Source: an optimization exercise on an open RTL-to-GDS flow (aim: small area and a short achievable clock period). Production flows keep margins and buffers that such runs may drop.
RTL that was checked went through simulation tests only; none was proved equivalent to the original.
Some runs may be left out. An edit can pass the tests and still lose a function that they never use.
Function not checked in runs 2 to 9: the RTL went through the layout flow alone.
Power is estimated from default activity; no workload was simulated.

==> run_1/layer_met1.png <==
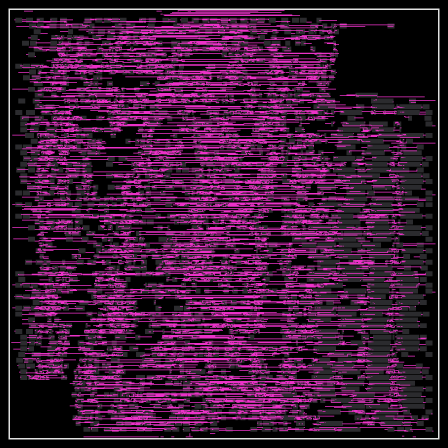
==> run_1/layer_met2.png <==
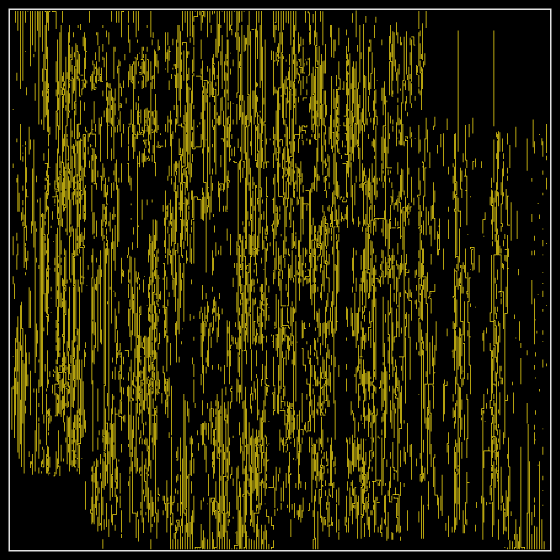
==> run_1/layer_met3.png <==
The bar under the picture is 50 um long.
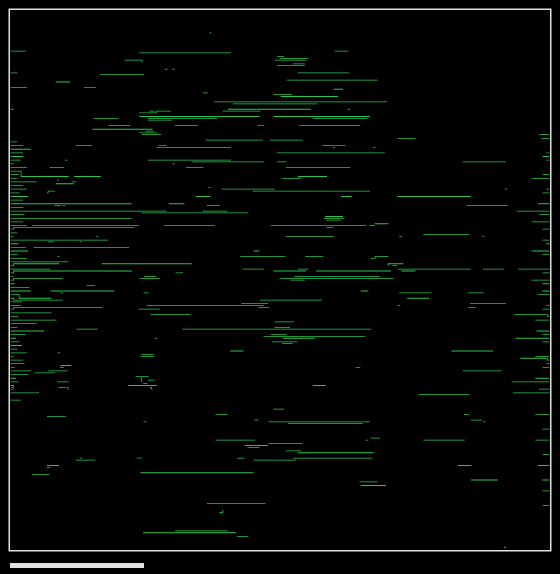
==> run_1/layer_met4.png <==
The bar under the picture is 50 um long.
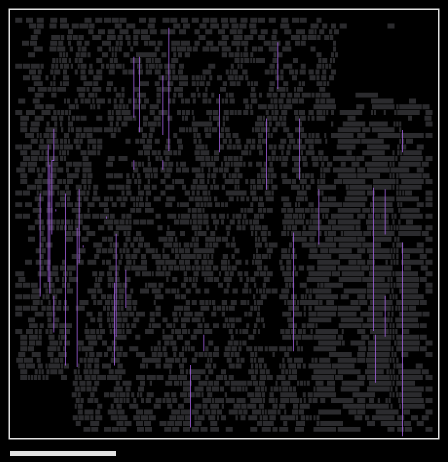
==> flow/design.v <==
`timescale 1ns / 1ps
module testAdd(a_1,b_1,sum_1);
	input [63:0] a_1;
	input [63:0] b_1;
	output [63:0] sum_1;
	Add #(.WIDTH(64)) Add_1(a_1,b_1,sum_1);
endmodule
module Add #(parameter WIDTH = 64)(a,b,sum);
input [WIDTH-1:0] a;
input [WIDTH-1:0] b;
output [WIDTH-1:0] sum;
assign{sum} = b + a;
endmodule  
`timescale 1ns / 1ps
module testSub(a_1,b_1,diff_1);
	input [31:0] a_1;
	input [31:0] b_1;
	output [31:0] diff_1;
	Sub #(.WIDTH(32)) Sub_1(a_1,b_1,diff_1);
	endmodule
module Sub #(parameter WIDTH = 32) (a,b,diff);
input [WIDTH - 1: 0] a;
input [WIDTH - 1: 0] b;
output [WIDTH - 1: 0] diff;
	assign{diff} = a - b;
endmodule  
`timescale 1ns / 1ps
module testComp(a_1,b_1,eq_1,lt_1,gt_1);
	input [63:0] a_1;
	input [63:0] b_1;
	output    eq_1;
	output    lt_1;
	output    gt_1;
	Comp #(.WIDTH(64)) Comp_1(a_1,b_1,eq_1,lt_1,gt_1);
endmodule
module Comp #(parameter WIDTH = 64) (a, b, eq, lt, gt);
input [WIDTH - 1:0] a;
input [WIDTH - 1:0] b;
output reg   eq;
output reg   lt;
output reg   gt;
    always @* begin
      if (a<b) begin
        eq = 0;
        lt = 1;
        gt = 0;
      end
      else if (a==b) begin
        eq = 1;
        lt = 0;
        gt = 0;
      end
      else begin
        eq = 0;
        lt = 0;
        gt = 1;
      end
    end
endmodule  
`timescale 1ns / 1ps
module testMux2x1(a_1,b_1,sel_1,d_1);
	input [63:0] a_1;
	input [63:0] b_1;
	input [63:0] sel_1;
	output [63:0] d_1;
	Mux2x1 #(.WIDTH(64)) Mux2x1_1(a_1,b_1,sel_1,d_1);
endmodule
 module Mux2x1 #(parameter WIDTH = 64) (a, b, sel, d);
 input [WIDTH - 1: 0] a; 
 input [WIDTH - 1: 0] b;
 input [WIDTH - 1: 0] sel;
 output [WIDTH - 1: 0] d;
 reg [WIDTH - 1: 0] d;
 always @(a or b or sel)
 if (sel == 1'b0)
 d = a;
 else
 d = b;
 endmodule  
`timescale 1ns / 1ps
module testReg(d_1,Clk,Rst,q_1);
	input Clk;
	input Rst;
	input [31:0] d_1;
	output [31:0] q_1;
	Reg #(.WIDTH(32)) Reg_1(d_1,Clk,Rst,q_1);
endmodule
module Reg #(parameter WIDTH = 32)(d,Clk,Rst,q);
input Clk;
input Rst;
input [WIDTH-1:0] d;
output reg [WIDTH-1:0] q;
 always @(posedge Clk) begin
 if(Rst == 0)begin
 q <= d;
end
end
endmodule  
`timescale 1ns / 1ps
module testSHL(a_1,sh_amt_1,d_1);
	input [1:0] a_1;
	input [1:0] sh_amt_1;
	output [1:0] d_1;
	SHL #(.WIDTH(2)) SHL_1(a_1,sh_amt_1,d_1);
endmodule
module SHL #(parameter WIDTH = 2) (a,sh_amt,d);
input [WIDTH-1 : 0] a;
input [WIDTH-1 : 0] sh_amt;
output [WIDTH-1 : 0] d;
    assign d = {a<<sh_amt};
	endmodule  
`timescale 1ns / 1ps
module testSHR(a_1,sh_amt_1,d_1);
	input [1:0] a_1;
	input [1:0] sh_amt_1;
	output [1:0] d_1;
	SHR #(.WIDTH(2)) SHR_1(a_1,sh_amt_1,d_1);
endmodule
module SHR #(parameter WIDTH = 2) (a,sh_amt,d);
input [WIDTH-1 : 0] a;
input [WIDTH-1 : 0] sh_amt;
output [WIDTH-1 : 0] d;
    assign d = {a>>sh_amt};
	endmodule  
`timescale 1ns / 1ps
module CircuitTest (a,b,c,z,x,clk,rst);
input [63:0] a, b, c;
input clk,rst;
output [31:0] z, x;
wire [63:0] d, e, f, g, h;			
wire dLTe, dEQe, dGTe; 
wire [63:0] xrin, zrin;
wire [63:0] greg, hreg;
Add #(.WIDTH(64)) Add_1(a,b,d);
Add #(.WIDTH(64)) Add_2(a,c,e);
Sub #(.WIDTH(64)) Sub_1(a,b,f);
Comp #(.WIDTH(64)) Comp_1(d,e,dEQe,dLTe,dGTe);
Mux2x1 #(.WIDTH(64)) Mux2x1_1(d,e,dLTe,g);
Mux2x1 #(.WIDTH(64)) Mux2x1_2(g,f,dEQe,h);
Reg #(.WIDTH(64)) Reg_1(g,clk,rst,greg);
Reg #(.WIDTH(64)) Reg_2(h,clk,rst,hreg);
SHL #(.WIDTH(64)) SHL_1(hreg,dLTe,xrin);
SHR #(.WIDTH(64)) SHR_1(greg,dEQe,zrin);
Reg #(.WIDTH(64)) Reg_3(xrin[31:0],clk,rst,x);
Reg #(.WIDTH(64)) Reg_4(zrin[31:0],clk,rst,z);
endmodule
==> flow/run.sh <==
#!/bin/bash
# synth_recipe.tcl (not shown) runs the flow's synth.tcl, then flattens the netlist and writes it again
# the make line also repeats each setting of config.mk as NAME=value (left out here)
make -C /OpenROAD-flow-scripts/flow DESIGN_CONFIG=/design/flow/config.mk WORK_HOME=/design/flow/orfs CLKGATE_MAP_FILE= SYNTH_SCRIPT=/design/flow/synth_recipe.tcl finish
==> flow/config.mk <==
export PLATFORM = sky130hd
export DESIGN_NAME = CircuitTest
export DESIGN_NICKNAME = CircuitTest
export VERILOG_FILES = /design/flow/design.v
export SDC_FILE = /design/flow/constraint.sdc
export NUM_CORES = 4
export LEC_CHECK = 0
export CAP_MARGIN = 20
export CORE_MARGIN = 2
export CORE_UTILIZATION = 40
export SLEW_MARGIN = 20
==> flow/constraint.sdc <==
create_clock -name core_clock -period 7.5 [get_ports {clk}]
set_input_delay 1.5000 -clock core_clock [delete_from_list [all_inputs] [get_ports {clk}]]
set_output_delay 1.5000 -clock core_clock [all_outputs]
set_load 0.01 [all_outputs]
==> run summary, run 1 <==
* CP endpoint kind: flop
* Commonest cells after routing, fill and taps aside: buf_4 (337), clkdlybuf4s50_1 (248), ha_1 (219)
* DIE WIDTH at 202 um
* Max Root-Sink Buffers at 3
* Worst Skew at 0.0170 ns
* Post-DRT Antenna Nets at 0
* VDD IR max at 0.153 mV
* Dominant cells by area after synthesis: edfxtp_1 (25%), ha_1 (18%), a21oi_1 (6.2%)
* Leading area contributor after synthesis: edfxtp_1
* Fillers at 3,455
* Post-synth EDFFs at 129
* Avg Cell Area, Syn at 8.45 sq um
* Req. time, crit path at 7.69 ns
* Final GP Congestion at 0.992
* Place WS at -0.831 ns
* Most flop-heavy register: Reg_1.q
* Hold EP: Reg_4.q[31]
* Minimum clock period at 7.34 ns
* Worst slew margin at 0.344
* First-pass GRT wire length at 84,500 um
* MaxCap Viol Count at 0
* Crit Path Class: input pin to flop
* Dpl hpwl at 47,800 um
* Critical Path Fanout Max at 5
* Hold WC Path Type: flop to flop
* Most frequent cell after synthesis: ha_1
* Initial antenna violation count at 4
* 1st-pass router iterations at 6
* Max reg flops at 33
* CTS hold repair buffers at 0
* Power Density at 202 nW/um^2
* Syn Nets at 2,275
* Die area at 40,800 sq um
* Mapped Area at 15,700 sq um
* FF-to-FF path depth at 1
* Pin count of the biggest net entering global routing at 86
* Min-delay src: Reg_1.q[32]
* Commonest non-fill, non-tap cell in the layout: buf_4
* Achievable Freq at 136 MHz
* Yosys cell types at 79
* WP data arrival at 7.53 ns
* Ant. Diodes at 0
* Share of layout cells above drive strength 1 at 0.210
* Yosys reg bits at 129
* DR WL/cell at 18.8 um
* Post-synthesis sequential area ratio at 0.247
* Area share of the largest cell type after synthesis at 0.247
* Final worst slack at 0.159 ns
* Lkg Pwr at 10.1 nW
* Primary FF master, synth: edfxtp_1
* Startpoint types: input pin
* Starting DRT DRC Count at 1,064
* Total congestion overflow at 0
* Ys Warns at 11
* Core Rows at 72
* Num CTS Buffers at 25
* Ys async rst share at 0
* Core footprint at 38,600 sq um
* Mapped Cells at 1,857
* FF-to-FF End: Reg_3.q[24]
* Port Buf Inserts at 257
* Residual DRC count at 0
* CTS sink cnt at 129
* Fin. Hold Viols at 0
* Crit. Startpoint: c[0]
* Period utilization at 0.979
* Status: complete, no violations
* Die Y at 202 um
* Reg2Reg Launch Point: Reg_2.q[24]
* Post-CTS resize count at 17
* Hold Crit Depth at 2
* Pwr Total at 4.52 mW
* Gr usage total at 0.263
* Post-synth top cells: ha_1 (221), nand2_1 (201), a21oi_1 (195)
* Root buf cell: clkbuf_16
* # IOs at 258
* End point of the critical path: Reg_2.q[12]
* Initial Utilization at 0.406
* Drt via density at 5.41
* Synthesis-to-layout area growth at 42.4%
* Clock transition at path regs at 0.05 ns
* Final Max Slew Viols at 0
* # setup viols final at 0
* CTS tree: yes
* Skew-Pair Late Insertion Delay at 0.45 ns
* Slew @ Worst Pin at 0.984 ns
* Vias in the first global route at 15,500
* Post-CTS Repair Setup Buffers at 2
* R2r setup slk at 6.55 ns
* # nets final at 2,836
* H-tree Lvls at 4
About layer_met1.png:
The longest straight run is 82.8 um. 2,647 nets have wire on it. The wires run mostly horizontal. The layer holds 48% of the routed length.
met1 Resource Use GR: 0.382
vias: 15,900
final wirelength: 55,400 um

About layer_met2.png:
2,404 nets have wire on it. The wires run mostly vertical. The layer holds 44% of the routed length. The layer carries 24.3 mm of wire.
met2 Track Usage GR: 0.417

About layer_met3.png:
The layer carries 3,260 um of wire. The longest straight run is 70.4 um. The wires run mostly horizontal. The layer holds 5.9% of the routed length. 284 nets have wire on it.

About layer_met4.png:
The longest straight run is 91.1 um. The layer carries 1,150 um of wire. 32 nets have wire on it. The wires run mostly vertical. The layer holds 2.1% of the routed length.

run 1: worst max-delay path, cell delays in order:
cell	delay, ns
clkdlybuf4s50_1	0.46
ha_1	0.19
inv_1	0.08
fa_2	0.37
nor2b_2	0.17
o31ai_2	0.12
a2111oi_2	0.37
buf_4	0.18
nor3_4	0.05
o31ai_4	0.35
a21oi_2	0.15
o21a_2	0.28
o21ai_2	0.17
nand3_2	0.16
o21ai_2	0.18
xnor2_1	0.08
ha_1	0.33
and3_4	0.19
nand3_2	0.08
or2_1	0.23
or3_4	0.37
or3_4	0.42
nor2_4	0.09
buf_6	0.11
nor2_4	0.06
nor2b_4	0.24
clkbuf_16	0.20
mux2_2	0.33
run 1: through the flow:
step	std cells	TNS, ns	hold WS (ns)	instance area [sq um]	utilization
2_1_floorplan	1857	0	0.491	15700	-
3_3_place_gp	2895	-83.25	0.513	21200	0.548
3_5_place_dp	2895	-94.65	0.509	21200	0.548
4_1_cts	2928	0	0.507	21900	0.567
5_1_grt	2940	-0.00662	0.542	22300	0.578
6_report	2940	0	0.503	22300	0.578
run 1: report_power, final:
group | switching [mW] | leakage, nW | internal [mW]
clock network | 0.285 | 0.318 | 0.587
registers | 0.0939 | 1.26 | 1.12
logic | 1.23 | 8.47 | 1.21
total | 1.60 | 10.1 | 2.91
run 1: per-layer routing:
| layer | part of all wire | GRT usage | up-vias |
|---|---|---|---|
| met5 | 0.0010 | 0 | - |
| met2 | 0.44 | 0.417 | 478 |
| met1 | 0.48 | 0.382 | 7427 |
| met3 | 0.059 | 0.0289 | 73 |
| li1 | - | - | 7931 |
| met4 | 0.021 | 0.0588 | 8 |
run 1: cells by family (layout without fill, tap and decap cells):
| group | Yosys count | after routing | synth area share |
|---|---|---|---|
| buffers and inverters | 172 | 737 | 0.0446 |
| AOI/OAI and AO/OA | 590 | 590 | 0.243 |
| xor gates and xnor gates | 148 | 148 | 0.0826 |
| DFF | 129 | 129 | 0.247 |
| adders and majority gates | 224 | 224 | 0.180 |
| and+or+nand+nor | 537 | 537 | 0.163 |
| muxes | 57 | 57 | 0.0404 |
run 1: final cells by class:
type / count / area [sq um] / share of cell area
flip-flops and latches: 129 / 3870 / 0.173
inverters: 101 / 382 / 0.0171
clock inverters: 5 / 23.8 / 0.00106
multi-input cells: 1556 / 11400 / 0.513
well taps: 518 / 648 / 0.0290
repair buffers: 605 / 5330 / 0.238
clock buffers: 26 / 629 / 0.0282
## Run 2: files that changed since run 1, shown whole
==> flow/design.v <==
`timescale 1ns / 1ps
module testAdd(a_1,b_1,sum_1);
	input [63:0] a_1;
	input [63:0] b_1;
	output [63:0] sum_1;
	Add #(.WIDTH(64)) Add_1(a_1,b_1,sum_1);
endmodule
module Add #(parameter WIDTH = 64)(a,b,sum);
input [WIDTH-1:0] a;
input [WIDTH-1:0] b;
output [WIDTH-1:0] sum;
assign{sum} = b + a;
endmodule  
`timescale 1ns / 1ps
module testSub(a_1,b_1,diff_1);
	input [31:0] a_1;
	input [31:0] b_1;
	output [31:0] diff_1;
	Sub #(.WIDTH(32)) Sub_1(a_1,b_1,diff_1);
	endmodule
module Sub #(parameter WIDTH = 32) (a,b,diff);
input [WIDTH - 1: 0] a;
input [WIDTH - 1: 0] b;
output [WIDTH - 1: 0] diff;
	assign{diff} = a - b;
endmodule  
`timescale 1ns / 1ps
module testComp(a_1,b_1,eq_1,lt_1,gt_1);
	input [63:0] a_1;
	input [63:0] b_1;
	output    eq_1;
	output    lt_1;
	output    gt_1;
	Comp #(.WIDTH(64)) Comp_1(a_1,b_1,eq_1,lt_1,gt_1);
endmodule
module Comp #(parameter WIDTH = 64) (a, b, eq, lt, gt);
input [WIDTH - 1:0] a;
input [WIDTH - 1:0] b;
output reg   eq;
output reg   lt;
output reg   gt;
    always @* begin
      if (a<b) begin
        eq = 0;
        lt = 1;
        gt = 0;
      end
      else if (a==b) begin
        eq = 1;
        lt = 0;
        gt = 0;
      end
      else begin
        eq = 0;
        lt = 0;
        gt = 1;
      end
    end
endmodule  
`timescale 1ns / 1ps
module testMux2x1(a_1,b_1,sel_1,d_1);
	input [63:0] a_1;
	input [63:0] b_1;
	input [63:0] sel_1;
	output [63:0] d_1;
	Mux2x1 #(.WIDTH(64)) Mux2x1_1(a_1,b_1,sel_1,d_1);
endmodule
 module Mux2x1 #(parameter WIDTH = 64) (a, b, sel, d);
 input [WIDTH - 1: 0] a; 
 input [WIDTH - 1: 0] b;
 input [WIDTH - 1: 0] sel;
 output [WIDTH - 1: 0] d;
 reg [WIDTH - 1: 0] d;
 always @(a or b or sel)
 if (sel == 1'b0)
 d = a;
 else
 d = b;
 endmodule  
`timescale 1ns / 1ps
module testReg(d_1,Clk,Rst,q_1);
	input Clk;
	input Rst;
	input [31:0] d_1;
	output [31:0] q_1;
	Reg #(.WIDTH(32)) Reg_1(d_1,Clk,Rst,q_1);
endmodule
module Reg #(parameter WIDTH = 32)(d,Clk,Rst,q);
input Clk;
input Rst;
input [WIDTH-1:0] d;
output reg [WIDTH-1:0] q;
 always @(posedge Clk) begin
 if(Rst == 0)begin
 q <= d;
end
end
endmodule  
`timescale 1ns / 1ps
module testSHL(a_1,sh_amt_1,d_1);
	input [1:0] a_1;
	input [1:0] sh_amt_1;
	output [1:0] d_1;
	SHL #(.WIDTH(2)) SHL_1(a_1,sh_amt_1,d_1);
endmodule
module SHL #(parameter WIDTH = 2) (a,sh_amt,d);
input [WIDTH-1 : 0] a;
input [WIDTH-1 : 0] sh_amt;
output [WIDTH-1 : 0] d;
    assign d = {a<<sh_amt};
	endmodule  
`timescale 1ns / 1ps
module testSHR(a_1,sh_amt_1,d_1);
	input [1:0] a_1;
	input [1:0] sh_amt_1;
	output [1:0] d_1;
	SHR #(.WIDTH(2)) SHR_1(a_1,sh_amt_1,d_1);
endmodule
module SHR #(parameter WIDTH = 2) (a,sh_amt,d);
input [WIDTH-1 : 0] a;
input [WIDTH-1 : 0] sh_amt;
output [WIDTH-1 : 0] d;
    assign d = {a>>sh_amt};
	endmodule  
`timescale 1ns / 1ps
module CircuitTest (a,b,c,z,x,clk,rst);
input [63:0] a, b, c;
input clk,rst;
output reg [31:0] z, x;
reg [32:0] greg;
reg [31:0] hreg;
wire n1 = a[0] ^ b[0];
wire n2 = a[1] ^ b[1];
wire n3 = a[2] ^ b[2];
wire n4 = a[3] ^ b[3];
wire n5 = a[4] ^ b[4];
wire n6 = a[5] ^ b[5];
wire n7 = a[6] ^ b[6];
wire n8 = a[7] ^ b[7];
wire n9 = a[8] ^ b[8];
wire n10 = a[9] ^ b[9];
wire n11 = a[10] ^ b[10];
wire n12 = a[11] ^ b[11];
wire n13 = a[12] ^ b[12];
wire n14 = a[13] ^ b[13];
wire n15 = a[14] ^ b[14];
wire n16 = a[15] ^ b[15];
wire n17 = a[16] ^ b[16];
wire n18 = a[17] ^ b[17];
wire n19 = a[18] ^ b[18];
wire n20 = a[19] ^ b[19];
wire n21 = a[20] ^ b[20];
wire n22 = a[21] ^ b[21];
wire n23 = a[22] ^ b[22];
wire n24 = a[23] ^ b[23];
wire n25 = a[24] ^ b[24];
wire n26 = a[25] ^ b[25];
wire n27 = a[26] ^ b[26];
wire n28 = a[27] ^ b[27];
wire n29 = a[28] ^ b[28];
wire n30 = a[29] ^ b[29];
wire n31 = a[30] ^ b[30];
wire n32 = a[31] ^ b[31];
wire n33 = a[32] ^ b[32];
wire n34 = a[0] & b[0];
wire n35 = a[1] & b[1];
wire n36 = a[2] & b[2];
wire n37 = a[3] & b[3];
wire n38 = a[4] & b[4];
wire n39 = a[5] & b[5];
wire n40 = a[6] & b[6];
wire n41 = a[7] & b[7];
wire n42 = a[8] & b[8];
wire n43 = a[9] & b[9];
wire n44 = a[10] & b[10];
wire n45 = a[11] & b[11];
wire n46 = a[12] & b[12];
wire n47 = a[13] & b[13];
wire n48 = a[14] & b[14];
wire n49 = a[15] & b[15];
wire n50 = a[16] & b[16];
wire n51 = a[17] & b[17];
wire n52 = a[18] & b[18];
wire n53 = a[19] & b[19];
wire n54 = a[20] & b[20];
wire n55 = a[21] & b[21];
wire n56 = a[22] & b[22];
wire n57 = a[23] & b[23];
wire n58 = a[24] & b[24];
wire n59 = a[25] & b[25];
wire n60 = a[26] & b[26];
wire n61 = a[27] & b[27];
wire n62 = a[28] & b[28];
wire n63 = a[29] & b[29];
wire n64 = a[30] & b[30];
wire n65 = a[31] & b[31];
wire n66 = a[32] & b[32];
wire n67 = n35 | (n2 & n34);
wire n68 = n2 & n1;
wire n69 = n37 | (n4 & n36);
wire n70 = n4 & n3;
wire n71 = n39 | (n6 & n38);
wire n72 = n6 & n5;
wire n73 = n41 | (n8 & n40);
wire n74 = n8 & n7;
wire n75 = n43 | (n10 & n42);
wire n76 = n10 & n9;
wire n77 = n45 | (n12 & n44);
wire n78 = n12 & n11;
wire n79 = n47 | (n14 & n46);
wire n80 = n14 & n13;
wire n81 = n49 | (n16 & n48);
wire n82 = n16 & n15;
wire n83 = n51 | (n18 & n50);
wire n84 = n18 & n17;
wire n85 = n53 | (n20 & n52);
wire n86 = n20 & n19;
wire n87 = n55 | (n22 & n54);
wire n88 = n22 & n21;
wire n89 = n57 | (n24 & n56);
wire n90 = n24 & n23;
wire n91 = n59 | (n26 & n58);
wire n92 = n26 & n25;
wire n93 = n61 | (n28 & n60);
wire n94 = n28 & n27;
wire n95 = n63 | (n30 & n62);
wire n96 = n30 & n29;
wire n97 = n65 | (n32 & n64);
wire n98 = n32 & n31;
wire n99 = n69 | (n70 & n67);
wire n100 = n70 & n68;
wire n101 = n73 | (n74 & n71);
wire n102 = n74 & n72;
wire n103 = n77 | (n78 & n75);
wire n104 = n78 & n76;
wire n105 = n81 | (n82 & n79);
wire n106 = n82 & n80;
wire n107 = n85 | (n86 & n83);
wire n108 = n86 & n84;
wire n109 = n89 | (n90 & n87);
wire n110 = n90 & n88;
wire n111 = n93 | (n94 & n91);
wire n112 = n94 & n92;
wire n113 = n97 | (n98 & n95);
wire n114 = n98 & n96;
wire n115 = n101 | (n102 & n99);
wire n116 = n102 & n100;
wire n117 = n105 | (n106 & n103);
wire n118 = n106 & n104;
wire n119 = n109 | (n110 & n107);
wire n120 = n110 & n108;
wire n121 = n113 | (n114 & n111);
wire n122 = n114 & n112;
wire n123 = n117 | (n118 & n115);
wire n124 = n118 & n116;
wire n125 = n121 | (n122 & n119);
wire n126 = n122 & n120;
wire n127 = n125 | (n126 & n123);
wire n128 = n126 & n124;
wire n129 = n119 | (n120 & n123);
wire n130 = n120 & n124;
wire n131 = n103 | (n104 & n115);
wire n132 = n104 & n116;
wire n133 = n107 | (n108 & n123);
wire n134 = n108 & n124;
wire n135 = n111 | (n112 & n129);
wire n136 = n112 & n130;
wire n137 = n71 | (n72 & n99);
wire n138 = n72 & n100;
wire n139 = n75 | (n76 & n115);
wire n140 = n76 & n116;
wire n141 = n79 | (n80 & n131);
wire n142 = n80 & n132;
wire n143 = n83 | (n84 & n123);
wire n144 = n84 & n124;
wire n145 = n87 | (n88 & n133);
wire n146 = n88 & n134;
wire n147 = n91 | (n92 & n129);
wire n148 = n92 & n130;
wire n149 = n95 | (n96 & n135);
wire n150 = n96 & n136;
wire n151 = n36 | (n3 & n67);
wire n152 = n3 & n68;
wire n153 = n38 | (n5 & n99);
wire n154 = n5 & n100;
wire n155 = n40 | (n7 & n137);
wire n156 = n7 & n138;
wire n157 = n42 | (n9 & n115);
wire n158 = n9 & n116;
wire n159 = n44 | (n11 & n139);
wire n160 = n11 & n140;
wire n161 = n46 | (n13 & n131);
wire n162 = n13 & n132;
wire n163 = n48 | (n15 & n141);
wire n164 = n15 & n142;
wire n165 = n50 | (n17 & n123);
wire n166 = n17 & n124;
wire n167 = n52 | (n19 & n143);
wire n168 = n19 & n144;
wire n169 = n54 | (n21 & n133);
wire n170 = n21 & n134;
wire n171 = n56 | (n23 & n145);
wire n172 = n23 & n146;
wire n173 = n58 | (n25 & n129);
wire n174 = n25 & n130;
wire n175 = n60 | (n27 & n147);
wire n176 = n27 & n148;
wire n177 = n62 | (n29 & n135);
wire n178 = n29 & n136;
wire n179 = n64 | (n31 & n149);
wire n180 = n31 & n150;
wire n181 = n66 | (n33 & n127);
wire n182 = n33 & n128;
wire n183 = n2 ^ n34;
wire n184 = n3 ^ n67;
wire n185 = n4 ^ n151;
wire n186 = n5 ^ n99;
wire n187 = n6 ^ n153;
wire n188 = n7 ^ n137;
wire n189 = n8 ^ n155;
wire n190 = n9 ^ n115;
wire n191 = n10 ^ n157;
wire n192 = n11 ^ n139;
wire n193 = n12 ^ n159;
wire n194 = n13 ^ n131;
wire n195 = n14 ^ n161;
wire n196 = n15 ^ n141;
wire n197 = n16 ^ n163;
wire n198 = n17 ^ n123;
wire n199 = n18 ^ n165;
wire n200 = n19 ^ n143;
wire n201 = n20 ^ n167;
wire n202 = n21 ^ n133;
wire n203 = n22 ^ n169;
wire n204 = n23 ^ n145;
wire n205 = n24 ^ n171;
wire n206 = n25 ^ n129;
wire n207 = n26 ^ n173;
wire n208 = n27 ^ n147;
wire n209 = n28 ^ n175;
wire n210 = n29 ^ n135;
wire n211 = n30 ^ n177;
wire n212 = n31 ^ n149;
wire n213 = n32 ^ n179;
wire n214 = n33 ^ n127;
wire n215 = a[33] & b[33];
wire n216 = a[33] | b[33];
wire n217 = a[34] & b[34];
wire n218 = a[34] | b[34];
wire n219 = a[35] & b[35];
wire n220 = a[35] | b[35];
wire n221 = a[36] & b[36];
wire n222 = a[36] | b[36];
wire n223 = a[37] & b[37];
wire n224 = a[37] | b[37];
wire n225 = a[38] & b[38];
wire n226 = a[38] | b[38];
wire n227 = a[39] & b[39];
wire n228 = a[39] | b[39];
wire n229 = a[40] & b[40];
wire n230 = a[40] | b[40];
wire n231 = a[41] & b[41];
wire n232 = a[41] | b[41];
wire n233 = a[42] & b[42];
wire n234 = a[42] | b[42];
wire n235 = a[43] & b[43];
wire n236 = a[43] | b[43];
wire n237 = a[44] & b[44];
wire n238 = a[44] | b[44];
wire n239 = a[45] & b[45];
wire n240 = a[45] | b[45];
wire n241 = a[46] & b[46];
wire n242 = a[46] | b[46];
wire n243 = a[47] & b[47];
wire n244 = a[47] | b[47];
wire n245 = a[48] & b[48];
wire n246 = a[48] | b[48];
wire n247 = a[49] & b[49];
wire n248 = a[49] | b[49];
wire n249 = a[50] & b[50];
wire n250 = a[50] | b[50];
wire n251 = a[51] & b[51];
wire n252 = a[51] | b[51];
wire n253 = a[52] & b[52];
wire n254 = a[52] | b[52];
wire n255 = a[53] & b[53];
wire n256 = a[53] | b[53];
wire n257 = a[54] & b[54];
wire n258 = a[54] | b[54];
wire n259 = a[55] & b[55];
wire n260 = a[55] | b[55];
wire n261 = a[56] & b[56];
wire n262 = a[56] | b[56];
wire n263 = a[57] & b[57];
wire n264 = a[57] | b[57];
wire n265 = a[58] & b[58];
wire n266 = a[58] | b[58];
wire n267 = a[59] & b[59];
wire n268 = a[59] | b[59];
wire n269 = a[60] & b[60];
wire n270 = a[60] | b[60];
wire n271 = a[61] & b[61];
wire n272 = a[61] | b[61];
wire n273 = a[62] & b[62];
wire n274 = a[62] | b[62];
wire n275 = a[63] & b[63];
wire n276 = a[63] | b[63];
wire n277 = n217 | (n218 & n215);
wire n278 = n218 & n216;
wire n279 = n221 | (n222 & n219);
wire n280 = n222 & n220;
wire n281 = n225 | (n226 & n223);
wire n282 = n226 & n224;
wire n283 = n229 | (n230 & n227);
wire n284 = n230 & n228;
wire n285 = n233 | (n234 & n231);
wire n286 = n234 & n232;
wire n287 = n237 | (n238 & n235);
wire n288 = n238 & n236;
wire n289 = n241 | (n242 & n239);
wire n290 = n242 & n240;
wire n291 = n245 | (n246 & n243);
wire n292 = n246 & n244;
wire n293 = n249 | (n250 & n247);
wire n294 = n250 & n248;
wire n295 = n253 | (n254 & n251);
wire n296 = n254 & n252;
wire n297 = n257 | (n258 & n255);
wire n298 = n258 & n256;
wire n299 = n261 | (n262 & n259);
wire n300 = n262 & n260;
wire n301 = n265 | (n266 & n263);
wire n302 = n266 & n264;
wire n303 = n269 | (n270 & n267);
wire n304 = n270 & n268;
wire n305 = n273 | (n274 & n271);
wire n306 = n274 & n272;
wire n307 = n279 | (n280 & n277);
wire n308 = n280 & n278;
wire n309 = n283 | (n284 & n281);
wire n310 = n284 & n282;
wire n311 = n287 | (n288 & n285);
wire n312 = n288 & n286;
wire n313 = n291 | (n292 & n289);
wire n314 = n292 & n290;
wire n315 = n295 | (n296 & n293);
wire n316 = n296 & n294;
wire n317 = n299 | (n300 & n297);
wire n318 = n300 & n298;
wire n319 = n303 | (n304 & n301);
wire n320 = n304 & n302;
wire n321 = n275 | (n276 & n305);
wire n322 = n276 & n306;
wire n323 = n309 | (n310 & n307);
wire n324 = n310 & n308;
wire n325 = n313 | (n314 & n311);
wire n326 = n314 & n312;
wire n327 = n317 | (n318 & n315);
wire n328 = n318 & n316;
wire n329 = n321 | (n322 & n319);
wire n330 = n322 & n320;
wire n331 = n325 | (n326 & n323);
wire n332 = n326 & n324;
wire n333 = n329 | (n330 & n327);
wire n334 = n330 & n328;
wire n335 = n333 | (n334 & n331);
wire n336 = n334 & n332;
wire n337 = n335 | (n336 & n181);
wire n338 = a[0] ^ c[0];
wire n339 = a[1] ^ c[1];
wire n340 = a[2] ^ c[2];
wire n341 = a[3] ^ c[3];
wire n342 = a[4] ^ c[4];
wire n343 = a[5] ^ c[5];
wire n344 = a[6] ^ c[6];
wire n345 = a[7] ^ c[7];
wire n346 = a[8] ^ c[8];
wire n347 = a[9] ^ c[9];
wire n348 = a[10] ^ c[10];
wire n349 = a[11] ^ c[11];
wire n350 = a[12] ^ c[12];
wire n351 = a[13] ^ c[13];
wire n352 = a[14] ^ c[14];
wire n353 = a[15] ^ c[15];
wire n354 = a[16] ^ c[16];
wire n355 = a[17] ^ c[17];
wire n356 = a[18] ^ c[18];
wire n357 = a[19] ^ c[19];
wire n358 = a[20] ^ c[20];
wire n359 = a[21] ^ c[21];
wire n360 = a[22] ^ c[22];
wire n361 = a[23] ^ c[23];
wire n362 = a[24] ^ c[24];
wire n363 = a[25] ^ c[25];
wire n364 = a[26] ^ c[26];
wire n365 = a[27] ^ c[27];
wire n366 = a[28] ^ c[28];
wire n367 = a[29] ^ c[29];
wire n368 = a[30] ^ c[30];
wire n369 = a[31] ^ c[31];
wire n370 = a[32] ^ c[32];
wire n371 = a[0] & c[0];
wire n372 = a[1] & c[1];
wire n373 = a[2] & c[2];
wire n374 = a[3] & c[3];
wire n375 = a[4] & c[4];
wire n376 = a[5] & c[5];
wire n377 = a[6] & c[6];
wire n378 = a[7] & c[7];
wire n379 = a[8] & c[8];
wire n380 = a[9] & c[9];
wire n381 = a[10] & c[10];
wire n382 = a[11] & c[11];
wire n383 = a[12] & c[12];
wire n384 = a[13] & c[13];
wire n385 = a[14] & c[14];
wire n386 = a[15] & c[15];
wire n387 = a[16] & c[16];
wire n388 = a[17] & c[17];
wire n389 = a[18] & c[18];
wire n390 = a[19] & c[19];
wire n391 = a[20] & c[20];
wire n392 = a[21] & c[21];
wire n393 = a[22] & c[22];
wire n394 = a[23] & c[23];
wire n395 = a[24] & c[24];
wire n396 = a[25] & c[25];
wire n397 = a[26] & c[26];
wire n398 = a[27] & c[27];
wire n399 = a[28] & c[28];
wire n400 = a[29] & c[29];
wire n401 = a[30] & c[30];
wire n402 = a[31] & c[31];
wire n403 = a[32] & c[32];
wire n404 = n372 | (n339 & n371);
wire n405 = n339 & n338;
wire n406 = n374 | (n341 & n373);
wire n407 = n341 & n340;
wire n408 = n376 | (n343 & n375);
wire n409 = n343 & n342;
wire n410 = n378 | (n345 & n377);
wire n411 = n345 & n344;
wire n412 = n380 | (n347 & n379);
wire n413 = n347 & n346;
wire n414 = n382 | (n349 & n381);
wire n415 = n349 & n348;
wire n416 = n384 | (n351 & n383);
wire n417 = n351 & n350;
wire n418 = n386 | (n353 & n385);
wire n419 = n353 & n352;
wire n420 = n388 | (n355 & n387);
wire n421 = n355 & n354;
wire n422 = n390 | (n357 & n389);
wire n423 = n357 & n356;
wire n424 = n392 | (n359 & n391);
wire n425 = n359 & n358;
wire n426 = n394 | (n361 & n393);
wire n427 = n361 & n360;
wire n428 = n396 | (n363 & n395);
wire n429 = n363 & n362;
wire n430 = n398 | (n365 & n397);
wire n431 = n365 & n364;
wire n432 = n400 | (n367 & n399);
wire n433 = n367 & n366;
wire n434 = n402 | (n369 & n401);
wire n435 = n369 & n368;
wire n436 = n406 | (n407 & n404);
wire n437 = n407 & n405;
wire n438 = n410 | (n411 & n408);
wire n439 = n411 & n409;
wire n440 = n414 | (n415 & n412);
wire n441 = n415 & n413;
wire n442 = n418 | (n419 & n416);
wire n443 = n419 & n417;
wire n444 = n422 | (n423 & n420);
wire n445 = n423 & n421;
wire n446 = n426 | (n427 & n424);
wire n447 = n427 & n425;
wire n448 = n430 | (n431 & n428);
wire n449 = n431 & n429;
wire n450 = n434 | (n435 & n432);
wire n451 = n435 & n433;
wire n452 = n438 | (n439 & n436);
wire n453 = n439 & n437;
wire n454 = n442 | (n443 & n440);
wire n455 = n443 & n441;
wire n456 = n446 | (n447 & n444);
wire n457 = n447 & n445;
wire n458 = n450 | (n451 & n448);
wire n459 = n451 & n449;
wire n460 = n454 | (n455 & n452);
wire n461 = n455 & n453;
wire n462 = n458 | (n459 & n456);
wire n463 = n459 & n457;
wire n464 = n462 | (n463 & n460);
wire n465 = n463 & n461;
wire n466 = n456 | (n457 & n460);
wire n467 = n457 & n461;
wire n468 = n440 | (n441 & n452);
wire n469 = n441 & n453;
wire n470 = n444 | (n445 & n460);
wire n471 = n445 & n461;
wire n472 = n448 | (n449 & n466);
wire n473 = n449 & n467;
wire n474 = n408 | (n409 & n436);
wire n475 = n409 & n437;
wire n476 = n412 | (n413 & n452);
wire n477 = n413 & n453;
wire n478 = n416 | (n417 & n468);
wire n479 = n417 & n469;
wire n480 = n420 | (n421 & n460);
wire n481 = n421 & n461;
wire n482 = n424 | (n425 & n470);
wire n483 = n425 & n471;
wire n484 = n428 | (n429 & n466);
wire n485 = n429 & n467;
wire n486 = n432 | (n433 & n472);
wire n487 = n433 & n473;
wire n488 = n373 | (n340 & n404);
wire n489 = n340 & n405;
wire n490 = n375 | (n342 & n436);
wire n491 = n342 & n437;
wire n492 = n377 | (n344 & n474);
wire n493 = n344 & n475;
wire n494 = n379 | (n346 & n452);
wire n495 = n346 & n453;
wire n496 = n381 | (n348 & n476);
wire n497 = n348 & n477;
wire n498 = n383 | (n350 & n468);
wire n499 = n350 & n469;
wire n500 = n385 | (n352 & n478);
wire n501 = n352 & n479;
wire n502 = n387 | (n354 & n460);
wire n503 = n354 & n461;
wire n504 = n389 | (n356 & n480);
wire n505 = n356 & n481;
wire n506 = n391 | (n358 & n470);
wire n507 = n358 & n471;
wire n508 = n393 | (n360 & n482);
wire n509 = n360 & n483;
wire n510 = n395 | (n362 & n466);
wire n511 = n362 & n467;
wire n512 = n397 | (n364 & n484);
wire n513 = n364 & n485;
wire n514 = n399 | (n366 & n472);
wire n515 = n366 & n473;
wire n516 = n401 | (n368 & n486);
wire n517 = n368 & n487;
wire n518 = n403 | (n370 & n464);
wire n519 = n370 & n465;
wire n520 = n339 ^ n371;
wire n521 = n340 ^ n404;
wire n522 = n341 ^ n488;
wire n523 = n342 ^ n436;
wire n524 = n343 ^ n490;
wire n525 = n344 ^ n474;
wire n526 = n345 ^ n492;
wire n527 = n346 ^ n452;
wire n528 = n347 ^ n494;
wire n529 = n348 ^ n476;
wire n530 = n349 ^ n496;
wire n531 = n350 ^ n468;
wire n532 = n351 ^ n498;
wire n533 = n352 ^ n478;
wire n534 = n353 ^ n500;
wire n535 = n354 ^ n460;
wire n536 = n355 ^ n502;
wire n537 = n356 ^ n480;
wire n538 = n357 ^ n504;
wire n539 = n358 ^ n470;
wire n540 = n359 ^ n506;
wire n541 = n360 ^ n482;
wire n542 = n361 ^ n508;
wire n543 = n362 ^ n466;
wire n544 = n363 ^ n510;
wire n545 = n364 ^ n484;
wire n546 = n365 ^ n512;
wire n547 = n366 ^ n472;
wire n548 = n367 ^ n514;
wire n549 = n368 ^ n486;
wire n550 = n369 ^ n516;
wire n551 = n370 ^ n464;
wire n552 = a[33] & c[33];
wire n553 = a[33] | c[33];
wire n554 = a[34] & c[34];
wire n555 = a[34] | c[34];
wire n556 = a[35] & c[35];
wire n557 = a[35] | c[35];
wire n558 = a[36] & c[36];
wire n559 = a[36] | c[36];
wire n560 = a[37] & c[37];
wire n561 = a[37] | c[37];
wire n562 = a[38] & c[38];
wire n563 = a[38] | c[38];
wire n564 = a[39] & c[39];
wire n565 = a[39] | c[39];
wire n566 = a[40] & c[40];
wire n567 = a[40] | c[40];
wire n568 = a[41] & c[41];
wire n569 = a[41] | c[41];
wire n570 = a[42] & c[42];
wire n571 = a[42] | c[42];
wire n572 = a[43] & c[43];
wire n573 = a[43] | c[43];
wire n574 = a[44] & c[44];
wire n575 = a[44] | c[44];
wire n576 = a[45] & c[45];
wire n577 = a[45] | c[45];
wire n578 = a[46] & c[46];
wire n579 = a[46] | c[46];
wire n580 = a[47] & c[47];
wire n581 = a[47] | c[47];
wire n582 = a[48] & c[48];
wire n583 = a[48] | c[48];
wire n584 = a[49] & c[49];
wire n585 = a[49] | c[49];
wire n586 = a[50] & c[50];
wire n587 = a[50] | c[50];
wire n588 = a[51] & c[51];
wire n589 = a[51] | c[51];
wire n590 = a[52] & c[52];
wire n591 = a[52] | c[52];
wire n592 = a[53] & c[53];
wire n593 = a[53] | c[53];
wire n594 = a[54] & c[54];
wire n595 = a[54] | c[54];
wire n596 = a[55] & c[55];
wire n597 = a[55] | c[55];
wire n598 = a[56] & c[56];
wire n599 = a[56] | c[56];
wire n600 = a[57] & c[57];
wire n601 = a[57] | c[57];
wire n602 = a[58] & c[58];
wire n603 = a[58] | c[58];
wire n604 = a[59] & c[59];
wire n605 = a[59] | c[59];
wire n606 = a[60] & c[60];
wire n607 = a[60] | c[60];
wire n608 = a[61] & c[61];
wire n609 = a[61] | c[61];
wire n610 = a[62] & c[62];
wire n611 = a[62] | c[62];
wire n612 = a[63] & c[63];
wire n613 = a[63] | c[63];
wire n614 = n554 | (n555 & n552);
wire n615 = n555 & n553;
wire n616 = n558 | (n559 & n556);
wire n617 = n559 & n557;
wire n618 = n562 | (n563 & n560);
wire n619 = n563 & n561;
wire n620 = n566 | (n567 & n564);
wire n621 = n567 & n565;
wire n622 = n570 | (n571 & n568);
wire n623 = n571 & n569;
wire n624 = n574 | (n575 & n572);
wire n625 = n575 & n573;
wire n626 = n578 | (n579 & n576);
wire n627 = n579 & n577;
wire n628 = n582 | (n583 & n580);
wire n629 = n583 & n581;
wire n630 = n586 | (n587 & n584);
wire n631 = n587 & n585;
wire n632 = n590 | (n591 & n588);
wire n633 = n591 & n589;
wire n634 = n594 | (n595 & n592);
wire n635 = n595 & n593;
wire n636 = n598 | (n599 & n596);
wire n637 = n599 & n597;
wire n638 = n602 | (n603 & n600);
wire n639 = n603 & n601;
wire n640 = n606 | (n607 & n604);
wire n641 = n607 & n605;
wire n642 = n610 | (n611 & n608);
wire n643 = n611 & n609;
wire n644 = n616 | (n617 & n614);
wire n645 = n617 & n615;
wire n646 = n620 | (n621 & n618);
wire n647 = n621 & n619;
wire n648 = n624 | (n625 & n622);
wire n649 = n625 & n623;
wire n650 = n628 | (n629 & n626);
wire n651 = n629 & n627;
wire n652 = n632 | (n633 & n630);
wire n653 = n633 & n631;
wire n654 = n636 | (n637 & n634);
wire n655 = n637 & n635;
wire n656 = n640 | (n641 & n638);
wire n657 = n641 & n639;
wire n658 = n612 | (n613 & n642);
wire n659 = n613 & n643;
wire n660 = n646 | (n647 & n644);
wire n661 = n647 & n645;
wire n662 = n650 | (n651 & n648);
wire n663 = n651 & n649;
wire n664 = n654 | (n655 & n652);
wire n665 = n655 & n653;
wire n666 = n658 | (n659 & n656);
wire n667 = n659 & n657;
wire n668 = n662 | (n663 & n660);
wire n669 = n663 & n661;
wire n670 = n666 | (n667 & n664);
wire n671 = n667 & n665;
wire n672 = n670 | (n671 & n668);
wire n673 = n671 & n669;
wire n674 = n672 | (n673 & n518);
wire n675 = ~b[0] & c[0];
wire n676 = ~(b[0] ^ c[0]);
wire n677 = ~b[1] & c[1];
wire n678 = ~(b[1] ^ c[1]);
wire n679 = ~b[2] & c[2];
wire n680 = ~(b[2] ^ c[2]);
wire n681 = ~b[3] & c[3];
wire n682 = ~(b[3] ^ c[3]);
wire n683 = ~b[4] & c[4];
wire n684 = ~(b[4] ^ c[4]);
wire n685 = ~b[5] & c[5];
wire n686 = ~(b[5] ^ c[5]);
wire n687 = ~b[6] & c[6];
wire n688 = ~(b[6] ^ c[6]);
wire n689 = ~b[7] & c[7];
wire n690 = ~(b[7] ^ c[7]);
wire n691 = ~b[8] & c[8];
wire n692 = ~(b[8] ^ c[8]);
wire n693 = ~b[9] & c[9];
wire n694 = ~(b[9] ^ c[9]);
wire n695 = ~b[10] & c[10];
wire n696 = ~(b[10] ^ c[10]);
wire n697 = ~b[11] & c[11];
wire n698 = ~(b[11] ^ c[11]);
wire n699 = ~b[12] & c[12];
wire n700 = ~(b[12] ^ c[12]);
wire n701 = ~b[13] & c[13];
wire n702 = ~(b[13] ^ c[13]);
wire n703 = ~b[14] & c[14];
wire n704 = ~(b[14] ^ c[14]);
wire n705 = ~b[15] & c[15];
wire n706 = ~(b[15] ^ c[15]);
wire n707 = ~b[16] & c[16];
wire n708 = ~(b[16] ^ c[16]);
wire n709 = ~b[17] & c[17];
wire n710 = ~(b[17] ^ c[17]);
wire n711 = ~b[18] & c[18];
wire n712 = ~(b[18] ^ c[18]);
wire n713 = ~b[19] & c[19];
wire n714 = ~(b[19] ^ c[19]);
wire n715 = ~b[20] & c[20];
wire n716 = ~(b[20] ^ c[20]);
wire n717 = ~b[21] & c[21];
wire n718 = ~(b[21] ^ c[21]);
wire n719 = ~b[22] & c[22];
wire n720 = ~(b[22] ^ c[22]);
wire n721 = ~b[23] & c[23];
wire n722 = ~(b[23] ^ c[23]);
wire n723 = ~b[24] & c[24];
wire n724 = ~(b[24] ^ c[24]);
wire n725 = ~b[25] & c[25];
wire n726 = ~(b[25] ^ c[25]);
wire n727 = ~b[26] & c[26];
wire n728 = ~(b[26] ^ c[26]);
wire n729 = ~b[27] & c[27];
wire n730 = ~(b[27] ^ c[27]);
wire n731 = ~b[28] & c[28];
wire n732 = ~(b[28] ^ c[28]);
wire n733 = ~b[29] & c[29];
wire n734 = ~(b[29] ^ c[29]);
wire n735 = ~b[30] & c[30];
wire n736 = ~(b[30] ^ c[30]);
wire n737 = ~b[31] & c[31];
wire n738 = ~(b[31] ^ c[31]);
wire n739 = ~b[32] & c[32];
wire n740 = ~(b[32] ^ c[32]);
wire n741 = ~b[33] & c[33];
wire n742 = ~(b[33] ^ c[33]);
wire n743 = ~b[34] & c[34];
wire n744 = ~(b[34] ^ c[34]);
wire n745 = ~b[35] & c[35];
wire n746 = ~(b[35] ^ c[35]);
wire n747 = ~b[36] & c[36];
wire n748 = ~(b[36] ^ c[36]);
wire n749 = ~b[37] & c[37];
wire n750 = ~(b[37] ^ c[37]);
wire n751 = ~b[38] & c[38];
wire n752 = ~(b[38] ^ c[38]);
wire n753 = ~b[39] & c[39];
wire n754 = ~(b[39] ^ c[39]);
wire n755 = ~b[40] & c[40];
wire n756 = ~(b[40] ^ c[40]);
wire n757 = ~b[41] & c[41];
wire n758 = ~(b[41] ^ c[41]);
wire n759 = ~b[42] & c[42];
wire n760 = ~(b[42] ^ c[42]);
wire n761 = ~b[43] & c[43];
wire n762 = ~(b[43] ^ c[43]);
wire n763 = ~b[44] & c[44];
wire n764 = ~(b[44] ^ c[44]);
wire n765 = ~b[45] & c[45];
wire n766 = ~(b[45] ^ c[45]);
wire n767 = ~b[46] & c[46];
wire n768 = ~(b[46] ^ c[46]);
wire n769 = ~b[47] & c[47];
wire n770 = ~(b[47] ^ c[47]);
wire n771 = ~b[48] & c[48];
wire n772 = ~(b[48] ^ c[48]);
wire n773 = ~b[49] & c[49];
wire n774 = ~(b[49] ^ c[49]);
wire n775 = ~b[50] & c[50];
wire n776 = ~(b[50] ^ c[50]);
wire n777 = ~b[51] & c[51];
wire n778 = ~(b[51] ^ c[51]);
wire n779 = ~b[52] & c[52];
wire n780 = ~(b[52] ^ c[52]);
wire n781 = ~b[53] & c[53];
wire n782 = ~(b[53] ^ c[53]);
wire n783 = ~b[54] & c[54];
wire n784 = ~(b[54] ^ c[54]);
wire n785 = ~b[55] & c[55];
wire n786 = ~(b[55] ^ c[55]);
wire n787 = ~b[56] & c[56];
wire n788 = ~(b[56] ^ c[56]);
wire n789 = ~b[57] & c[57];
wire n790 = ~(b[57] ^ c[57]);
wire n791 = ~b[58] & c[58];
wire n792 = ~(b[58] ^ c[58]);
wire n793 = ~b[59] & c[59];
wire n794 = ~(b[59] ^ c[59]);
wire n795 = ~b[60] & c[60];
wire n796 = ~(b[60] ^ c[60]);
wire n797 = ~b[61] & c[61];
wire n798 = ~(b[61] ^ c[61]);
wire n799 = ~b[62] & c[62];
wire n800 = ~(b[62] ^ c[62]);
wire n801 = ~b[63] & c[63];
wire n802 = ~(b[63] ^ c[63]);
wire n803 = n677 | (n678 & n675);
wire n804 = n678 & n676;
wire n805 = n681 | (n682 & n679);
wire n806 = n682 & n680;
wire n807 = n685 | (n686 & n683);
wire n808 = n686 & n684;
wire n809 = n689 | (n690 & n687);
wire n810 = n690 & n688;
wire n811 = n693 | (n694 & n691);
wire n812 = n694 & n692;
wire n813 = n697 | (n698 & n695);
wire n814 = n698 & n696;
wire n815 = n701 | (n702 & n699);
wire n816 = n702 & n700;
wire n817 = n705 | (n706 & n703);
wire n818 = n706 & n704;
wire n819 = n709 | (n710 & n707);
wire n820 = n710 & n708;
wire n821 = n713 | (n714 & n711);
wire n822 = n714 & n712;
wire n823 = n717 | (n718 & n715);
wire n824 = n718 & n716;
wire n825 = n721 | (n722 & n719);
wire n826 = n722 & n720;
wire n827 = n725 | (n726 & n723);
wire n828 = n726 & n724;
wire n829 = n729 | (n730 & n727);
wire n830 = n730 & n728;
wire n831 = n733 | (n734 & n731);
wire n832 = n734 & n732;
wire n833 = n737 | (n738 & n735);
wire n834 = n738 & n736;
wire n835 = n741 | (n742 & n739);
wire n836 = n742 & n740;
wire n837 = n745 | (n746 & n743);
wire n838 = n746 & n744;
wire n839 = n749 | (n750 & n747);
wire n840 = n750 & n748;
wire n841 = n753 | (n754 & n751);
wire n842 = n754 & n752;
wire n843 = n757 | (n758 & n755);
wire n844 = n758 & n756;
wire n845 = n761 | (n762 & n759);
wire n846 = n762 & n760;
wire n847 = n765 | (n766 & n763);
wire n848 = n766 & n764;
wire n849 = n769 | (n770 & n767);
wire n850 = n770 & n768;
wire n851 = n773 | (n774 & n771);
wire n852 = n774 & n772;
wire n853 = n777 | (n778 & n775);
wire n854 = n778 & n776;
wire n855 = n781 | (n782 & n779);
wire n856 = n782 & n780;
wire n857 = n785 | (n786 & n783);
wire n858 = n786 & n784;
wire n859 = n789 | (n790 & n787);
wire n860 = n790 & n788;
wire n861 = n793 | (n794 & n791);
wire n862 = n794 & n792;
wire n863 = n797 | (n798 & n795);
wire n864 = n798 & n796;
wire n865 = n801 | (n802 & n799);
wire n866 = n802 & n800;
wire n867 = n805 | (n806 & n803);
wire n868 = n806 & n804;
wire n869 = n809 | (n810 & n807);
wire n870 = n810 & n808;
wire n871 = n813 | (n814 & n811);
wire n872 = n814 & n812;
wire n873 = n817 | (n818 & n815);
wire n874 = n818 & n816;
wire n875 = n821 | (n822 & n819);
wire n876 = n822 & n820;
wire n877 = n825 | (n826 & n823);
wire n878 = n826 & n824;
wire n879 = n829 | (n830 & n827);
wire n880 = n830 & n828;
wire n881 = n833 | (n834 & n831);
wire n882 = n834 & n832;
wire n883 = n837 | (n838 & n835);
wire n884 = n838 & n836;
wire n885 = n841 | (n842 & n839);
wire n886 = n842 & n840;
wire n887 = n845 | (n846 & n843);
wire n888 = n846 & n844;
wire n889 = n849 | (n850 & n847);
wire n890 = n850 & n848;
wire n891 = n853 | (n854 & n851);
wire n892 = n854 & n852;
wire n893 = n857 | (n858 & n855);
wire n894 = n858 & n856;
wire n895 = n861 | (n862 & n859);
wire n896 = n862 & n860;
wire n897 = n865 | (n866 & n863);
wire n898 = n866 & n864;
wire n899 = n869 | (n870 & n867);
wire n900 = n870 & n868;
wire n901 = n873 | (n874 & n871);
wire n902 = n874 & n872;
wire n903 = n877 | (n878 & n875);
wire n904 = n878 & n876;
wire n905 = n881 | (n882 & n879);
wire n906 = n882 & n880;
wire n907 = n885 | (n886 & n883);
wire n908 = n886 & n884;
wire n909 = n889 | (n890 & n887);
wire n910 = n890 & n888;
wire n911 = n893 | (n894 & n891);
wire n912 = n894 & n892;
wire n913 = n897 | (n898 & n895);
wire n914 = n898 & n896;
wire n915 = n901 | (n902 & n899);
wire n916 = n902 & n900;
wire n917 = n905 | (n906 & n903);
wire n918 = n906 & n904;
wire n919 = n909 | (n910 & n907);
wire n920 = n910 & n908;
wire n921 = n913 | (n914 & n911);
wire n922 = n914 & n912;
wire n923 = n917 | (n918 & n915);
wire n924 = n918 & n916;
wire n925 = n921 | (n922 & n919);
wire n926 = n922 & n920;
wire n927 = n925 | (n926 & n923);
wire n928 = n926 & n924;
wire n929 = a[0] ^ ~b[0];
wire n930 = a[1] ^ ~b[1];
wire n931 = a[2] ^ ~b[2];
wire n932 = a[3] ^ ~b[3];
wire n933 = a[4] ^ ~b[4];
wire n934 = a[5] ^ ~b[5];
wire n935 = a[6] ^ ~b[6];
wire n936 = a[7] ^ ~b[7];
wire n937 = a[8] ^ ~b[8];
wire n938 = a[9] ^ ~b[9];
wire n939 = a[10] ^ ~b[10];
wire n940 = a[11] ^ ~b[11];
wire n941 = a[12] ^ ~b[12];
wire n942 = a[13] ^ ~b[13];
wire n943 = a[14] ^ ~b[14];
wire n944 = a[15] ^ ~b[15];
wire n945 = a[16] ^ ~b[16];
wire n946 = a[17] ^ ~b[17];
wire n947 = a[18] ^ ~b[18];
wire n948 = a[19] ^ ~b[19];
wire n949 = a[20] ^ ~b[20];
wire n950 = a[21] ^ ~b[21];
wire n951 = a[22] ^ ~b[22];
wire n952 = a[23] ^ ~b[23];
wire n953 = a[24] ^ ~b[24];
wire n954 = a[25] ^ ~b[25];
wire n955 = a[26] ^ ~b[26];
wire n956 = a[27] ^ ~b[27];
wire n957 = a[28] ^ ~b[28];
wire n958 = a[29] ^ ~b[29];
wire n959 = a[30] ^ ~b[30];
wire n960 = a[31] ^ ~b[31];
wire n961 = a[0] & ~b[0];
wire n962 = a[1] & ~b[1];
wire n963 = a[2] & ~b[2];
wire n964 = a[3] & ~b[3];
wire n965 = a[4] & ~b[4];
wire n966 = a[5] & ~b[5];
wire n967 = a[6] & ~b[6];
wire n968 = a[7] & ~b[7];
wire n969 = a[8] & ~b[8];
wire n970 = a[9] & ~b[9];
wire n971 = a[10] & ~b[10];
wire n972 = a[11] & ~b[11];
wire n973 = a[12] & ~b[12];
wire n974 = a[13] & ~b[13];
wire n975 = a[14] & ~b[14];
wire n976 = a[15] & ~b[15];
wire n977 = a[16] & ~b[16];
wire n978 = a[17] & ~b[17];
wire n979 = a[18] & ~b[18];
wire n980 = a[19] & ~b[19];
wire n981 = a[20] & ~b[20];
wire n982 = a[21] & ~b[21];
wire n983 = a[22] & ~b[22];
wire n984 = a[23] & ~b[23];
wire n985 = a[24] & ~b[24];
wire n986 = a[25] & ~b[25];
wire n987 = a[26] & ~b[26];
wire n988 = a[27] & ~b[27];
wire n989 = a[28] & ~b[28];
wire n990 = a[29] & ~b[29];
wire n991 = a[30] & ~b[30];
wire n992 = a[31] & ~b[31];
wire n993 = n961 | n929;
wire n994 = n962 | (n930 & n993);
wire n995 = n930 & n929;
wire n996 = n964 | (n932 & n963);
wire n997 = n932 & n931;
wire n998 = n966 | (n934 & n965);
wire n999 = n934 & n933;
wire n1000 = n968 | (n936 & n967);
wire n1001 = n936 & n935;
wire n1002 = n970 | (n938 & n969);
wire n1003 = n938 & n937;
wire n1004 = n972 | (n940 & n971);
wire n1005 = n940 & n939;
wire n1006 = n974 | (n942 & n973);
wire n1007 = n942 & n941;
wire n1008 = n976 | (n944 & n975);
wire n1009 = n944 & n943;
wire n1010 = n978 | (n946 & n977);
wire n1011 = n946 & n945;
wire n1012 = n980 | (n948 & n979);
wire n1013 = n948 & n947;
wire n1014 = n982 | (n950 & n981);
wire n1015 = n950 & n949;
wire n1016 = n984 | (n952 & n983);
wire n1017 = n952 & n951;
wire n1018 = n986 | (n954 & n985);
wire n1019 = n954 & n953;
wire n1020 = n988 | (n956 & n987);
wire n1021 = n956 & n955;
wire n1022 = n990 | (n958 & n989);
wire n1023 = n958 & n957;
wire n1024 = n992 | (n960 & n991);
wire n1025 = n960 & n959;
wire n1026 = n996 | (n997 & n994);
wire n1027 = n997 & n995;
wire n1028 = n1000 | (n1001 & n998);
wire n1029 = n1001 & n999;
wire n1030 = n1004 | (n1005 & n1002);
wire n1031 = n1005 & n1003;
wire n1032 = n1008 | (n1009 & n1006);
wire n1033 = n1009 & n1007;
wire n1034 = n1012 | (n1013 & n1010);
wire n1035 = n1013 & n1011;
wire n1036 = n1016 | (n1017 & n1014);
wire n1037 = n1017 & n1015;
wire n1038 = n1020 | (n1021 & n1018);
wire n1039 = n1021 & n1019;
wire n1040 = n1024 | (n1025 & n1022);
wire n1041 = n1025 & n1023;
wire n1042 = n1028 | (n1029 & n1026);
wire n1043 = n1029 & n1027;
wire n1044 = n1032 | (n1033 & n1030);
wire n1045 = n1033 & n1031;
wire n1046 = n1036 | (n1037 & n1034);
wire n1047 = n1037 & n1035;
wire n1048 = n1040 | (n1041 & n1038);
wire n1049 = n1041 & n1039;
wire n1050 = n1044 | (n1045 & n1042);
wire n1051 = n1045 & n1043;
wire n1052 = n1048 | (n1049 & n1046);
wire n1053 = n1049 & n1047;
wire n1054 = n1052 | (n1053 & n1050);
wire n1055 = n1053 & n1051;
wire n1056 = n1046 | (n1047 & n1050);
wire n1057 = n1047 & n1051;
wire n1058 = n1030 | (n1031 & n1042);
wire n1059 = n1031 & n1043;
wire n1060 = n1034 | (n1035 & n1050);
wire n1061 = n1035 & n1051;
wire n1062 = n1038 | (n1039 & n1056);
wire n1063 = n1039 & n1057;
wire n1064 = n998 | (n999 & n1026);
wire n1065 = n999 & n1027;
wire n1066 = n1002 | (n1003 & n1042);
wire n1067 = n1003 & n1043;
wire n1068 = n1006 | (n1007 & n1058);
wire n1069 = n1007 & n1059;
wire n1070 = n1010 | (n1011 & n1050);
wire n1071 = n1011 & n1051;
wire n1072 = n1014 | (n1015 & n1060);
wire n1073 = n1015 & n1061;
wire n1074 = n1018 | (n1019 & n1056);
wire n1075 = n1019 & n1057;
wire n1076 = n1022 | (n1023 & n1062);
wire n1077 = n1023 & n1063;
wire n1078 = n963 | (n931 & n994);
wire n1079 = n931 & n995;
wire n1080 = n965 | (n933 & n1026);
wire n1081 = n933 & n1027;
wire n1082 = n967 | (n935 & n1064);
wire n1083 = n935 & n1065;
wire n1084 = n969 | (n937 & n1042);
wire n1085 = n937 & n1043;
wire n1086 = n971 | (n939 & n1066);
wire n1087 = n939 & n1067;
wire n1088 = n973 | (n941 & n1058);
wire n1089 = n941 & n1059;
wire n1090 = n975 | (n943 & n1068);
wire n1091 = n943 & n1069;
wire n1092 = n977 | (n945 & n1050);
wire n1093 = n945 & n1051;
wire n1094 = n979 | (n947 & n1070);
wire n1095 = n947 & n1071;
wire n1096 = n981 | (n949 & n1060);
wire n1097 = n949 & n1061;
wire n1098 = n983 | (n951 & n1072);
wire n1099 = n951 & n1073;
wire n1100 = n985 | (n953 & n1056);
wire n1101 = n953 & n1057;
wire n1102 = n987 | (n955 & n1074);
wire n1103 = n955 & n1075;
wire n1104 = n989 | (n957 & n1062);
wire n1105 = n957 & n1063;
wire n1106 = n991 | (n959 & n1076);
wire n1107 = n959 & n1077;
wire n1108 = ~n929;
wire n1109 = n930 ^ n993;
wire n1110 = n931 ^ n994;
wire n1111 = n932 ^ n1078;
wire n1112 = n933 ^ n1026;
wire n1113 = n934 ^ n1080;
wire n1114 = n935 ^ n1064;
wire n1115 = n936 ^ n1082;
wire n1116 = n937 ^ n1042;
wire n1117 = n938 ^ n1084;
wire n1118 = n939 ^ n1066;
wire n1119 = n940 ^ n1086;
wire n1120 = n941 ^ n1058;
wire n1121 = n942 ^ n1088;
wire n1122 = n943 ^ n1068;
wire n1123 = n944 ^ n1090;
wire n1124 = n945 ^ n1050;
wire n1125 = n946 ^ n1092;
wire n1126 = n947 ^ n1070;
wire n1127 = n948 ^ n1094;
wire n1128 = n949 ^ n1060;
wire n1129 = n950 ^ n1096;
wire n1130 = n951 ^ n1072;
wire n1131 = n952 ^ n1098;
wire n1132 = n953 ^ n1056;
wire n1133 = n954 ^ n1100;
wire n1134 = n955 ^ n1074;
wire n1135 = n956 ^ n1102;
wire n1136 = n957 ^ n1062;
wire n1137 = n958 ^ n1104;
wire n1138 = n959 ^ n1076;
wire n1139 = n960 ^ n1106;
wire [32:0] dlo = {n214,n213,n212,n211,n210,n209,n208,n207,n206,n205,n204,n203,n202,n201,n200,n199,n198,n197,n196,n195,n194,n193,n192,n191,n190,n189,n188,n187,n186,n185,n184,n183,n1};
wire [32:0] elo = {n551,n550,n549,n548,n547,n546,n545,n544,n543,n542,n541,n540,n539,n538,n537,n536,n535,n534,n533,n532,n531,n530,n529,n528,n527,n526,n525,n524,n523,n522,n521,n520,n338};
wire cd = n337;
wire ce = n674;
wire dEQe = n928;
wire bLTc = n927;
wire dLTe = (cd ^ ce) ? cd : bLTc;
wire [32:0] g = dLTe ? elo : dlo;
wire [31:0] f = {n1139,n1138,n1137,n1136,n1135,n1134,n1133,n1132,n1131,n1130,n1129,n1128,n1127,n1126,n1125,n1124,n1123,n1122,n1121,n1120,n1119,n1118,n1117,n1116,n1115,n1114,n1113,n1112,n1111,n1110,n1109,n1108};
wire [31:0] h = dEQe ? f : g[31:0];
always @(posedge clk) begin
  if (!rst) begin
    greg <= g;
    hreg <= h;
    x <= dLTe ? {hreg[30:0], 1'b0} : hreg;
    z <= dEQe ? greg[32:1] : greg[31:0];
  end
end
endmodule
==> flow/config.mk <==
export PLATFORM = sky130hd
export DESIGN_NAME = CircuitTest
export DESIGN_NICKNAME = CircuitTest
export VERILOG_FILES = /design/flow/design.v
export SDC_FILE = /design/flow/constraint.sdc
export NUM_CORES = 4
export LEC_CHECK = 0
export ABC_AREA = 1
export CAP_MARGIN = 20
export CORE_MARGIN = 2
export CORE_UTILIZATION = 40
export SLEW_MARGIN = 20
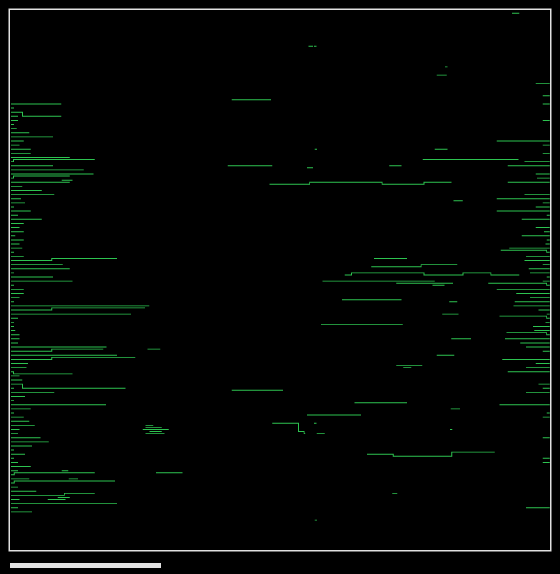
(run_2/layer_met3.png)
The bar under the picture is 50 um long.
195 nets have wire on it. The layer holds 6.4% of the routed length.
final wirelength: 32,000 um
met3 Use GR: 0.0539
vias: 10,400

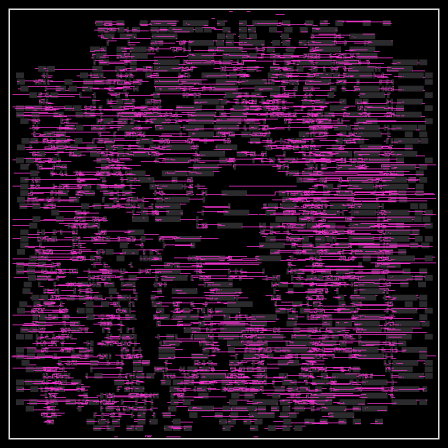
(run_2/layer_met1.png)
1,900 nets have wire on it. The longest straight run is 50.1 um. The layer holds 43% of the routed length. The layer carries 13,800 um of wire.

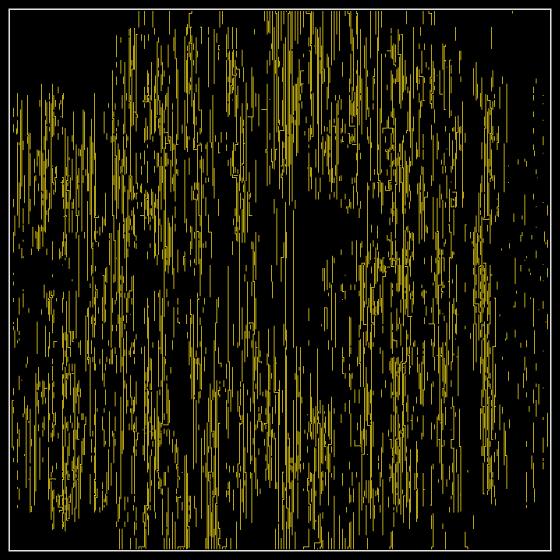
(run_2/layer_met2.png)
The longest straight run is 52.2 um. The layer holds 49% of the routed length. The layer carries 15,800 um of wire. The wires run mostly vertical. 1,690 nets have wire on it.
met2 Track Usage GR: 0.375

==> run 2 against run 1 <==
Synthesized area fell by 23%. Critical path depth grew 4. Flip-flop and latch count did not move. Synthesized cell count shrank 20%. First-iteration DRC count shrank 51%. Global-route usage decreased by 5.4 points. Sequential power fell by 13%. Via count is 35% lower. Still clean on timing, DRC and antenna. Highest routed layer unchanged. Clock power decreased by 3.8%.
==> run summary, run 2 <==
* Ys Warns at 1 (-10)
* Achievable Freq at 165 MHz (+21%)
* Vias in the first global route at 10,600 (-32%)
* Final Max Slew Viols at 0 (unchanged)
* Post-CTS Repair Setup Buffers at 0 (-2)
* Residual DRC count at 0 (unchanged)
* Design Area, Final at 15,700 sq um (-30%)
* DR WL/cell at 15.0 um (-20%)
* Yosys cell types at 44 (-44%)
* CTS sink cnt at 129 (unchanged)
* Post-synthesis sequential area ratio at 0.319 (+0.0721)
* Register area at 3870 sq um (unchanged)
* Power Density at 185 nW/um^2 (-8.6%)
* Starting DRT DRC Count at 526 (-51%)
* CP endpoint kind: flop
* Die area at 31,800 sq um (-22%)
* FF-to-FF path depth at 2 (+1)
* Reg2Reg Launch Point: greg[0]
* Startpoint types: input pin
* Commonest non-fill, non-tap cell in the layout: nand2_1
* Area share of the largest cell type after synthesis at 0.319 (+0.0721)
* Max Root-Sink Buffers at 2 (-1)
* # setup viols final at 0 (unchanged)
* Post-synth top cells: nand2_1 (464), inv_1 (206), ha_1 (155)
* Top Family by Delay on Critical Path: simple AND/OR/NAND/NOR gates
* Hold EP: z[31]
* Primary FF master, synth: edfxtp_1
* Fin. Hold Viols at 0 (unchanged)
* Initial antenna violation count at 2 (-2)
* WP data arrival at 6.17 ns (-1.36 ns)
* Dominant cells by area after synthesis: edfxtp_1 (32%), ha_1 (16%), nand2_1 (14%)
* Ys async rst share at 0 (unchanged)
* Syn Nets at 1,888 (-17%)
* Worst slew margin at 0.348 (+0.00382)
* Yosys reg bits at 129 (unchanged)
* Cell repeated most along the worst path: nand2_1
* Initial Utilization at 0.407 (+0.00161)
* VDD IR max at 0.133 mV (-13%)
* Power share of the clock group at 0.290 (+0.097)
* Req. time, crit path at 7.63 ns (-0.06 ns)
* MaxCap Viol Count at 0 (unchanged)
* CTS tree: yes
* Commonest cells after routing, fill and taps aside: nand2_1 (464), clkdlybuf4s50_1 (257), inv_1 (204)
* 1st-pass router iterations at 5 (-1)
* Mapped Cells at 1,489 (-20%)
* Pin count of the biggest net entering global routing at 74 (-14%)
* Min-delay src: greg[32]
* Clock transition at path regs at 0.06 ns (about the same)
* Fillers at 2,842 (-18%)
* Most flop-heavy register: greg
* Setup TNS at 0 ns (unchanged)
* Crit Path Class: input pin to flop
* Status: complete, no violations
* Slew @ Worst Pin at 0.979 ns (-0.00573 ns)
* Core Rows at 63 (-13%)
* FF-to-FF End: z[0]
* Port Buf Inserts at 257 (unchanged)
* Share of layout cells above drive strength 1 at 0.0492 (-0.161)
* Avg Cell Area, Syn at 8.15 sq um (-3.5%)
* Internal at 1.97 mW (-32%)
* Critical Path Fanout Max at 28 (+23)
* Die Y at 178 um (-12%)
* H-tree Lvls at 4 (unchanged)
* Total congestion overflow at 0 (unchanged)
* Worst Hold Slack at 0.538 ns (+0.0348 ns)
* Root buf cell: clkbuf_16
* Post-synth EDFFs at 129 (unchanged)
* DIE WIDTH at 178 um (-12%)
* R2r setup slk at 6.63 ns (+0.08 ns)
* Place WS at 0.950 ns (+1.78 ns)
* Sequential Power Share at 0.363 (+0.095)
* Post-CTS resize count at 0 (-17)
* Drt via density at 4.85 (-10%)
* First-pass GRT wire length at 51,600 um (-39%)
* Sw frac at 0.320 (-0.0356)
* Most frequent cell after synthesis: nand2_1
* Hold WC Path Type: flop to flop
* Minimum clock period at 6.04 ns (-1.30 ns)
* Mapped Area at 12,100 sq um (-23%)
==> run 2: how the worst max path moves through the flow <==
stage                     from        to  cells after the start
after floorplan           c[0]   greg[0]                     31
after global placement    c[0]  hreg[25]                     31
after detailed placement  c[0]  hreg[22]                     32
after CTS                 c[0]  hreg[22]                     32
after global routing      c[0]   hreg[1]                     32
final                     c[0]  hreg[22]                     32
==> run 2: layout make-up <==
cell class                      count  share of cell area
Sequential cell                   129               0.247
Clock buffer                       18              0.0274
Clock inverter                     14              0.0106
Tap cell                          390              0.0312
Multi-Input combinational cell   1116               0.465
Inverter                          209              0.0504
Timing Repair Buffer              262               0.168
==> run 2: per-layer routing <==
| layer | routed length [um] | part of all wire | vias up | GRT usage |
|---|---|---|---|---|
| met2 | 15800 | 0.49 | 253 | 0.375 |
| met3 | 2060 | 0.064 | 23 | 0.0539 |
| met5 | 27 | 0.00084 | - | 0 |
| li1 | - | - | 5338 | - |
| met1 | 13800 | 0.43 | 4749 | 0.250 |
| met4 | 320 | 0.010 | 4 | 0.0430 |
==> run 2: tightest hold or removal path, stage by stage (launching register included) <==
cell      delay (ns)
edfxtp_1        0.32
nand2_1         0.05
nand2_1         0.05
==> run 2: power groups by stage <==
stage / clock network (mW) / registers (mW) / logic (mW)
2_1_floorplan: 0 / 1.08 / 0.591
3_3_place_gp: 0 / 1.07 / 0.995
3_5_place_dp: 0 / 1.07 / 1.01
4_1_cts: 0.854 / 1.05 / 1.02
5_1_grt: 0.884 / 1.07 / 1.15
6_report: 0.839 / 1.05 / 1.00
==> run 2: logic make-up after synthesis <==
group,count (synthesis),synth area share
AND/OR/NAND/NOR,632,0.208
flip-flops,129,0.319
adder cells (fa/ha/maj),205,0.242
AO/OA/AOI/OAI,234,0.116
XOR/XNOR,45,0.0325
buffers and inverters,244,0.0817
## Run 3: what changed since run 2
==> flow/flow/run.sh (new file) <==
#!/bin/bash
# Own layout flow: the standard ORFS flow (standard.sh) with two changes:
#  - no Yosys full/half-adder extraction (ADDER_MAP_FILE empty), so ABC maps the
#    hand-written prefix carry logic itself;
#  - the port buffers that buffer_ports inserts on every input and output are
#    sky130_fd_sc_hd__buf_2 instead of the default delay buffer.
# Make's full output goes to flow_make.log here; each ORFS step keeps its own log
# under orfs/logs/.
set -uo pipefail
bash standard.sh ADDER_MAP_FILE= \
  "BUFFER_PORTS_ARGS=-buffer_cell sky130_fd_sc_hd__buf_2" \
  finish > flow_make.log 2>&1
==> flow/standard.sh (new file) <==
#!/bin/bash
# synth_recipe.tcl (not shown) runs the flow's synth.tcl, then flattens the netlist and writes it again
# the make line also repeats each setting of config.mk as NAME=value (left out here)
make -C /OpenROAD-flow-scripts/flow DESIGN_CONFIG=/design/flow/config.mk WORK_HOME=/design/flow/orfs CLKGATE_MAP_FILE= SYNTH_SCRIPT=/design/flow/synth_recipe.tcl "${@:-finish}"
removed: flow/run.sh
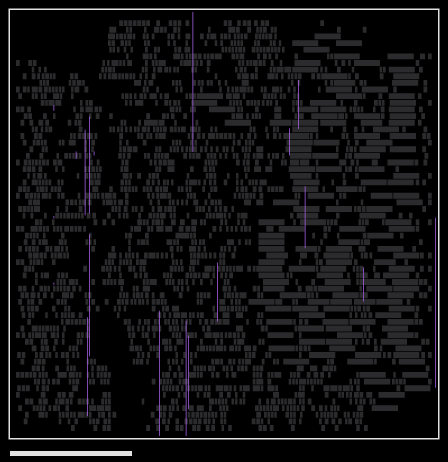
(run_3/layer_met4.png)
The bar under the picture is 50 um long.
The layer holds 1.6% of the routed length. The layer carries 519 um of wire. 15 nets have wire on it. The wires run mostly vertical.
final wirelength: 32,900 um
vias: 12,100

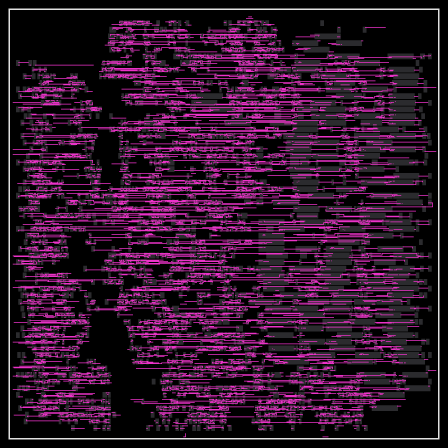
(run_3/layer_met1.png)
The longest straight run is 69.0 um. 2,115 nets have wire on it. The layer carries 16,500 um of wire. The wires run mostly horizontal. The layer holds 50% of the routed length.

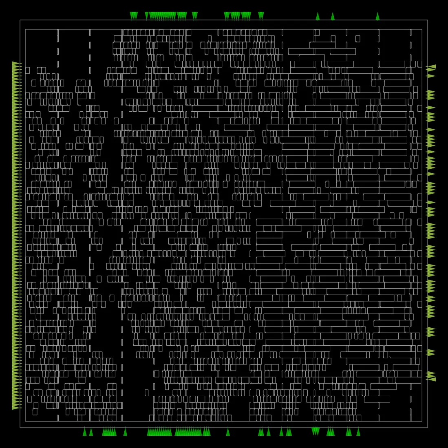
(run_3/placement.png)
num sequential: 129
core footprint: 28,800 sq um
n_taps: 384
Post-Route Utilization: 0.486

==> run 3 against run 2 <==
Fmax grew 36%. Cell count up 19%. Clock skew is 0.0034 ns lower. Global-route usage rose by 0.52 points. Sequential share of layout area increased by 3.0 points. Design area decreased by 11%. Routed wire length increased by 2.7%. Setup slack improved by 1.6 ns. Register-to-register slack worse by 0.06 ns. Flip-flop and latch count is the same. Power down 8.3%. First-iteration DRC count is 71% higher.
==> run summary, run 3 <==
* Status: complete, no violations
* Minimum clock period at 4.44 ns (-1.60 ns)
* Mapped Area at 11,800 sq um (-3.2%)
* Power Density at 190 nW/um^2 (+2.6%)
* Final Max Slew Viols at 0 (unchanged)
* Complex-gate fraction of the synthesized area at 0.131 (+0.0146)
* Starting DRT DRC Count at 898 (+71%)
* Reg2Reg Launch Point: greg[30]
* CTS tree: yes
* H-tree Lvls at 4 (unchanged)
* Post-synthesis sequential area ratio at 0.330 (+0.0106)
* Post-synth top cells: nand2_1 (740), inv_1 (274), nor2_1 (199)
* Adder-cell area share of the yosys netlist at 0.00170 (-0.240)
* Achievable Freq at 225 MHz (+36%)
* Hold WC Path Type: flop to flop
* Min-delay src: greg[0]
* Most frequent cell after synthesis: nand2_1
* Port Buf Inserts at 257 (unchanged)
* FF-to-FF End: z[29]
* Total congestion overflow at 0 (unchanged)
* Initial Utilization at 0.408 (+0.000777)
* Fin. Hold Viols at 0 (unchanged)
* Simple-gate share of the synthesized area at 0.380 (+0.172)
* Worst Hold Slack at 0.532 ns (-0.00646 ns)
* Die area at 30,800 sq um (-3.2%)
* First-pass GRT wire length at 53,200 um (+3.1%)
* Initial antenna violation count at 15 (+13)
* Req. time, crit path at 7.77 ns (+0.14 ns)
* Root buf cell: clkbuf_16
* CP endpoint kind: flop
* Crit Path Class: input pin to flop
* Mapped Cells at 1,889 (+27%)
* Yosys reg bits at 129 (unchanged)
* Worst slew margin at 0.313 (-0.0344)
* Share of layout cells above drive strength 1 at 0.160 (+0.111)
* Fillers at 3,004 (+5.7%)
* Pin count of the biggest net entering global routing at 86 (+16%)
* Register area at 3870 sq um (unchanged)
* Vias in the first global route at 11,000 (+3.9%)
* R2r setup slk at 6.57 ns (-0.06 ns)
* Hold EP: z[0]
* Clock transition at path regs at 0.06 ns (about the same)
* Critical Path Fanout Max at 47 (+68%)
* 1st-pass router iterations at 5 (unchanged)
* Design Area, Final at 14,000 sq um (-11%)
* Core Rows at 62 (-1.6%)
* Syn Nets at 2,083 (+10%)
## run 3: cell count changes after synthesis, moves of 23 or more
cell     delta
nand2_1   +276
ha_1      -155
nor2_1    +110
o21ai_0    +73
inv_1      +68
fa_1       -50
nand3_1    +47
xor2_1     +23
## run 3: power breakdown
part	internal (mW)	total, mW	switching (mW)
logic	0.297	0.851	0.554
clock network	0.464	0.780	0.316
registers	0.979	1.02	0.0441
## run 3: how the worst max path moves through the flow
stage	to	start	slack (ns)
2_1_floorplan	greg[0]	rst	3.03
5_1_grt	hreg[28]	b[12]	2.57
6_report	hreg[28]	b[12]	3.06
3_5_place_dp	greg[19]	b[27]	2.65
3_3_place_gp	hreg[28]	b[27]	2.67
4_1_cts	greg[19]	b[27]	3.09
## run 3: area by class of cell
cell class / instances / area share
flip-flops and latches: 129 / 0.277
diodes: 8 / 0.00143
repair buffers: 261 / 0.0941
clock buffers: 17 / 0.0304
clock inverters: 15 / 0.0106
inverters: 282 / 0.0759
multi-input cells: 1452 / 0.476
well taps: 384 / 0.0344
## run 3: per-stage QoR
step | worst slack, ns | util | std cells | total power, mW
after global routing | 2.57 | 0.486 | 2546 | 2.84
after detailed placement | 2.65 | 0.465 | 2508 | 1.89
after floorplan | 3.03 | - | 1889 | 1.61
after global placement | 2.67 | 0.465 | 2508 | 1.88
final | 3.06 | 0.486 | 2548 | 2.65
after CTS | 3.09 | 0.485 | 2540 | 2.67
## run 3: layer usage
metal  global-route usage  wire [um]
met2                0.324      13600
met5                    0         76
met4               0.0507        518
met1                0.307      16500
met3               0.0487       2260
## run 3: worst max-delay path, delay by kind of cell
family        cells  cell delay [ns]
buf+inv           4             0.86
simple gates     19             2.35
## run 3: cells by family after synthesis
| logic type | after synthesis |
|---|---|
| xor+xnor | 71 |
| compound gates | 272 |
| simple gates | 1107 |
| flops | 129 |
| buf+inv | 308 |
| fa+ha+maj | 2 |
## Run 4: what changed since run 3
--- a/flow/config.mk
+++ b/flow/config.mk
@@ -9,4 +9,5 @@
 export CAP_MARGIN = 20
 export CORE_MARGIN = 2
 export CORE_UTILIZATION = 40
+export SETUP_SLACK_MARGIN = 4
 export SLEW_MARGIN = 20
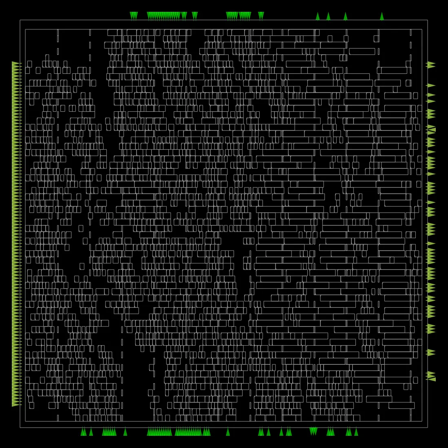
(run_4/placement.png)
Fillers: 2,869
non-filler instance count after layout: 2,620
Post-Route Utilization: 0.558

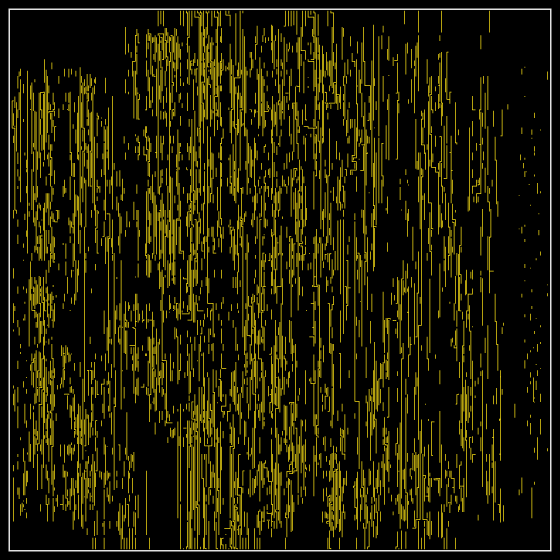
(run_4/layer_met2.png)
The layer carries 16,400 um of wire. The longest straight run is 59.2 um. The wires run mostly vertical.
met2 Track Usage GR: 0.357
final wirelength: 36,400 um
vias: 12,700

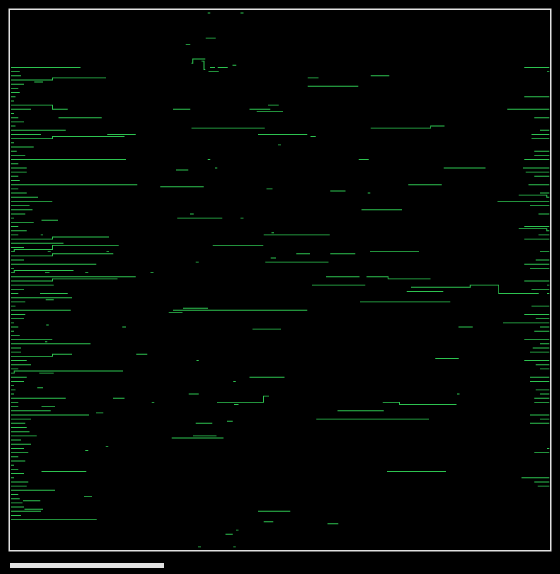
(run_4/layer_met3.png)
The bar under the picture is 50 um long.
The layer carries 2,110 um of wire. The layer holds 5.8% of the routed length. The wires run mostly horizontal. The longest straight run is 43.2 um.
met3 Use GR: 0.0413

==> run 4 against run 3 <==
Synthesized area unchanged. Critical path depth is 3 lower. Register-to-register slack improved by 0.08 ns. Largest power group is now combinational cells. Power rose by 11%. Setup slack better by 0.93 ns. Synthesized cell count is the same. Die area stayed put. Fmax rose by 26%. Hold slack got worse by 0.019 ns. Global-route usage rose by 1.0 points.
==> run summary, run 4 <==
* Status: complete, no violations
* Ys Warns at 1
* Clock transition at path regs at 0.06 ns (about the same)
* Mapped Area at 11,800 sq um (unchanged)
* Placed Instance Area at 13,400 sq um
* Vias in the first global route at 11,400 (+3.9%)
* Lkg Pwr at 8.22 nW
* H-tree Lvls at 4 (unchanged)
* Initial Utilization at 0.408 (unchanged)
* Dominant cells by area after synthesis: edfxtp_1 (33%), nand2_1 (24%), inv_1 (8.8%)
* Gr usage total at 0.224
* Max Root-Sink Buffers at 2
* Place WS at 2.60 ns (-0.0595 ns)
* Max reg flops at 33
* Port Buf Inserts at 257 (unchanged)
* # IOs at 258
* Final worst slack at 3.98 ns (+0.926 ns)
* Die Y at 175 um
* 1st-pass router iterations at 6 (+1)
* Setup TNS at 0 ns
* Req. time, crit path at 7.74 ns (-0.03 ns)
* Root buf cell: clkbuf_16
* Slew @ Worst Pin at 0.938 ns
* Final GP Congestion at 0.914
* Starting DRT DRC Count at 616 (-31%)
* Die area at 30,800 sq um (unchanged)
* Max layer used: met5
* Critical Path Fanout Max at 14 (-70%)
* Post-synth top cells: nand2_1 (740), inv_1 (274), nor2_1 (199)
* Achievable Freq at 284 MHz (+26%)
* Share of layout cells above drive strength 1 at 0.315 (+0.155)
* WL met1 at 16,800 um (+2.1%)
* Mapped Cells at 1,889 (unchanged)
* Post-DRT Antenna Nets at 0
* Detail Route met3 WL at 2110 um (-6.6%)
* Combined buffer and inverter count along the critical path at 3 (-1)
* Top Family by Delay on Critical Path: simple AND/OR/NAND/NOR gates
* Core footprint at 28,800 sq um (unchanged)
* Pin count of the biggest net entering global routing at 79 (-8.1%)
* RSZ-0062 raised after global routing: true
* Total length of routed met2 wires at 16,400 um (+21%)
* Total congestion overflow at 0 (unchanged)
* DIE WIDTH at 175 um
* Post-synthesis sequential area ratio at 0.330 (unchanged)
* First-pass GRT wire length at 55,500 um (+4.3%)
* Initial antenna violation count at 10 (-5)
* CTS tree: yes
* Hold WC Path Type: flop to flop
* Worst slew margin at 0.375 (+0.0616)
* # nets final at 2,411
* Design Area, Final at 16,100 sq um (+15%)
* Most frequent cell after synthesis: nand2_1
* Minimum clock period at 3.52 ns (-0.926 ns)
* Final Max Slew Viols at 0 (unchanged)
* CP endpoint kind: flop
* Power Density at 183 nW/um^2 (-3.8%)
* Most flop-heavy register: greg
* Startpoint types: input pin
* CTS sink cnt at 129
* Fin. Hold Viols at 0 (unchanged)
* Core Rows at 62 (unchanged)
* Syn Nets at 2,083 (unchanged)
* Avg Cell Area, Syn at 6.22 sq um
* Yosys reg bits at 129 (unchanged)
* Crit Path Class: input pin to flop
* WP data arrival at 3.75 ns
-- run 4: cell types whose count changed in the layout (fill, tap and decap cells not counted), moves of 24 or more --
cell and delta:
buf_2 -33, buf_4 +69, inv_1 -29, inv_2 +26, nand2_1 -150, nand2_2 +114, nand2_4 +35, nor2_1 -46
nor2_4 +24
-- run 4: cell families after synthesis --
group,Yosys count,synth area share
flops,129,0.330
buf+inv,308,0.104
simple gates,1107,0.380
fa+ha+maj,2,0.00170
xor+xnor,71,0.0536
compound gates,272,0.131
-- run 4: metal layers --
metal | vias to the layer above | track usage
li1 | 6681 | -
met1 | 5644 | 0.305
met2 | 336 | 0.357
met3 | 57 | 0.0413
met4 | 4 | 0.0753
met5 | - | 0
-- run 4: power breakdown --
| group | internal, mW | leakage (nW) | switching, mW | total, mW |
|---|---|---|---|---|
| Sequential | 0.979 | 1.27 | 0.0449 | 1.02 |
| Clock | 0.463 | 0.265 | 0.314 | 0.777 |
| Combinational | 0.454 | 6.69 | 0.678 | 1.13 |
-- run 4: final cells by class --
class | instances | area [sq um]
Multi-Input combinational cell | 1455 | 7820
Clock inverter | 15 | 149
Antenna cell | 6 | 15.0
Inverter | 282 | 1090
Tap cell | 384 | 480
Clock buffer | 17 | 425
Fill cell | 2869 | 12700
Timing Repair Buffer | 332 | 2210
Sequential cell | 129 | 3870
-- run 4: worst paths after layout --
| path | slack [ns] | depth (start not counted) | startpoint | to |
|---|---|---|---|---|
| max | 3.98 | 20 | a[17] | hreg[14] |
| max reg2reg | 6.65 | 2 | greg[21] | z[20] |
| min reg2reg | 0.51 | 2 | hreg[31] | x[31] |
| min | 0.51 | 2 | hreg[31] | x[31] |
-- run 4: metrics by stage --
stage | hold slack, ns | cells | util | power (mW)
floorplan | 0.487 | 1889 | - | 1.60
global placement | 0.500 | 2508 | 0.465 | 1.88
detailed placement | 0.505 | 2508 | 0.465 | 1.89
CTS | 0.519 | 2564 | 0.505 | 2.78
global route | 0.566 | 2619 | 0.558 | 3.12
finish | 0.512 | 2620 | 0.558 | 2.93
-- run 4: what timing repair did --
| action | in CTS | in global routing |
|---|---|---|
| setup buffers | 18 | 46 |
| hold endpoints to repair | 0 | 0 |
| hold buffers | 0 | 0 |
| pin swaps | 16 | 80 |
| resized for setup | 80 | 373 |
| cloned | 6 | 3 |
| endpoints found under the setup margin | 114 | 125 |
## Run 5: what changed since run 4
--- a/flow/config.mk
+++ b/flow/config.mk
@@ -8,6 +8,6 @@
 export ABC_AREA = 1
 export CAP_MARGIN = 20
 export CORE_MARGIN = 2
-export CORE_UTILIZATION = 40
+export CORE_UTILIZATION = 60
 export SETUP_SLACK_MARGIN = 4
 export SLEW_MARGIN = 20
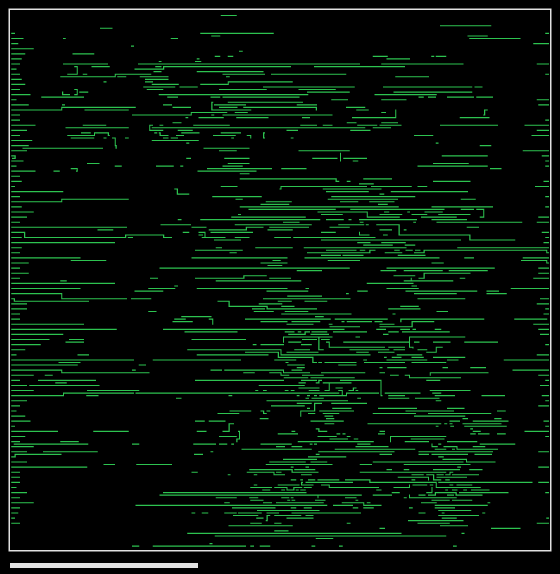
(run_5/layer_met3.png)
The bar under the picture is 50 um long.
581 nets have wire on it. The longest straight run is 61.4 um.
final wirelength: 47,200 um
vias: 15,100
met3 Use GR: 0.0766

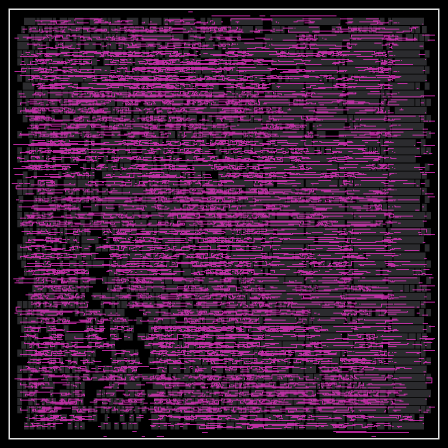
(run_5/layer_met1.png)
The layer carries 16,100 um of wire. The layer holds 34% of the routed length. The wires run mostly horizontal. 2,281 nets have wire on it. The longest straight run is 36.3 um.
met1 Resource Use GR: 0.443

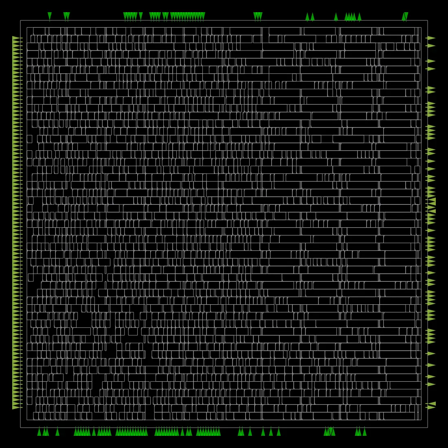
(run_5/placement.png)
non-filler instance count after layout: 2,552
Post-Route Utilization: 0.870

==> run 5 against run 4 <==
Highest routed layer unchanged. Non-clock buffer count grew 53. Sequential share of layout area shrank 1.1 points. Largest power group unchanged. Sequential power is essentially flat. Design area grew 4.7%. Setup slack lost 0.38 ns. Routed wire length grew 30%. First-iteration DRC count grew to 3.6 times the previous value. Synthesized cell count is the same. Critical path depth grew 5. Register-to-register slack lost 0.19 ns. Clock-buffer cell count is the same. Still clean on timing, DRC and antenna. Critical endpoint is now hreg[12].
==> run summary, run 5 <==
* Status: complete, no violations
* Max reg flops at 33 (unchanged)
* Vias in the first global route at 11,700 (+2.5%)
* Core Rows at 51 (-18%)
* CTS tree: yes
* Fillers at 1,049 (-63%)
* Final worst slack at 3.60 ns (-0.383 ns)
* R2r setup slk at 6.46 ns (-0.19 ns)
* Adder-cell area share of the yosys netlist at 0.00170 (unchanged)
* GR peak layer: met2
* Req. time, crit path at 7.79 ns (+0.05 ns)
* Yosys reg bits at 129 (unchanged)
* Dominant cells by area after synthesis: edfxtp_1 (33%), nand2_1 (24%), inv_1 (8.8%)
* Largest family of logic cells by synthesized area: simple AND/OR/NAND/NOR gates
* Crit. Startpoint: c[3]
* Syn Nets at 2,083 (unchanged)
* Setup TNS at 0 ns (unchanged)
* Root buf cell: clkbuf_16
* Die area at 20,700 sq um (-33%)
* 1st-pass router iterations at 12 (+6)
* # setup viols final at 0
* RSZ-0062 raised after global routing: true
* Simple-gate share of the synthesized area at 0.380 (unchanged)
* Initial Utilization at 0.608 (+0.199)
* Yosys cell types at 49
* Pin count of the biggest net entering global routing at 87 (+10%)
* Gr usage total at 0.340 (+0.117)
* Die Y at 144 um (-18%)
* Reg2Reg Launch Point: hreg[7]
* End point of the critical path: hreg[12]
* Final Max Slew Viols at 0 (unchanged)
* Lkg Pwr at 8.59 nW (+4.5%)
* Slew @ Worst Pin at 1.10 ns (+0.160 ns)
* H-tree Lvls at 4 (unchanged)
* Final GP Congestion at 1.03 (+13%)
* Hold WC Path Type: flop to flop
* CTS hold repair buffers at 0 (unchanged)
* FF-to-FF path depth at 2 (unchanged)
* Worst slew margin at 0.268 (-0.106)
* Skew-Pair Late Insertion Delay at 0.42 ns
* DR WL/cell at 18.5 um
* CTS sink cnt at 129 (unchanged)
* Clock transition at path regs at 0.06 ns (about the same)
* Ys Warns at 1 (unchanged)
* Max Root-Sink Buffers at 2 (unchanged)
* Post-synthesis sequential area ratio at 0.330 (unchanged)
* Total congestion overflow at 0 (unchanged)
* Most flop-heavy register: greg
* First-pass GRT wire length at 55,800 um (+0.65%)
* FF-to-FF End: x[7]
* Share of layout cells above drive strength 1 at 0.356 (+0.0410)
* Crit Path Class: input pin to flop
* Avg Cell Area, Syn at 6.22 sq um (unchanged)
* Achievable Freq at 256 MHz (-9.8%)
* Post-synth top cells: nand2_1 (740), inv_1 (274), nor2_1 (199)
* Multiplexer area fraction after synthesis at 0 (unchanged)
* Starting DRT DRC Count at 2,226 (+260%)
* Met2 Track Usage GR at 0.563 (+0.205)
* Fin. Hold Viols at 0 (unchanged)
* Synth Area in XOR/XNOR at 0.0536 (unchanged)
* Place WS at 2.65 ns (+0.0566 ns)
* Startpoint types: input pin
* Complex-gate fraction of the synthesized area at 0.131 (unchanged)
* Power Density at 190 nW/um^2 (+4.3%)
* Mapped Area at 11,800 sq um (unchanged)
* WP data arrival at 4.19 ns (+0.44 ns)
* Critical Path Fanout Max at 6 (-8)
* Pwr Total at 3.20 mW (+9.2%)
* # nets final at 2,463 (+2.2%)
* Most frequent cell after synthesis: nand2_1
* Minimum clock period at 3.90 ns (+0.383 ns)
* Port Buf Inserts at 257 (unchanged)
* Post-DRT Antenna Nets at 0 (unchanged)
* CP endpoint kind: flop
* Mapped Cells at 1,889 (unchanged)
* # IOs at 258 (unchanged)
* Core footprint at 19,300 sq um (-33%)
* DIE WIDTH at 144 um (-18%)
* Placed cells at 2,389 (-4.7%)
* Initial antenna violation count at 4 (-6)
## run 5: final cells by class
type | instances | area, sq um | area share
well taps | 265 | 332 | 0.0197
inverters | 282 | 1120 | 0.0665
clock buffers | 17 | 425 | 0.0253
clock inverters | 15 | 160 | 0.00952
diodes | 5 | 12.5 | 0.000743
multi-input cells | 1454 | 8120 | 0.482
flip-flops and latches | 129 | 3870 | 0.230
repair buffers | 385 | 2790 | 0.166
## run 5: worst min-delay path by stage
stage,startpoint,endpoint,cells after the start
finish,greg[31],z[30],2
global route,greg[31],z[30],2
CTS,greg[0],z[0],2
detailed placement,greg[0],z[0],2
global placement,greg[0],z[0],2
floorplan,hreg[31],x[31],2
## run 5: worst max-delay path: cells and delay by family
kind | cells | cell delay (ns)
buffers and inverters | 4 | 0.47
AOI/OAI and AO/OA | 1 | 0.32
and+or+nand+nor | 20 | 1.85
## run 5: logic make-up (layout without fill, tap and decap cells)
| logic type | Yosys count | count (layout) |
|---|---|---|
| XOR/XNOR | 71 | 71 |
| AO/OA/AOI/OAI | 272 | 272 |
| adder cells (fa/ha/maj) | 2 | 2 |
| buffers and inverters | 308 | 699 |
| flip-flops | 129 | 129 |
| AND/OR/NAND/NOR | 1107 | 1109 |
| other | 0 | 5 |
## run 5: what timing repair did
item | 4_1_cts | 5_1_grt
setup endpoints to repair | 114 | 129
pin swaps | 27 | 159
gates cloned | 9 | 2
setup buffers | 42 | 73
gates resized for setup | 103 | 497
endpoints found under the hold margin | 0 | 0
## run 5: per-layer routing
layer  share of wire  vias up  wire length (um)
li1                -     6792                 -
met2            0.45     1284             21400
met4           0.074        2              3470
met3            0.13      349              6220
met1            0.34     6626             16100
met5         0.00034        -                16
## run 5: power breakdown
group	leakage (nW)	internal, mW	total, mW	switching (mW)
Sequential	1.27	0.981	1.04	0.0632
Clock	0.272	0.492	0.834	0.342
Combinational	7.05	0.509	1.32	0.815
## run 5: per-stage QoR
| step | utilization | hold slack [ns] | instance area, sq um |
|---|---|---|---|
| 5_1_grt | 0.870 | 0.596 | 16800 |
| 2_1_floorplan | - | 0.487 | 11800 |
| 6_report | 0.870 | 0.576 | 16800 |
| 3_5_place_dp | 0.685 | 0.517 | 13200 |
| 4_1_cts | 0.761 | 0.535 | 14700 |
| 3_3_place_gp | 0.685 | 0.514 | 13200 |
## Run 6: what changed since run 5
==> flow/flow/run.sh (replaced) <==
#!/bin/bash
# Own layout flow: the standard ORFS flow (standard.sh) with two changes:
#  - no Yosys full/half-adder extraction (ADDER_MAP_FILE empty), so ABC maps the
#    hand-written prefix carry logic itself;
#  - the port buffers that buffer_ports inserts on every input and output are
#    sky130_fd_sc_hd__buf_1 instead of the default delay buffer.
# Make's full output goes to flow_make.log here; each ORFS step keeps its own log
# under orfs/logs/.
set -uo pipefail
bash standard.sh ADDER_MAP_FILE= \
  "BUFFER_PORTS_ARGS=-buffer_cell sky130_fd_sc_hd__buf_1" \
  finish > flow_make.log 2>&1
--- a/flow/config.mk
+++ b/flow/config.mk
@@ -8,6 +8,6 @@
 export ABC_AREA = 1
 export CAP_MARGIN = 20
 export CORE_MARGIN = 2
-export CORE_UTILIZATION = 60
-export SETUP_SLACK_MARGIN = 4
+export CORE_UTILIZATION = 40
+export SETUP_SLACK_MARGIN = 4.5
 export SLEW_MARGIN = 20
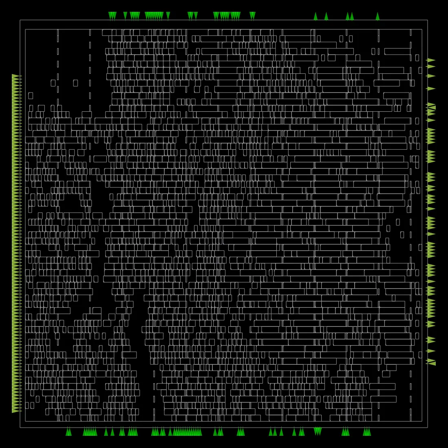
(run_6/placement.png)
Fillers: 2,447
Core Rows: 62
non-filler instance count after layout: 2,734

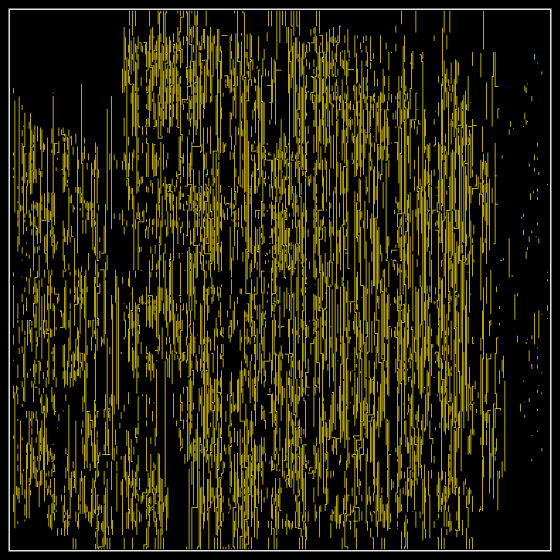
(run_6/layer_met2.png)
The layer carries 21.7 mm of wire. The wires run mostly vertical. The longest straight run is 63.6 um. 2,126 nets have wire on it. The layer holds 47% of the routed length.

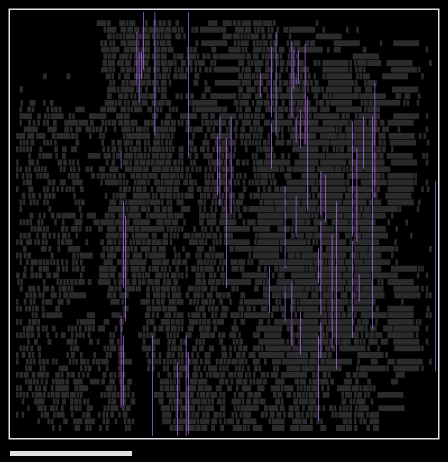
(run_6/layer_met4.png)
The bar under the picture is 50 um long.
The longest straight run is 87.0 um. The wires run mostly vertical. The layer carries 1,660 um of wire. The layer holds 3.6% of the routed length. 43 nets have wire on it.
vias: 14,200
final wirelength: 45,800 um

==> run 6 against run 5 <==
Still clean on timing, DRC and antenna. Routed wire length shrank 2.9%. Clock-buffer cell count is 1 higher. First-iteration DRC count shrank 51%. Synthesized area did not move. Setup slack gained 0.33 ns. Hold slack got worse by 0.016 ns. Fmax up 9.3%.
==> run summary, run 6 <==
* Vias in the first global route at 12,800 (+9.4%)
* CTS tree: yes
* Max Root-Sink Buffers at 2 (unchanged)
* Clock net power at 889 uW (+6.6%)
* Crit Path Class: input pin to flop
* Achievable Freq at 280 MHz (+9.3%)
* Adder-cell area share of the yosys netlist at 0.00170 (unchanged)
* Complex-gate fraction of the synthesized area at 0.131 (unchanged)
* CTS sink cnt at 129 (unchanged)
* Final worst slack at 3.93 ns (+0.330 ns)
* Critical Path Fanout Max at 19 (+13)
* Syn Nets at 2,083 (unchanged)
* First-pass GRT wire length at 66,400 um (+19%)
* FF-to-FF End: z[13]
* Root buf cell: clkbuf_16
* Slew @ Worst Pin at 0.808 ns (-0.290 ns)
* Skew-Pair Late Insertion Delay at 0.42 ns (about the same)
* Post-synth top cells: nand2_1 (740), inv_1 (274), nor2_1 (199)
* Min-delay src: hreg[26]
* Starting DRT DRC Count at 1,093 (-51%)
* Simple-gate share of the synthesized area at 0.380 (unchanged)
* Pin count of the biggest net entering global routing at 72 (-17%)
* Mapped Area at 11,800 sq um (unchanged)
* Combinational fraction of design power at 0.408 (-0.006)
* Internal at 2.08 mW (+5.1%)
* Share of layout cells above drive strength 1 at 0.369 (+0.0126)
* Top Consumer: combinational cells
* Crit. Startpoint: b[24]
* Sequential Power Share at 0.321 (-0.005)
* Gr usage total at 0.272 (-0.0681)
* Status: complete, no violations
* Post-Route Utilization at 0.643 (-0.228)
* # nets final at 2,529 (+2.7%)
* FF-to-FF path depth at 2 (unchanged)
* Combinational power at 1.34 mW (about the same)
* Ys Warns at 1 (unchanged)
* Net Sw Power at 1.20 mW (-1.7%)
* # setup viols final at 0 (unchanged)
* Port Buf Inserts at 257 (unchanged)
* Post-synthesis sequential area ratio at 0.330 (unchanged)
* Final GP Congestion at 0.908 (-12%)
==> run 6: cell counts after synthesis <==
Identical to the previous run, type by type.
==> run 6: cell families after synthesis <==
| group | count (synthesis) |
|---|---|
| buf+inv | 308 |
| xor+xnor | 71 |
| compound gates | 272 |
| flops | 129 |
| fa+ha+maj | 2 |
| simple gates | 1107 |
==> run 6: metrics by stage <==
stage                     instances  total power [mW]  hold WS, ns
after floorplan                1889              1.65        0.487
after global placement         2508              1.88        0.527
after detailed placement       2508              1.90        0.540
after CTS                      2667              3.00        0.567
after global routing           2733              3.45        0.595
final                          2734              3.28        0.560
==> run 6: how the worst max path moves through the flow <==
stage / to / depth (start not counted)
2_1_floorplan: greg[0] / 1
3_3_place_gp: greg[0] / 22
3_5_place_dp: hreg[0] / 22
4_1_cts: greg[0] / 19
5_1_grt: hreg[13] / 23
6_report: x[21] / 19
==> run 6: worst max-delay path, stage by stage <==
cell and delay, ns:
clkbuf_4 0.16, nand2_4 0.07, inv_2 0.05, nor2_4 0.17, inv_4 0.06, nor3_4 0.25, nand2_2 0.12, nor2_2 0.13
nand2_2 0.08, nand2_2 0.10, nand2_2 0.09, nand2_2 0.09, nand2_2 0.06, nand2_4 0.10, nand2_8 0.19, buf_12 0.22
nand2_8 0.14, nand2_1 0.10, o21ai_1 0.11
==> run 6: layer usage <==
| layer | routed length (um) | share of wire | global-route usage | vias up |
|---|---|---|---|---|
| li1 | - | - | - | 6937 |
| met1 | 18900 | 0.41 | 0.358 | 6533 |
| met2 | 21700 | 0.47 | 0.462 | 603 |
| met3 | 3530 | 0.077 | 0.0491 | 110 |
| met4 | 1660 | 0.036 | 0.0674 | 2 |
| met5 | 16 | 0.00035 | 0 | - |
==> run 6: what timing repair did <==
item | 4_1_cts | 5_1_grt
gates cloned | 27 | 8
gates resized for setup | 493 | 385
pin swaps | 122 | 124
endpoints found under the hold margin | 0 | 0
buffers inserted | 100 | 57
setup endpoints to repair | 200 | 129
==> run 6: final cells by class <==
type                       count  area, sq um  area share
antenna                        2         5.00    0.000271
timing repair inverter         7          149     0.00805
clock buffer                  18          429      0.0232
inverter                     282         1170      0.0630
tap                          384          480      0.0260
multi-input combinational   1463         8840       0.478
clock inverter                14          204      0.0110
timing repair buffer         435         3350       0.181
sequential                   129         3870       0.209
==> run 7: too many edits to list; what changed since run 6 <==
flow/design.v: 1289 -> 1549 lines; modules unchanged: 14
  CircuitTest: edited, 1164 -> 1424 lines
--- a/flow/config.mk
+++ b/flow/config.mk
@@ -10,4 +10,4 @@
 export CORE_MARGIN = 2
 export CORE_UTILIZATION = 40
-export SETUP_SLACK_MARGIN = 4.5
+export SETUP_SLACK_MARGIN = 4
 export SLEW_MARGIN = 20
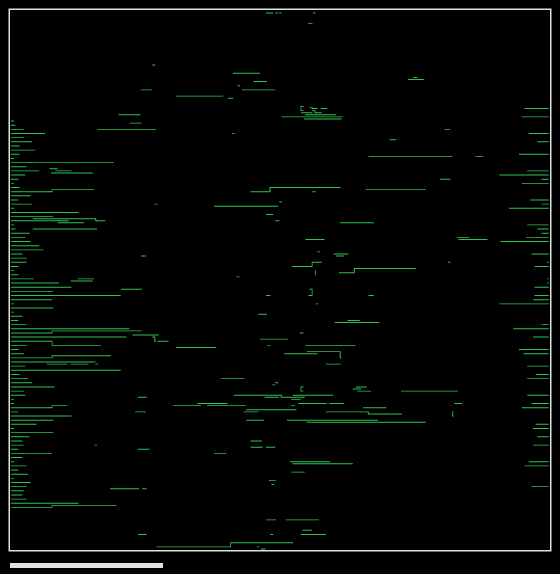
(run_7/layer_met3.png)
The bar under the picture is 50 um long.
The wires run mostly horizontal. The longest straight run is 38.6 um. The layer carries 2,100 um of wire. The layer holds 5.5% of the routed length.

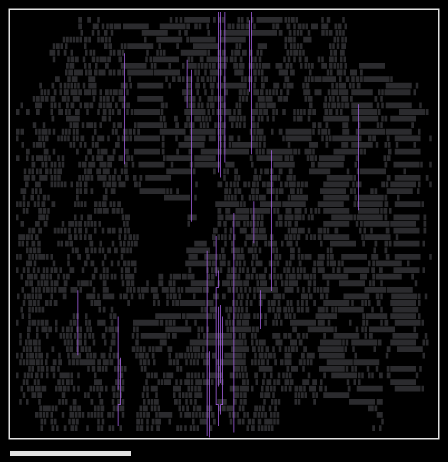
(run_7/layer_met4.png)
The bar under the picture is 50 um long.
The wires run mostly vertical. The layer holds 2.7% of the routed length. The longest straight run is 90.4 um. 20 nets have wire on it. The layer carries 1,020 um of wire.
final wirelength: 38,200 um
vias: 13,200

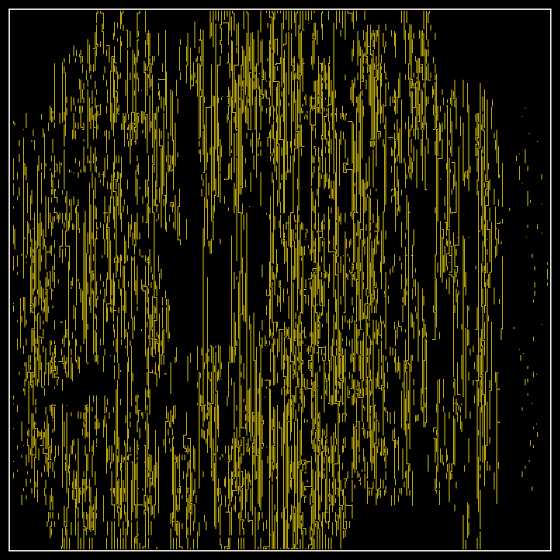
(run_7/layer_met2.png)
The layer holds 48% of the routed length. The layer carries 18,300 um of wire. The longest straight run is 65.3 um.

==> run 7 against run 6 <==
Global-route usage is 4.1 points lower. Via count is 7.3% lower. Sequential share of layout area is 4.8 points higher. Critical endpoint is now greg[16]. Synthesized cell count is 3.3% higher. Sequential power hardly changed. Flip-flop and latch count is 1 lower. Largest cell class unchanged. Power is 14% lower.
==> run summary, run 7 <==
* Status: complete, no violations
* Placed cells at 2,575 (+2.7%)
* CTS tree: yes
* Core Rows at 63 (+1.6%)
* Share of layout cells above drive strength 1 at 0.132 (-0.237)
* Slowest CP cell: buf_16
* Startpoint types: input pin
* Sequential Power Share at 0.366 (+0.045)
* Syn Nets at 2,146 (+3.0%)
* Achievable Freq at 293 MHz (+4.6%)
* CP endpoint kind: flop
* Post-synth top cells: nand2_1 (737), inv_1 (266), nor2_1 (230)
* Vias in the first global route at 11,600 (-9.3%)
* Fillers at 3,109 (+27%)
* Combinational fraction of design power at 0.354 (-0.054)
* Critical Path Fanout Max at 31 (+12)
* # nets final at 2,423 (-4.2%)
* Port Buf Inserts at 257 (unchanged)
* Most flop-heavy register: greg
* Mapped Area at 11,900 sq um (+1.6%)
* WP data arrival at 3.58 ns
* Post-synthesis sequential area ratio at 0.322 (-0.00777)
* Worst stage delay on the critical path at 0.20 ns (-0.05 ns)
* Final GP Congestion at 0.921 (+1.5%)
* Skew-Pair Late Insertion Delay at 0.43 ns (about the same)
* Internal at 1.79 mW (-14%)
* Ys Warns at 1 (unchanged)
* RSZ-0062 raised after global routing: true
* Max Root-Sink Buffers at 2 (unchanged)
* Non-filler instance count after layout at 2,639 (-3.5%)
* Gr usage total at 0.231 (-0.0409)
* Min-delay src: hreg[6]
* Reg2Reg Launch Point: greg[0]
* Cell-by-cell listing of the critical path: clkbuf_4 > inv_1 > nand2_2 > nand2_4 > o21ai_4 > nand2_2 > nand2_4 > nand2_2 > nand2_4 > nand4_2 > nand2_1 > nand2_1 > nand2_1 > nand2_1 > nand2_2 > nand2_8 > buf_16 > inv_16 > o21ai_0
* Crit. Startpoint: a[1]
* Pin count of the biggest net entering global routing at 83 (+15%)
* Power Density at 189 nW/um^2
* First-pass GRT wire length at 57,100 um (-14%)
* Slew @ Worst Pin at 1.10 ns (+0.288 ns)
* Req. time, crit path at 7.67 ns
* # setup viols final at 0 (unchanged)
-- run 7: worst paths after layout --
path              end  slack [ns]  depth (start not counted)
max          greg[16]        4.09                         19
min              x[7]        0.54                          2
max reg2reg      x[1]        6.57                          2
min reg2reg      x[7]        0.54                          2
-- run 7: cell families (layout without fill, tap and decap cells) --
kind of cell              count (synthesis)  count (layout)  share of synthesized area
and+or+nand+nor                        1164            1164                      0.396
xor gates and xnor gates                 69              69                     0.0506
AOI/OAI and AO/OA                       284             284                      0.130
DFF                                     128             128                      0.322
buffers and inverters                   307             596                      0.101
other                                     0               8                          0
-- run 7: power groups by stage --
stage / registers (mW) / logic, mW / clock network (mW)
after CTS: 1.03 / 0.887 / 0.801
after global routing: 1.05 / 1.13 / 0.834
after floorplan: 1.06 / 0.574 / 0
after detailed placement: 1.05 / 0.847 / 0
after global placement: 1.05 / 0.831 / 0
final: 1.03 / 1.00 / 0.790
-- run 7: timing repair --
action                     4_1_cts  5_1_grt
cloned                           2        7
setup buffers                    0       16
gates resized for setup         42      211
setup endpoints to repair      104      118
pin swaps                        0       32
-- run 7: area by class of cell --
cell class / instances / area [sq um] / share of cell area
Sequential cell: 128 / 3840 / 0.258
Multi-Input combinational cell: 1517 / 7430 / 0.499
Timing Repair Buffer: 283 / 1420 / 0.0953
Clock buffer: 17 / 425 / 0.0285
Timing Repair inverter: 4 / 56.3 / 0.00378
Inverter: 278 / 1090 / 0.0728
Clock inverter: 14 / 133 / 0.00890
Tap cell: 390 / 488 / 0.0327
Antenna cell: 8 / 20.0 / 0.00134
-- run 7: through the flow --
stage                     setup WS (ns)  total power [mW]  cell area (sq um)
final                              4.09              2.82              14900
after global routing               3.94              3.01              14900
after CTS                          3.93              2.72              14000
after detailed placement           2.89              1.90              13300
after global placement             2.92              1.88              13300
after floorplan                    3.77              1.63              11900
-- run 7: critical path: cells and delay by family --
| family | cells | cell delay (ns) |
|---|---|---|
| and+or+nand+nor | 13 | 1.22 |
| buffers and inverters | 4 | 0.55 |
| AOI/OAI and AO/OA | 2 | 0.30 |
-- run 7: per-layer routing --
metal | part of all wire | global-route usage | routed length, um
met4 | 0.027 | 0.0861 | 1020
met1 | 0.44 | 0.299 | 16900
met5 | 0 | 0 | 0
met2 | 0.48 | 0.384 | 18300
met3 | 0.055 | 0.0419 | 2100
--- run 8: outline of the changes from run 7 ---
flow/design.v: 1549 -> 1379 lines; modules unchanged: 14
  CircuitTest: edited, 1424 -> 1230 lines
  g_aoi21: new, 3 lines
  g_inv: new, 3 lines
  g_ltsel: new, 3 lines
  g_nand2: new, 3 lines
  g_nand2b: new, 3 lines
  g_nor2: new, 3 lines
  g_oai21: new, 3 lines
  g_xor2: new, 3 lines
==> module g_nand2b as of run 8 <==
module g_nand2b (input an, input b, output y);
  assign y = ~(~an & b);
endmodule
==> module g_nor2 as of run 8 <==
module g_nor2 (input a, input b, output y);
  assign y = ~(a | b);
endmodule
==> module g_aoi21 as of run 8 <==
module g_aoi21 (input a1, input a2, input b1, output y);
  assign y = ~((a1 & a2) | b1);
endmodule
==> module g_inv as of run 8 <==
module g_inv (input a, output y);
  assign y = ~a;
endmodule
==> module g_xor2 as of run 8 <==
module g_xor2 (input a, input b, output y);
  assign y = a ^ b;
endmodule
==> module g_nand2 as of run 8 <==
module g_nand2 (input a, input b, output y);
  assign y = ~(a & b);
endmodule
==> module g_ltsel as of run 8 <==
module g_ltsel (input cdn, input cen, input bltn, output y);
  assign y = ~cdn ? (cen | ~bltn) : (cen & ~bltn);
endmodule
==> module g_oai21 as of run 8 <==
module g_oai21 (input a1, input a2, input b1, output y);
  assign y = ~((a1 | a2) & b1);
endmodule
==> flow/flow/run.sh (replaced) <==
#!/bin/bash
# Own layout flow: the standard ORFS flow (standard.sh) with these changes:
#  - synthesis script flow/mixsynth.tcl: synth_recipe.tcl with ABC run per module,
#    the small gate modules (g_*) with ORFS's speed script and the top module with
#    ORFS's area script (ABC_AREA 1); hierarchy is flattened at the end as before;
#  - no Yosys full/half-adder extraction (ADDER_MAP_FILE empty);
#  - ABC sizes for a 2 fF load (ABC_LOAD_IN_FF), so gate modules get small cells;
#  - the port buffers that buffer_ports puts on every input and output are
#    sky130_fd_sc_hd__buf_1 instead of the default delay buffer.
# Make's full output goes to flow_make.log here; each ORFS step keeps its own log
# under orfs/logs/.
set -uo pipefail
here=$(pwd)
bash standard.sh ADDER_MAP_FILE= ABC_LOAD_IN_FF=2 \
  "SYNTH_SCRIPT=$here/flow/mixsynth.tcl" \
  "BUFFER_PORTS_ARGS=-buffer_cell sky130_fd_sc_hd__buf_1" \
  finish > flow_make.log 2>&1
==> flow/flow/mixsynth.tcl (new file) <==
# The standard flow's synthesis script (synth_recipe.tcl) with one change: ABC maps the small
# gate modules (g_*) with ORFS's speed script, which keeps XOR and MUX cells,
# and the rest of the design with ORFS's area script.
proc synth {args} { yosys synth -nofsm -noshare {*}$args }
proc abc {args} {
  set i [lsearch -exact $args -script]
  set speed [lreplace $args $i [expr {$i + 1}] -script $::env(SCRIPTS_DIR)/abc_speed.script]
  set area [lreplace $args $i [expr {$i + 1}] -script $::env(SCRIPTS_DIR)/abc_area.script]
  foreach m [split [string trim [yosys tee -q -s result.string select -list-mod =g_*]] "\n"] {
    if {$m ne ""} { yosys abc {*}$speed =$m }
  }
  yosys abc {*}$area =$::env(DESIGN_NAME)
}
source $::env(SCRIPTS_DIR)/synth.tcl
# left out here: clear keep_hierarchy, flatten, clean up, hide names made inside functions, write 1_2_yosys.v
--- a/flow/config.mk
+++ b/flow/config.mk
@@ -10,4 +10,7 @@
 export CORE_MARGIN = 2
 export CORE_UTILIZATION = 40
+export CTS_BUF_LIST = sky130_fd_sc_hd__clkbuf_8
 export SETUP_SLACK_MARGIN = 4
 export SLEW_MARGIN = 20
+export SYNTH_HIERARCHICAL = 1
+export TNS_END_PERCENT = 0
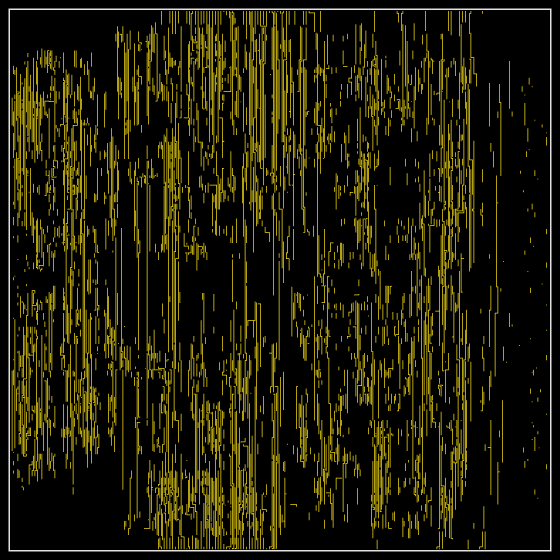
(run_8/layer_met2.png)
The longest straight run is 64.3 um. The layer holds 46% of the routed length. 1,696 nets have wire on it. The wires run mostly vertical. The layer carries 16,000 um of wire.
final wirelength: 34,500 um
met2 Track Usage GR: 0.370
vias: 11,800

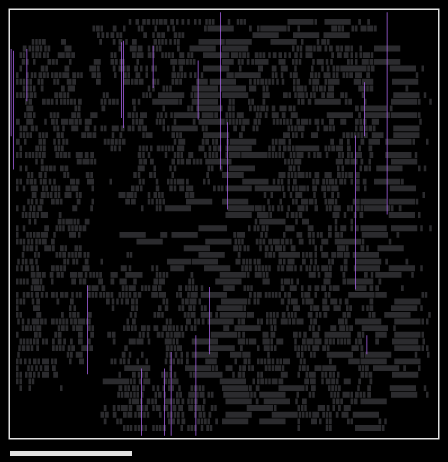
(run_8/layer_met4.png)
The bar under the picture is 50 um long.
14 nets have wire on it. The layer holds 2.0% of the routed length. The layer carries 677 um of wire. The longest straight run is 82.3 um.

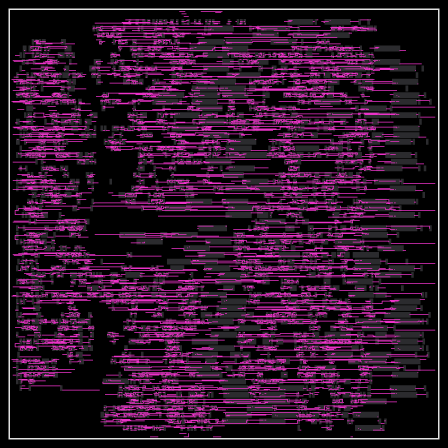
(run_8/layer_met1.png)
The longest straight run is 61.2 um. The layer holds 46% of the routed length. The wires run mostly horizontal. The layer carries 15,800 um of wire.
met1 Resource Use GR: 0.289

==> run 8 against run 7 <==
Die area shrank 2.2%. Non-clock buffer count shrank 12. Setup slack got worse by 0.015 ns. Combinational power grew 23%. First-iteration DRC count shrank 23%. Fmax down 0.45%. Critical path depth is 4 lower. Via count is 10% lower. Core utilization down 2.9 points. Cell count fell by 7.9%. Largest power group is now combinational cells. Highest routed layer unchanged.
==> run summary, run 8 <==
* Worst Skew at 0.0126 ns
* Status: complete, no violations
* Sequential Power Share at 0.365 (about the same)
* Cell repeated most along the worst path: nor2_1
* First-pass GRT wire length at 53,400 um (-6.6%)
* DIE WIDTH at 175 um
* Fillers at 3,009 (-3.2%)
* R2r setup slk at 4.42 ns (-2.15 ns)
* Fin. Hold Viols at 0
* Place WS at 2.64 ns (-0.252 ns)
* WP data arrival at 3.76 ns (+0.18 ns)
* FF-to-FF path depth at 19 (+17)
* Avg Cell Area, Syn at 6.61 sq um
* Final GP Congestion at 0.900 (-2.3%)
* Critical Path Fanout Max at 24 (-23%)
* Biggest regs: ar: 33 flops, yr: 33 flops
* 1st-pass router iterations at 5
* Post-Route Utilization at 0.477
* Hold WC Path Type: flop to flop
* Design Area, Final at 13,700 sq um (-8.3%)
* Post-synthesis sequential area ratio at 0.337 (+0.0150)
* Yosys reg bits at 131
* Multi-input logic area at 7200 sq um (-3.1%)
* Achievable Freq at 292 MHz (-0.45%)
* RSZ-0062 raised after global routing: true
* Residual DRC count at 0
* Die Y at 175 um
* H-tree Lvls at 4
* Port Buf Inserts at 257 (unchanged)
* CTS tree: yes
* Setup TNS at 0 ns
* Placed Instance Area at 13,000 sq um (-1.9%)
* Crit Path Class: input pin to flop
* Reg2Reg Launch Point: er
* Ys async rst share at 0
* Mapped Area at 11,700 sq um (-2.2%)
* MaxCap Viol Count at 0
* Initial Utilization at 0.407
* Worst stage delay on the critical path at 0.29 ns (+0.09 ns)
* Mapped Cells at 1,766
* # setup viols final at 0 (unchanged)
* Crit. Startpoint: a[29]
* Primary FF master, synth: edfxtp_1
* CP endpoint kind: flop
* Max layer used: met4
* Non-filler instance count after layout at 2,431 (-7.9%)
* CTS sink cnt at 131
* End point of the critical path: x[15]
* Slew @ Worst Pin at 0.849 ns (-0.246 ns)
* Synthesis-to-layout area growth at 17.1%
* Final worst slack at 4.07 ns (-0.0155 ns)
* Commonest cells after routing, fill and taps aside: nand2_1 (577), nor2_1 (320), buf_1 (243)
* Cell-by-cell listing of the critical path: buf_1 > nor2_1 > nor2_1 > nand2_1 > nor2_1 > nand2_1 > o21ai_1 > a21oi_2 > nor2_1 > o21a_2 > buf_12 > clkinv_8 > buf_16 > or2_2 > nand2_1
* Post-synth top cells: nand2_1 (577), nor2_1 (323), edfxtp_1 (131)
* Pin count of the biggest net entering global routing at 67 (-19%)
* Skew-Pair Late Insertion Delay at 0.46 ns (+0.03 ns)
* Initial antenna violation count at 2
* Total length of routed met2 wires at 16,000 um (-13%)
* Detail Route met3 WL at 2130 um (+1.3%)
* # nets final at 2,226 (-8.1%)
* Sw frac at 0.389
* Final Max Slew Viols at 0
* Period utilization at 0.457
* Placed cells at 2,388 (-7.3%)
* Register area at 3930 sq um (+2.3%)
* Num CTS Buffers at 17
* Syn Nets at 1,960 (-8.7%)
* Minimum clock period at 3.43 ns
* Gr usage total at 0.221 (-0.0102)
* WL met1 at 15,800 um (-6.5%)
* Power share of the clock group at 0.218
* VDD IR max at 0.117 mV
* Drt via density at 4.87
* Vias in the first global route at 10,800 (-7.2%)
* Power Density at 216 nW/um^2 (+14%)
* Starting DRT DRC Count at 669
* Combinational fraction of design power at 0.417 (+0.063)
* Die area at 30,600 sq um
* Core footprint at 28,700 sq um
* Max Root-Sink Buffers at 2 (unchanged)
* Startpoint types: input pin
* Internal at 1.80 mW (+0.82%)
* Root buf cell: clkbuf_8
* Req. time, crit path at 7.83 ns (+0.16 ns)
* Slowest CP cell: buf_1
* FF-to-FF End: x[29]
* Core Rows at 62 (-1.6%)
* Share of layout cells above drive strength 1 at 0.0567 (-0.0754)
* CTS hold repair buffers at 0
* Ys Warns at 7 (+6)
## run 8: cell count changes after synthesis, sizes merged, moves of 56 or more
cell / previous run / this run
inv: 277 / 112
nand2: 755 / 596
nor2: 233 / 327
xor2: 49 / 115
nand2b: 0 / 65
nand3: 92 / 36
## run 8: cell type report
class                   instances  area share
repair buffers                271      0.0865
repair inverters                1    0.000549
clock inverters                15      0.0139
inverters                     112      0.0322
diodes                          2    0.000366
clock buffers                  17      0.0171
flip-flops and latches        131       0.288
multi-input cells            1498       0.527
well taps                     384      0.0351
## run 8: worst min path at each step
stage | start | end | slack [ns] | depth (start not counted)
2_1_floorplan | ar[0] | x[0] | 0.60 | 2
3_3_place_gp | ar[0] | x[0] | 0.73 | 2
3_5_place_dp | ar[0] | x[0] | 0.73 | 2
4_1_cts | ar[0] | x[0] | 0.75 | 2
5_1_grt | ar[0] | x[0] | 0.80 | 2
6_report | ar[0] | x[0] | 0.75 | 2
## run 8: metrics by stage
| stage | hold WS (ns) | power [mW] |
|---|---|---|
| 5_1_grt | 0.802 | 3.18 |
| 6_report | 0.748 | 2.95 |
| 3_5_place_dp | 0.730 | 2.28 |
| 3_3_place_gp | 0.734 | 2.25 |
| 2_1_floorplan | 0.603 | 1.91 |
| 4_1_cts | 0.750 | 2.95 |
## run 8: kinds of logic after synthesis
logic type | Yosys count | share of synthesized area
buffers and inverters | 137 | 0.0490
AO/OA/AOI/OAI | 304 | 0.135
flip-flops | 131 | 0.337
multiplexers | 1 | 0.000857
XOR/XNOR | 148 | 0.114
AND/OR/NAND/NOR | 1045 | 0.364
## run 8: routing by layer
layer / vias up / global-route usage
li1: 6239 / -
met2: 379 / 0.370
met4: 0 / 0.0753
met1: 5184 / 0.289
met5: - / 0
met3: 42 / 0.0381
## run 8: power by group through the flow
stage          logic, mW  registers [mW]  clock network (mW)
2_1_floorplan      0.780            1.13                   0
3_3_place_gp        1.16            1.10                   0
3_5_place_dp        1.18            1.10                   0
4_1_cts             1.21            1.08               0.656
5_1_grt             1.40            1.10               0.680
6_report            1.23            1.08               0.643
## run 8: repair_timing
item                       in CTS  in global routing
pin swaps                       0                  3
resized for setup              16                 21
setup endpoints to repair      82                 79
setup buffers                   0                  5
gates cloned                    2                  2
hold endpoints to repair        0                  0
## run 8: worst max-delay path: cells and delay by family
family | cells | cell delay [ns]
simple gates | 8 | 1.03
compound gates | 3 | 0.42
buf+inv | 4 | 0.79
## Run 9: what changed since run 8
--- a/flow/config.mk
+++ b/flow/config.mk
@@ -10,7 +10,7 @@
 export CORE_MARGIN = 2
 export CORE_UTILIZATION = 40
 export CTS_BUF_LIST = sky130_fd_sc_hd__clkbuf_8
-export SETUP_SLACK_MARGIN = 4
+export SETUP_SLACK_MARGIN = 4.2
 export SLEW_MARGIN = 20
 export SYNTH_HIERARCHICAL = 1
 export TNS_END_PERCENT = 0
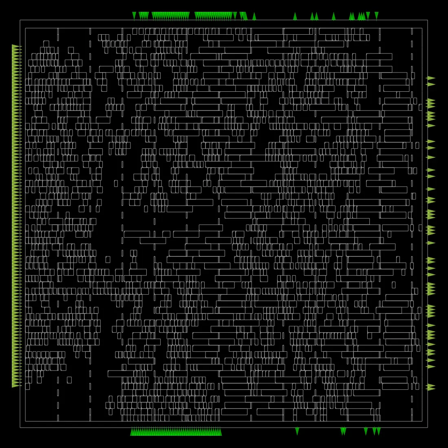
(run_9/placement.png)
non-filler instance count after layout: 2,437
Seq area share: 0.279
Post-Route Utilization: 0.492

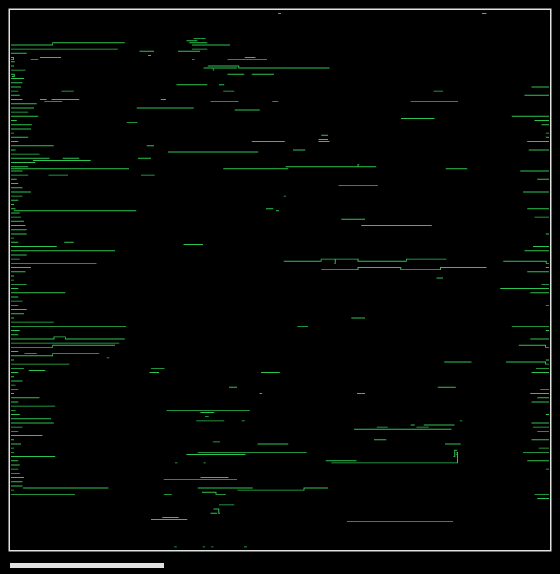
(run_9/layer_met3.png)
The bar under the picture is 50 um long.
The longest straight run is 40.7 um. The wires run mostly horizontal.
final wirelength: 35,100 um
met3 Use GR: 0.0379
vias: 11,900

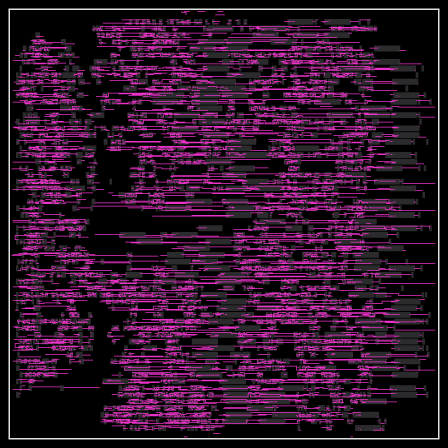
(run_9/layer_met1.png)
The wires run mostly horizontal. The layer carries 15,800 um of wire. The layer holds 45% of the routed length. 2,004 nets have wire on it.

==> run 9 against run 8 <==
Routed wire length increased by 1.5%. Combinational power increased by 5%. Clock skew about the same. Design area increased by 3.2%. Largest cell class unchanged. Critical endpoint is now x[22]. Sequential power about the same.
==> run summary, run 9 <==
* Status: complete, no violations
* Ys Warns at 7 (unchanged)
* Total length of routed met2 wires at 16,500 um (+3.1%)
* Max layer used: met4
* Die area at 30,600 sq um (unchanged)
* Hold EP: x[0]
* Mapped Cells at 1,766 (unchanged)
* RSZ-0062 raised after global routing: true
* H-tree Lvls at 4 (unchanged)
* Share of layout cells above drive strength 1 at 0.118 (+0.0618)
* Non-clock buffers at 276 (+1.8%)
* CTS sink cnt at 131 (unchanged)
* 1st-pass router iterations at 5 (unchanged)
* Met2 Track Usage GR at 0.381 (+0.0109)
* Fraction of area in multi-input gates at 0.525 (-0.00197)
* Fillers at 2,999 (-0.33%)
* Ant. Diodes at 2 (unchanged)
* Slew @ Worst Pin at 0.843 ns (-0.00663 ns)
* Multi-input comb cells at 1,498 (unchanged)
* # setup viols final at 0 (unchanged)
* Num sequential at 131 (unchanged)
* CTS hold repair buffers at 0 (unchanged)
* Crit Path Class: input pin to flop
* # clk buffers at 17 (unchanged)
* Dominant kind of cell: multi-input combinational cells
* Setup TNS at 0 ns (unchanged)
* Initial antenna violation count at 2 (unchanged)
* CTS tree: yes
* Drt via density at 4.88 (+0.20%)
* Die Y at 175 um (unchanged)
* Min-delay src: ar[0]
* Number of logic inverters in the finished layout at 114 (+0.88%)
* Final GP Congestion at 0.900 (unchanged)
* Max Root-Sink Buffers at 2 (unchanged)
* Synthesis-to-layout area growth at 20.9%
* Starting DRT DRC Count at 705 (+5.4%)
* Internal at 1.84 mW (+1.9%)
* Design Area, Final at 14,100 sq um (+3.2%)
* Core Rows at 62 (unchanged)
* FF-to-FF End: x[29]
* Reg2Reg Launch Point: er
* Clock net power at 642 uW (about the same)
* Critical Path Fanout Max at 12 (-50%)
* Num CTS Buffers at 17 (unchanged)
* Multi-input logic area at 7400 sq um (+2.8%)
* Port Buf Inserts at 257 (unchanged)
* Worst Skew at 0.0125 ns (-0.0000727 ns)
* Avg Cell Area, Syn at 6.61 sq um (unchanged)
* Commonest cells after routing, fill and taps aside: nand2_1 (573), nor2_1 (307), buf_1 (165)
* Sw frac at 0.389 (about the same)
* Combinational fraction of design power at 0.428 (+0.011)
* Core footprint at 28,700 sq um (unchanged)
* WL met1 at 15,800 um (+0.35%)
* Detail Route met3 WL at 2080 um (-2.4%)
* Startpoint types: input pin
* CP endpoint kind: flop
* First-pass GRT wire length at 54,100 um (+1.3%)
* Post-synthesis sequential area ratio at 0.337 (unchanged)
* GR peak layer: met2
* Sequential Power Share at 0.359 (-0.006)
* Gr usage total at 0.224 (+0.00345)
* Biggest regs: ar: 33 flops, yr: 33 flops
* Hold Crit Depth at 2 (unchanged)
* Root buf cell: clkbuf_8
* Post-synth top cells: nand2_1 (577), nor2_1 (323), edfxtp_1 (131)
* Power share of the clock group at 0.213 (-0.005)
* DIE WIDTH at 175 um (unchanged)
* Power Density at 213 nW/um^2 (-1.3%)
* Primary FF master, synth: edfxtp_1
* FF-to-FF path depth at 19 (unchanged)
* Mapped Area at 11,700 sq um (unchanged)
* Register area at 3930 sq um (unchanged)
* Clk cell area share at 0.0301 (-0.000957)
* Combinational power at 1.29 mW (+5%)
* Skew-Pair Late Insertion Delay at 0.46 ns (about the same)
* VDD IR max at 0.117 mV (-0.50%)
* R2r setup slk at 4.55 ns (+0.13 ns)
* Pin count of the biggest net entering global routing at 67 (unchanged)
* N_taps at 384 (unchanged)
* Initial Utilization at 0.407 (unchanged)
* Final Max Slew Viols at 0 (unchanged)
* # nets final at 2,232 (+0.27%)
* Residual DRC count at 0 (unchanged)
* Vias in the first global route at 10,800 (+0.63%)
* MaxCap Viol Count at 0 (unchanged)
* Syn Nets at 1,960 (unchanged)
* Minimum clock period at 3.22 ns (-0.202 ns)
* Achievable Freq at 310 MHz (+6.2%)
* Met1 Resource Use GR at 0.291 (+0.00206)
* Ys async rst share at 0 (unchanged)
* Placed Instance Area at 13,000 sq um (unchanged)
* Fin. Hold Viols at 0 (unchanged)
* WP data arrival at 3.42 ns (-0.34 ns)
* Yosys reg bits at 131 (unchanged)
* Non-Clock Buffer Area Fraction at 0.0987 (+0.0121)
run 9: cell count changes in the layout (fill, tap and decap cells not counted), moves of 4 or more:
cell / change
nand2_2: +4
nand2_1: -4
nor2_1: -13
a21oi_2: +9
buf_1: -78
clkbuf_2: +43
nor2_2: +11
buf_2: +33
o21ai_2: +4
xor2_2: +13
a21oi_1: -9
xor2_1: -13
run 9: metrics by stage:
| stage | total power, mW | instances | hold WS (ns) | util | worst slack [ns] |
|---|---|---|---|---|---|
| 5_1_grt | 3.23 | 2437 | 0.802 | 0.492 | 4.18 |
| 6_report | 3.01 | 2437 | 0.753 | 0.492 | 4.28 |
| 2_1_floorplan | 1.91 | 1766 | 0.603 | - | 3.72 |
| 4_1_cts | 2.98 | 2428 | 0.749 | 0.477 | 4.16 |
| 3_5_place_dp | 2.28 | 2388 | 0.730 | 0.454 | 2.64 |
| 3_3_place_gp | 2.25 | 2388 | 0.734 | 0.454 | 2.62 |
run 9: cell families (layout without fill, tap and decap cells):
family | after synthesis | count (layout) | share of synthesized area
DFF | 131 | 131 | 0.337
muxes | 1 | 1 | 0.000857
buffers and inverters | 137 | 422 | 0.0490
xor gates and xnor gates | 148 | 148 | 0.114
AOI/OAI and AO/OA | 304 | 304 | 0.135
and+or+nand+nor | 1045 | 1045 | 0.364
other | 0 | 2 | 0
run 9: worst max-delay path by stage:
stage               startpoint  endpoint  slack, ns  depth (start not counted)
global route             c[59]     x[19]       4.18                         14
CTS                      c[26]     x[15]       4.16                         15
finish                    a[3]     x[22]       4.28                         15
detailed placement       c[29]     x[15]       2.64                         15
global placement         c[29]     x[15]       2.62                         15
floorplan                  rst     ar[0]       3.72                          1
run 9: critical path: stages:
cell	delay (ns)
buf_1	0.22
nor2_1	0.09
nor2_1	0.13
a21oi_1	0.09
o21ai_1	0.20
a21oi_1	0.09
o21ai_1	0.19
a21oi_2	0.08
nor2_1	0.10
o21a_2	0.15
buf_12	0.14
clkinv_16	0.07
clkbuf_16	0.17
nand3_1	0.08
o21ai_0	0.09
run 9: what timing repair did:
action | in CTS | in global routing
endpoints found under the hold margin | 0 | 0
setup buffers | 4 | 4
pin swaps | 8 | 31
resized for setup | 57 | 121
setup endpoints to repair | 83 | 83
cloned | 4 | 3

Re-timed with assumed drivers on the ports (clkbuf_16 on the clock, buf_2 on other inputs), run 9 has 4.294 ns of setup slack against 4.276 ns with ideal ports, and 3.801 ns once port delays also move by the mid clock arrival of 0.493 ns.
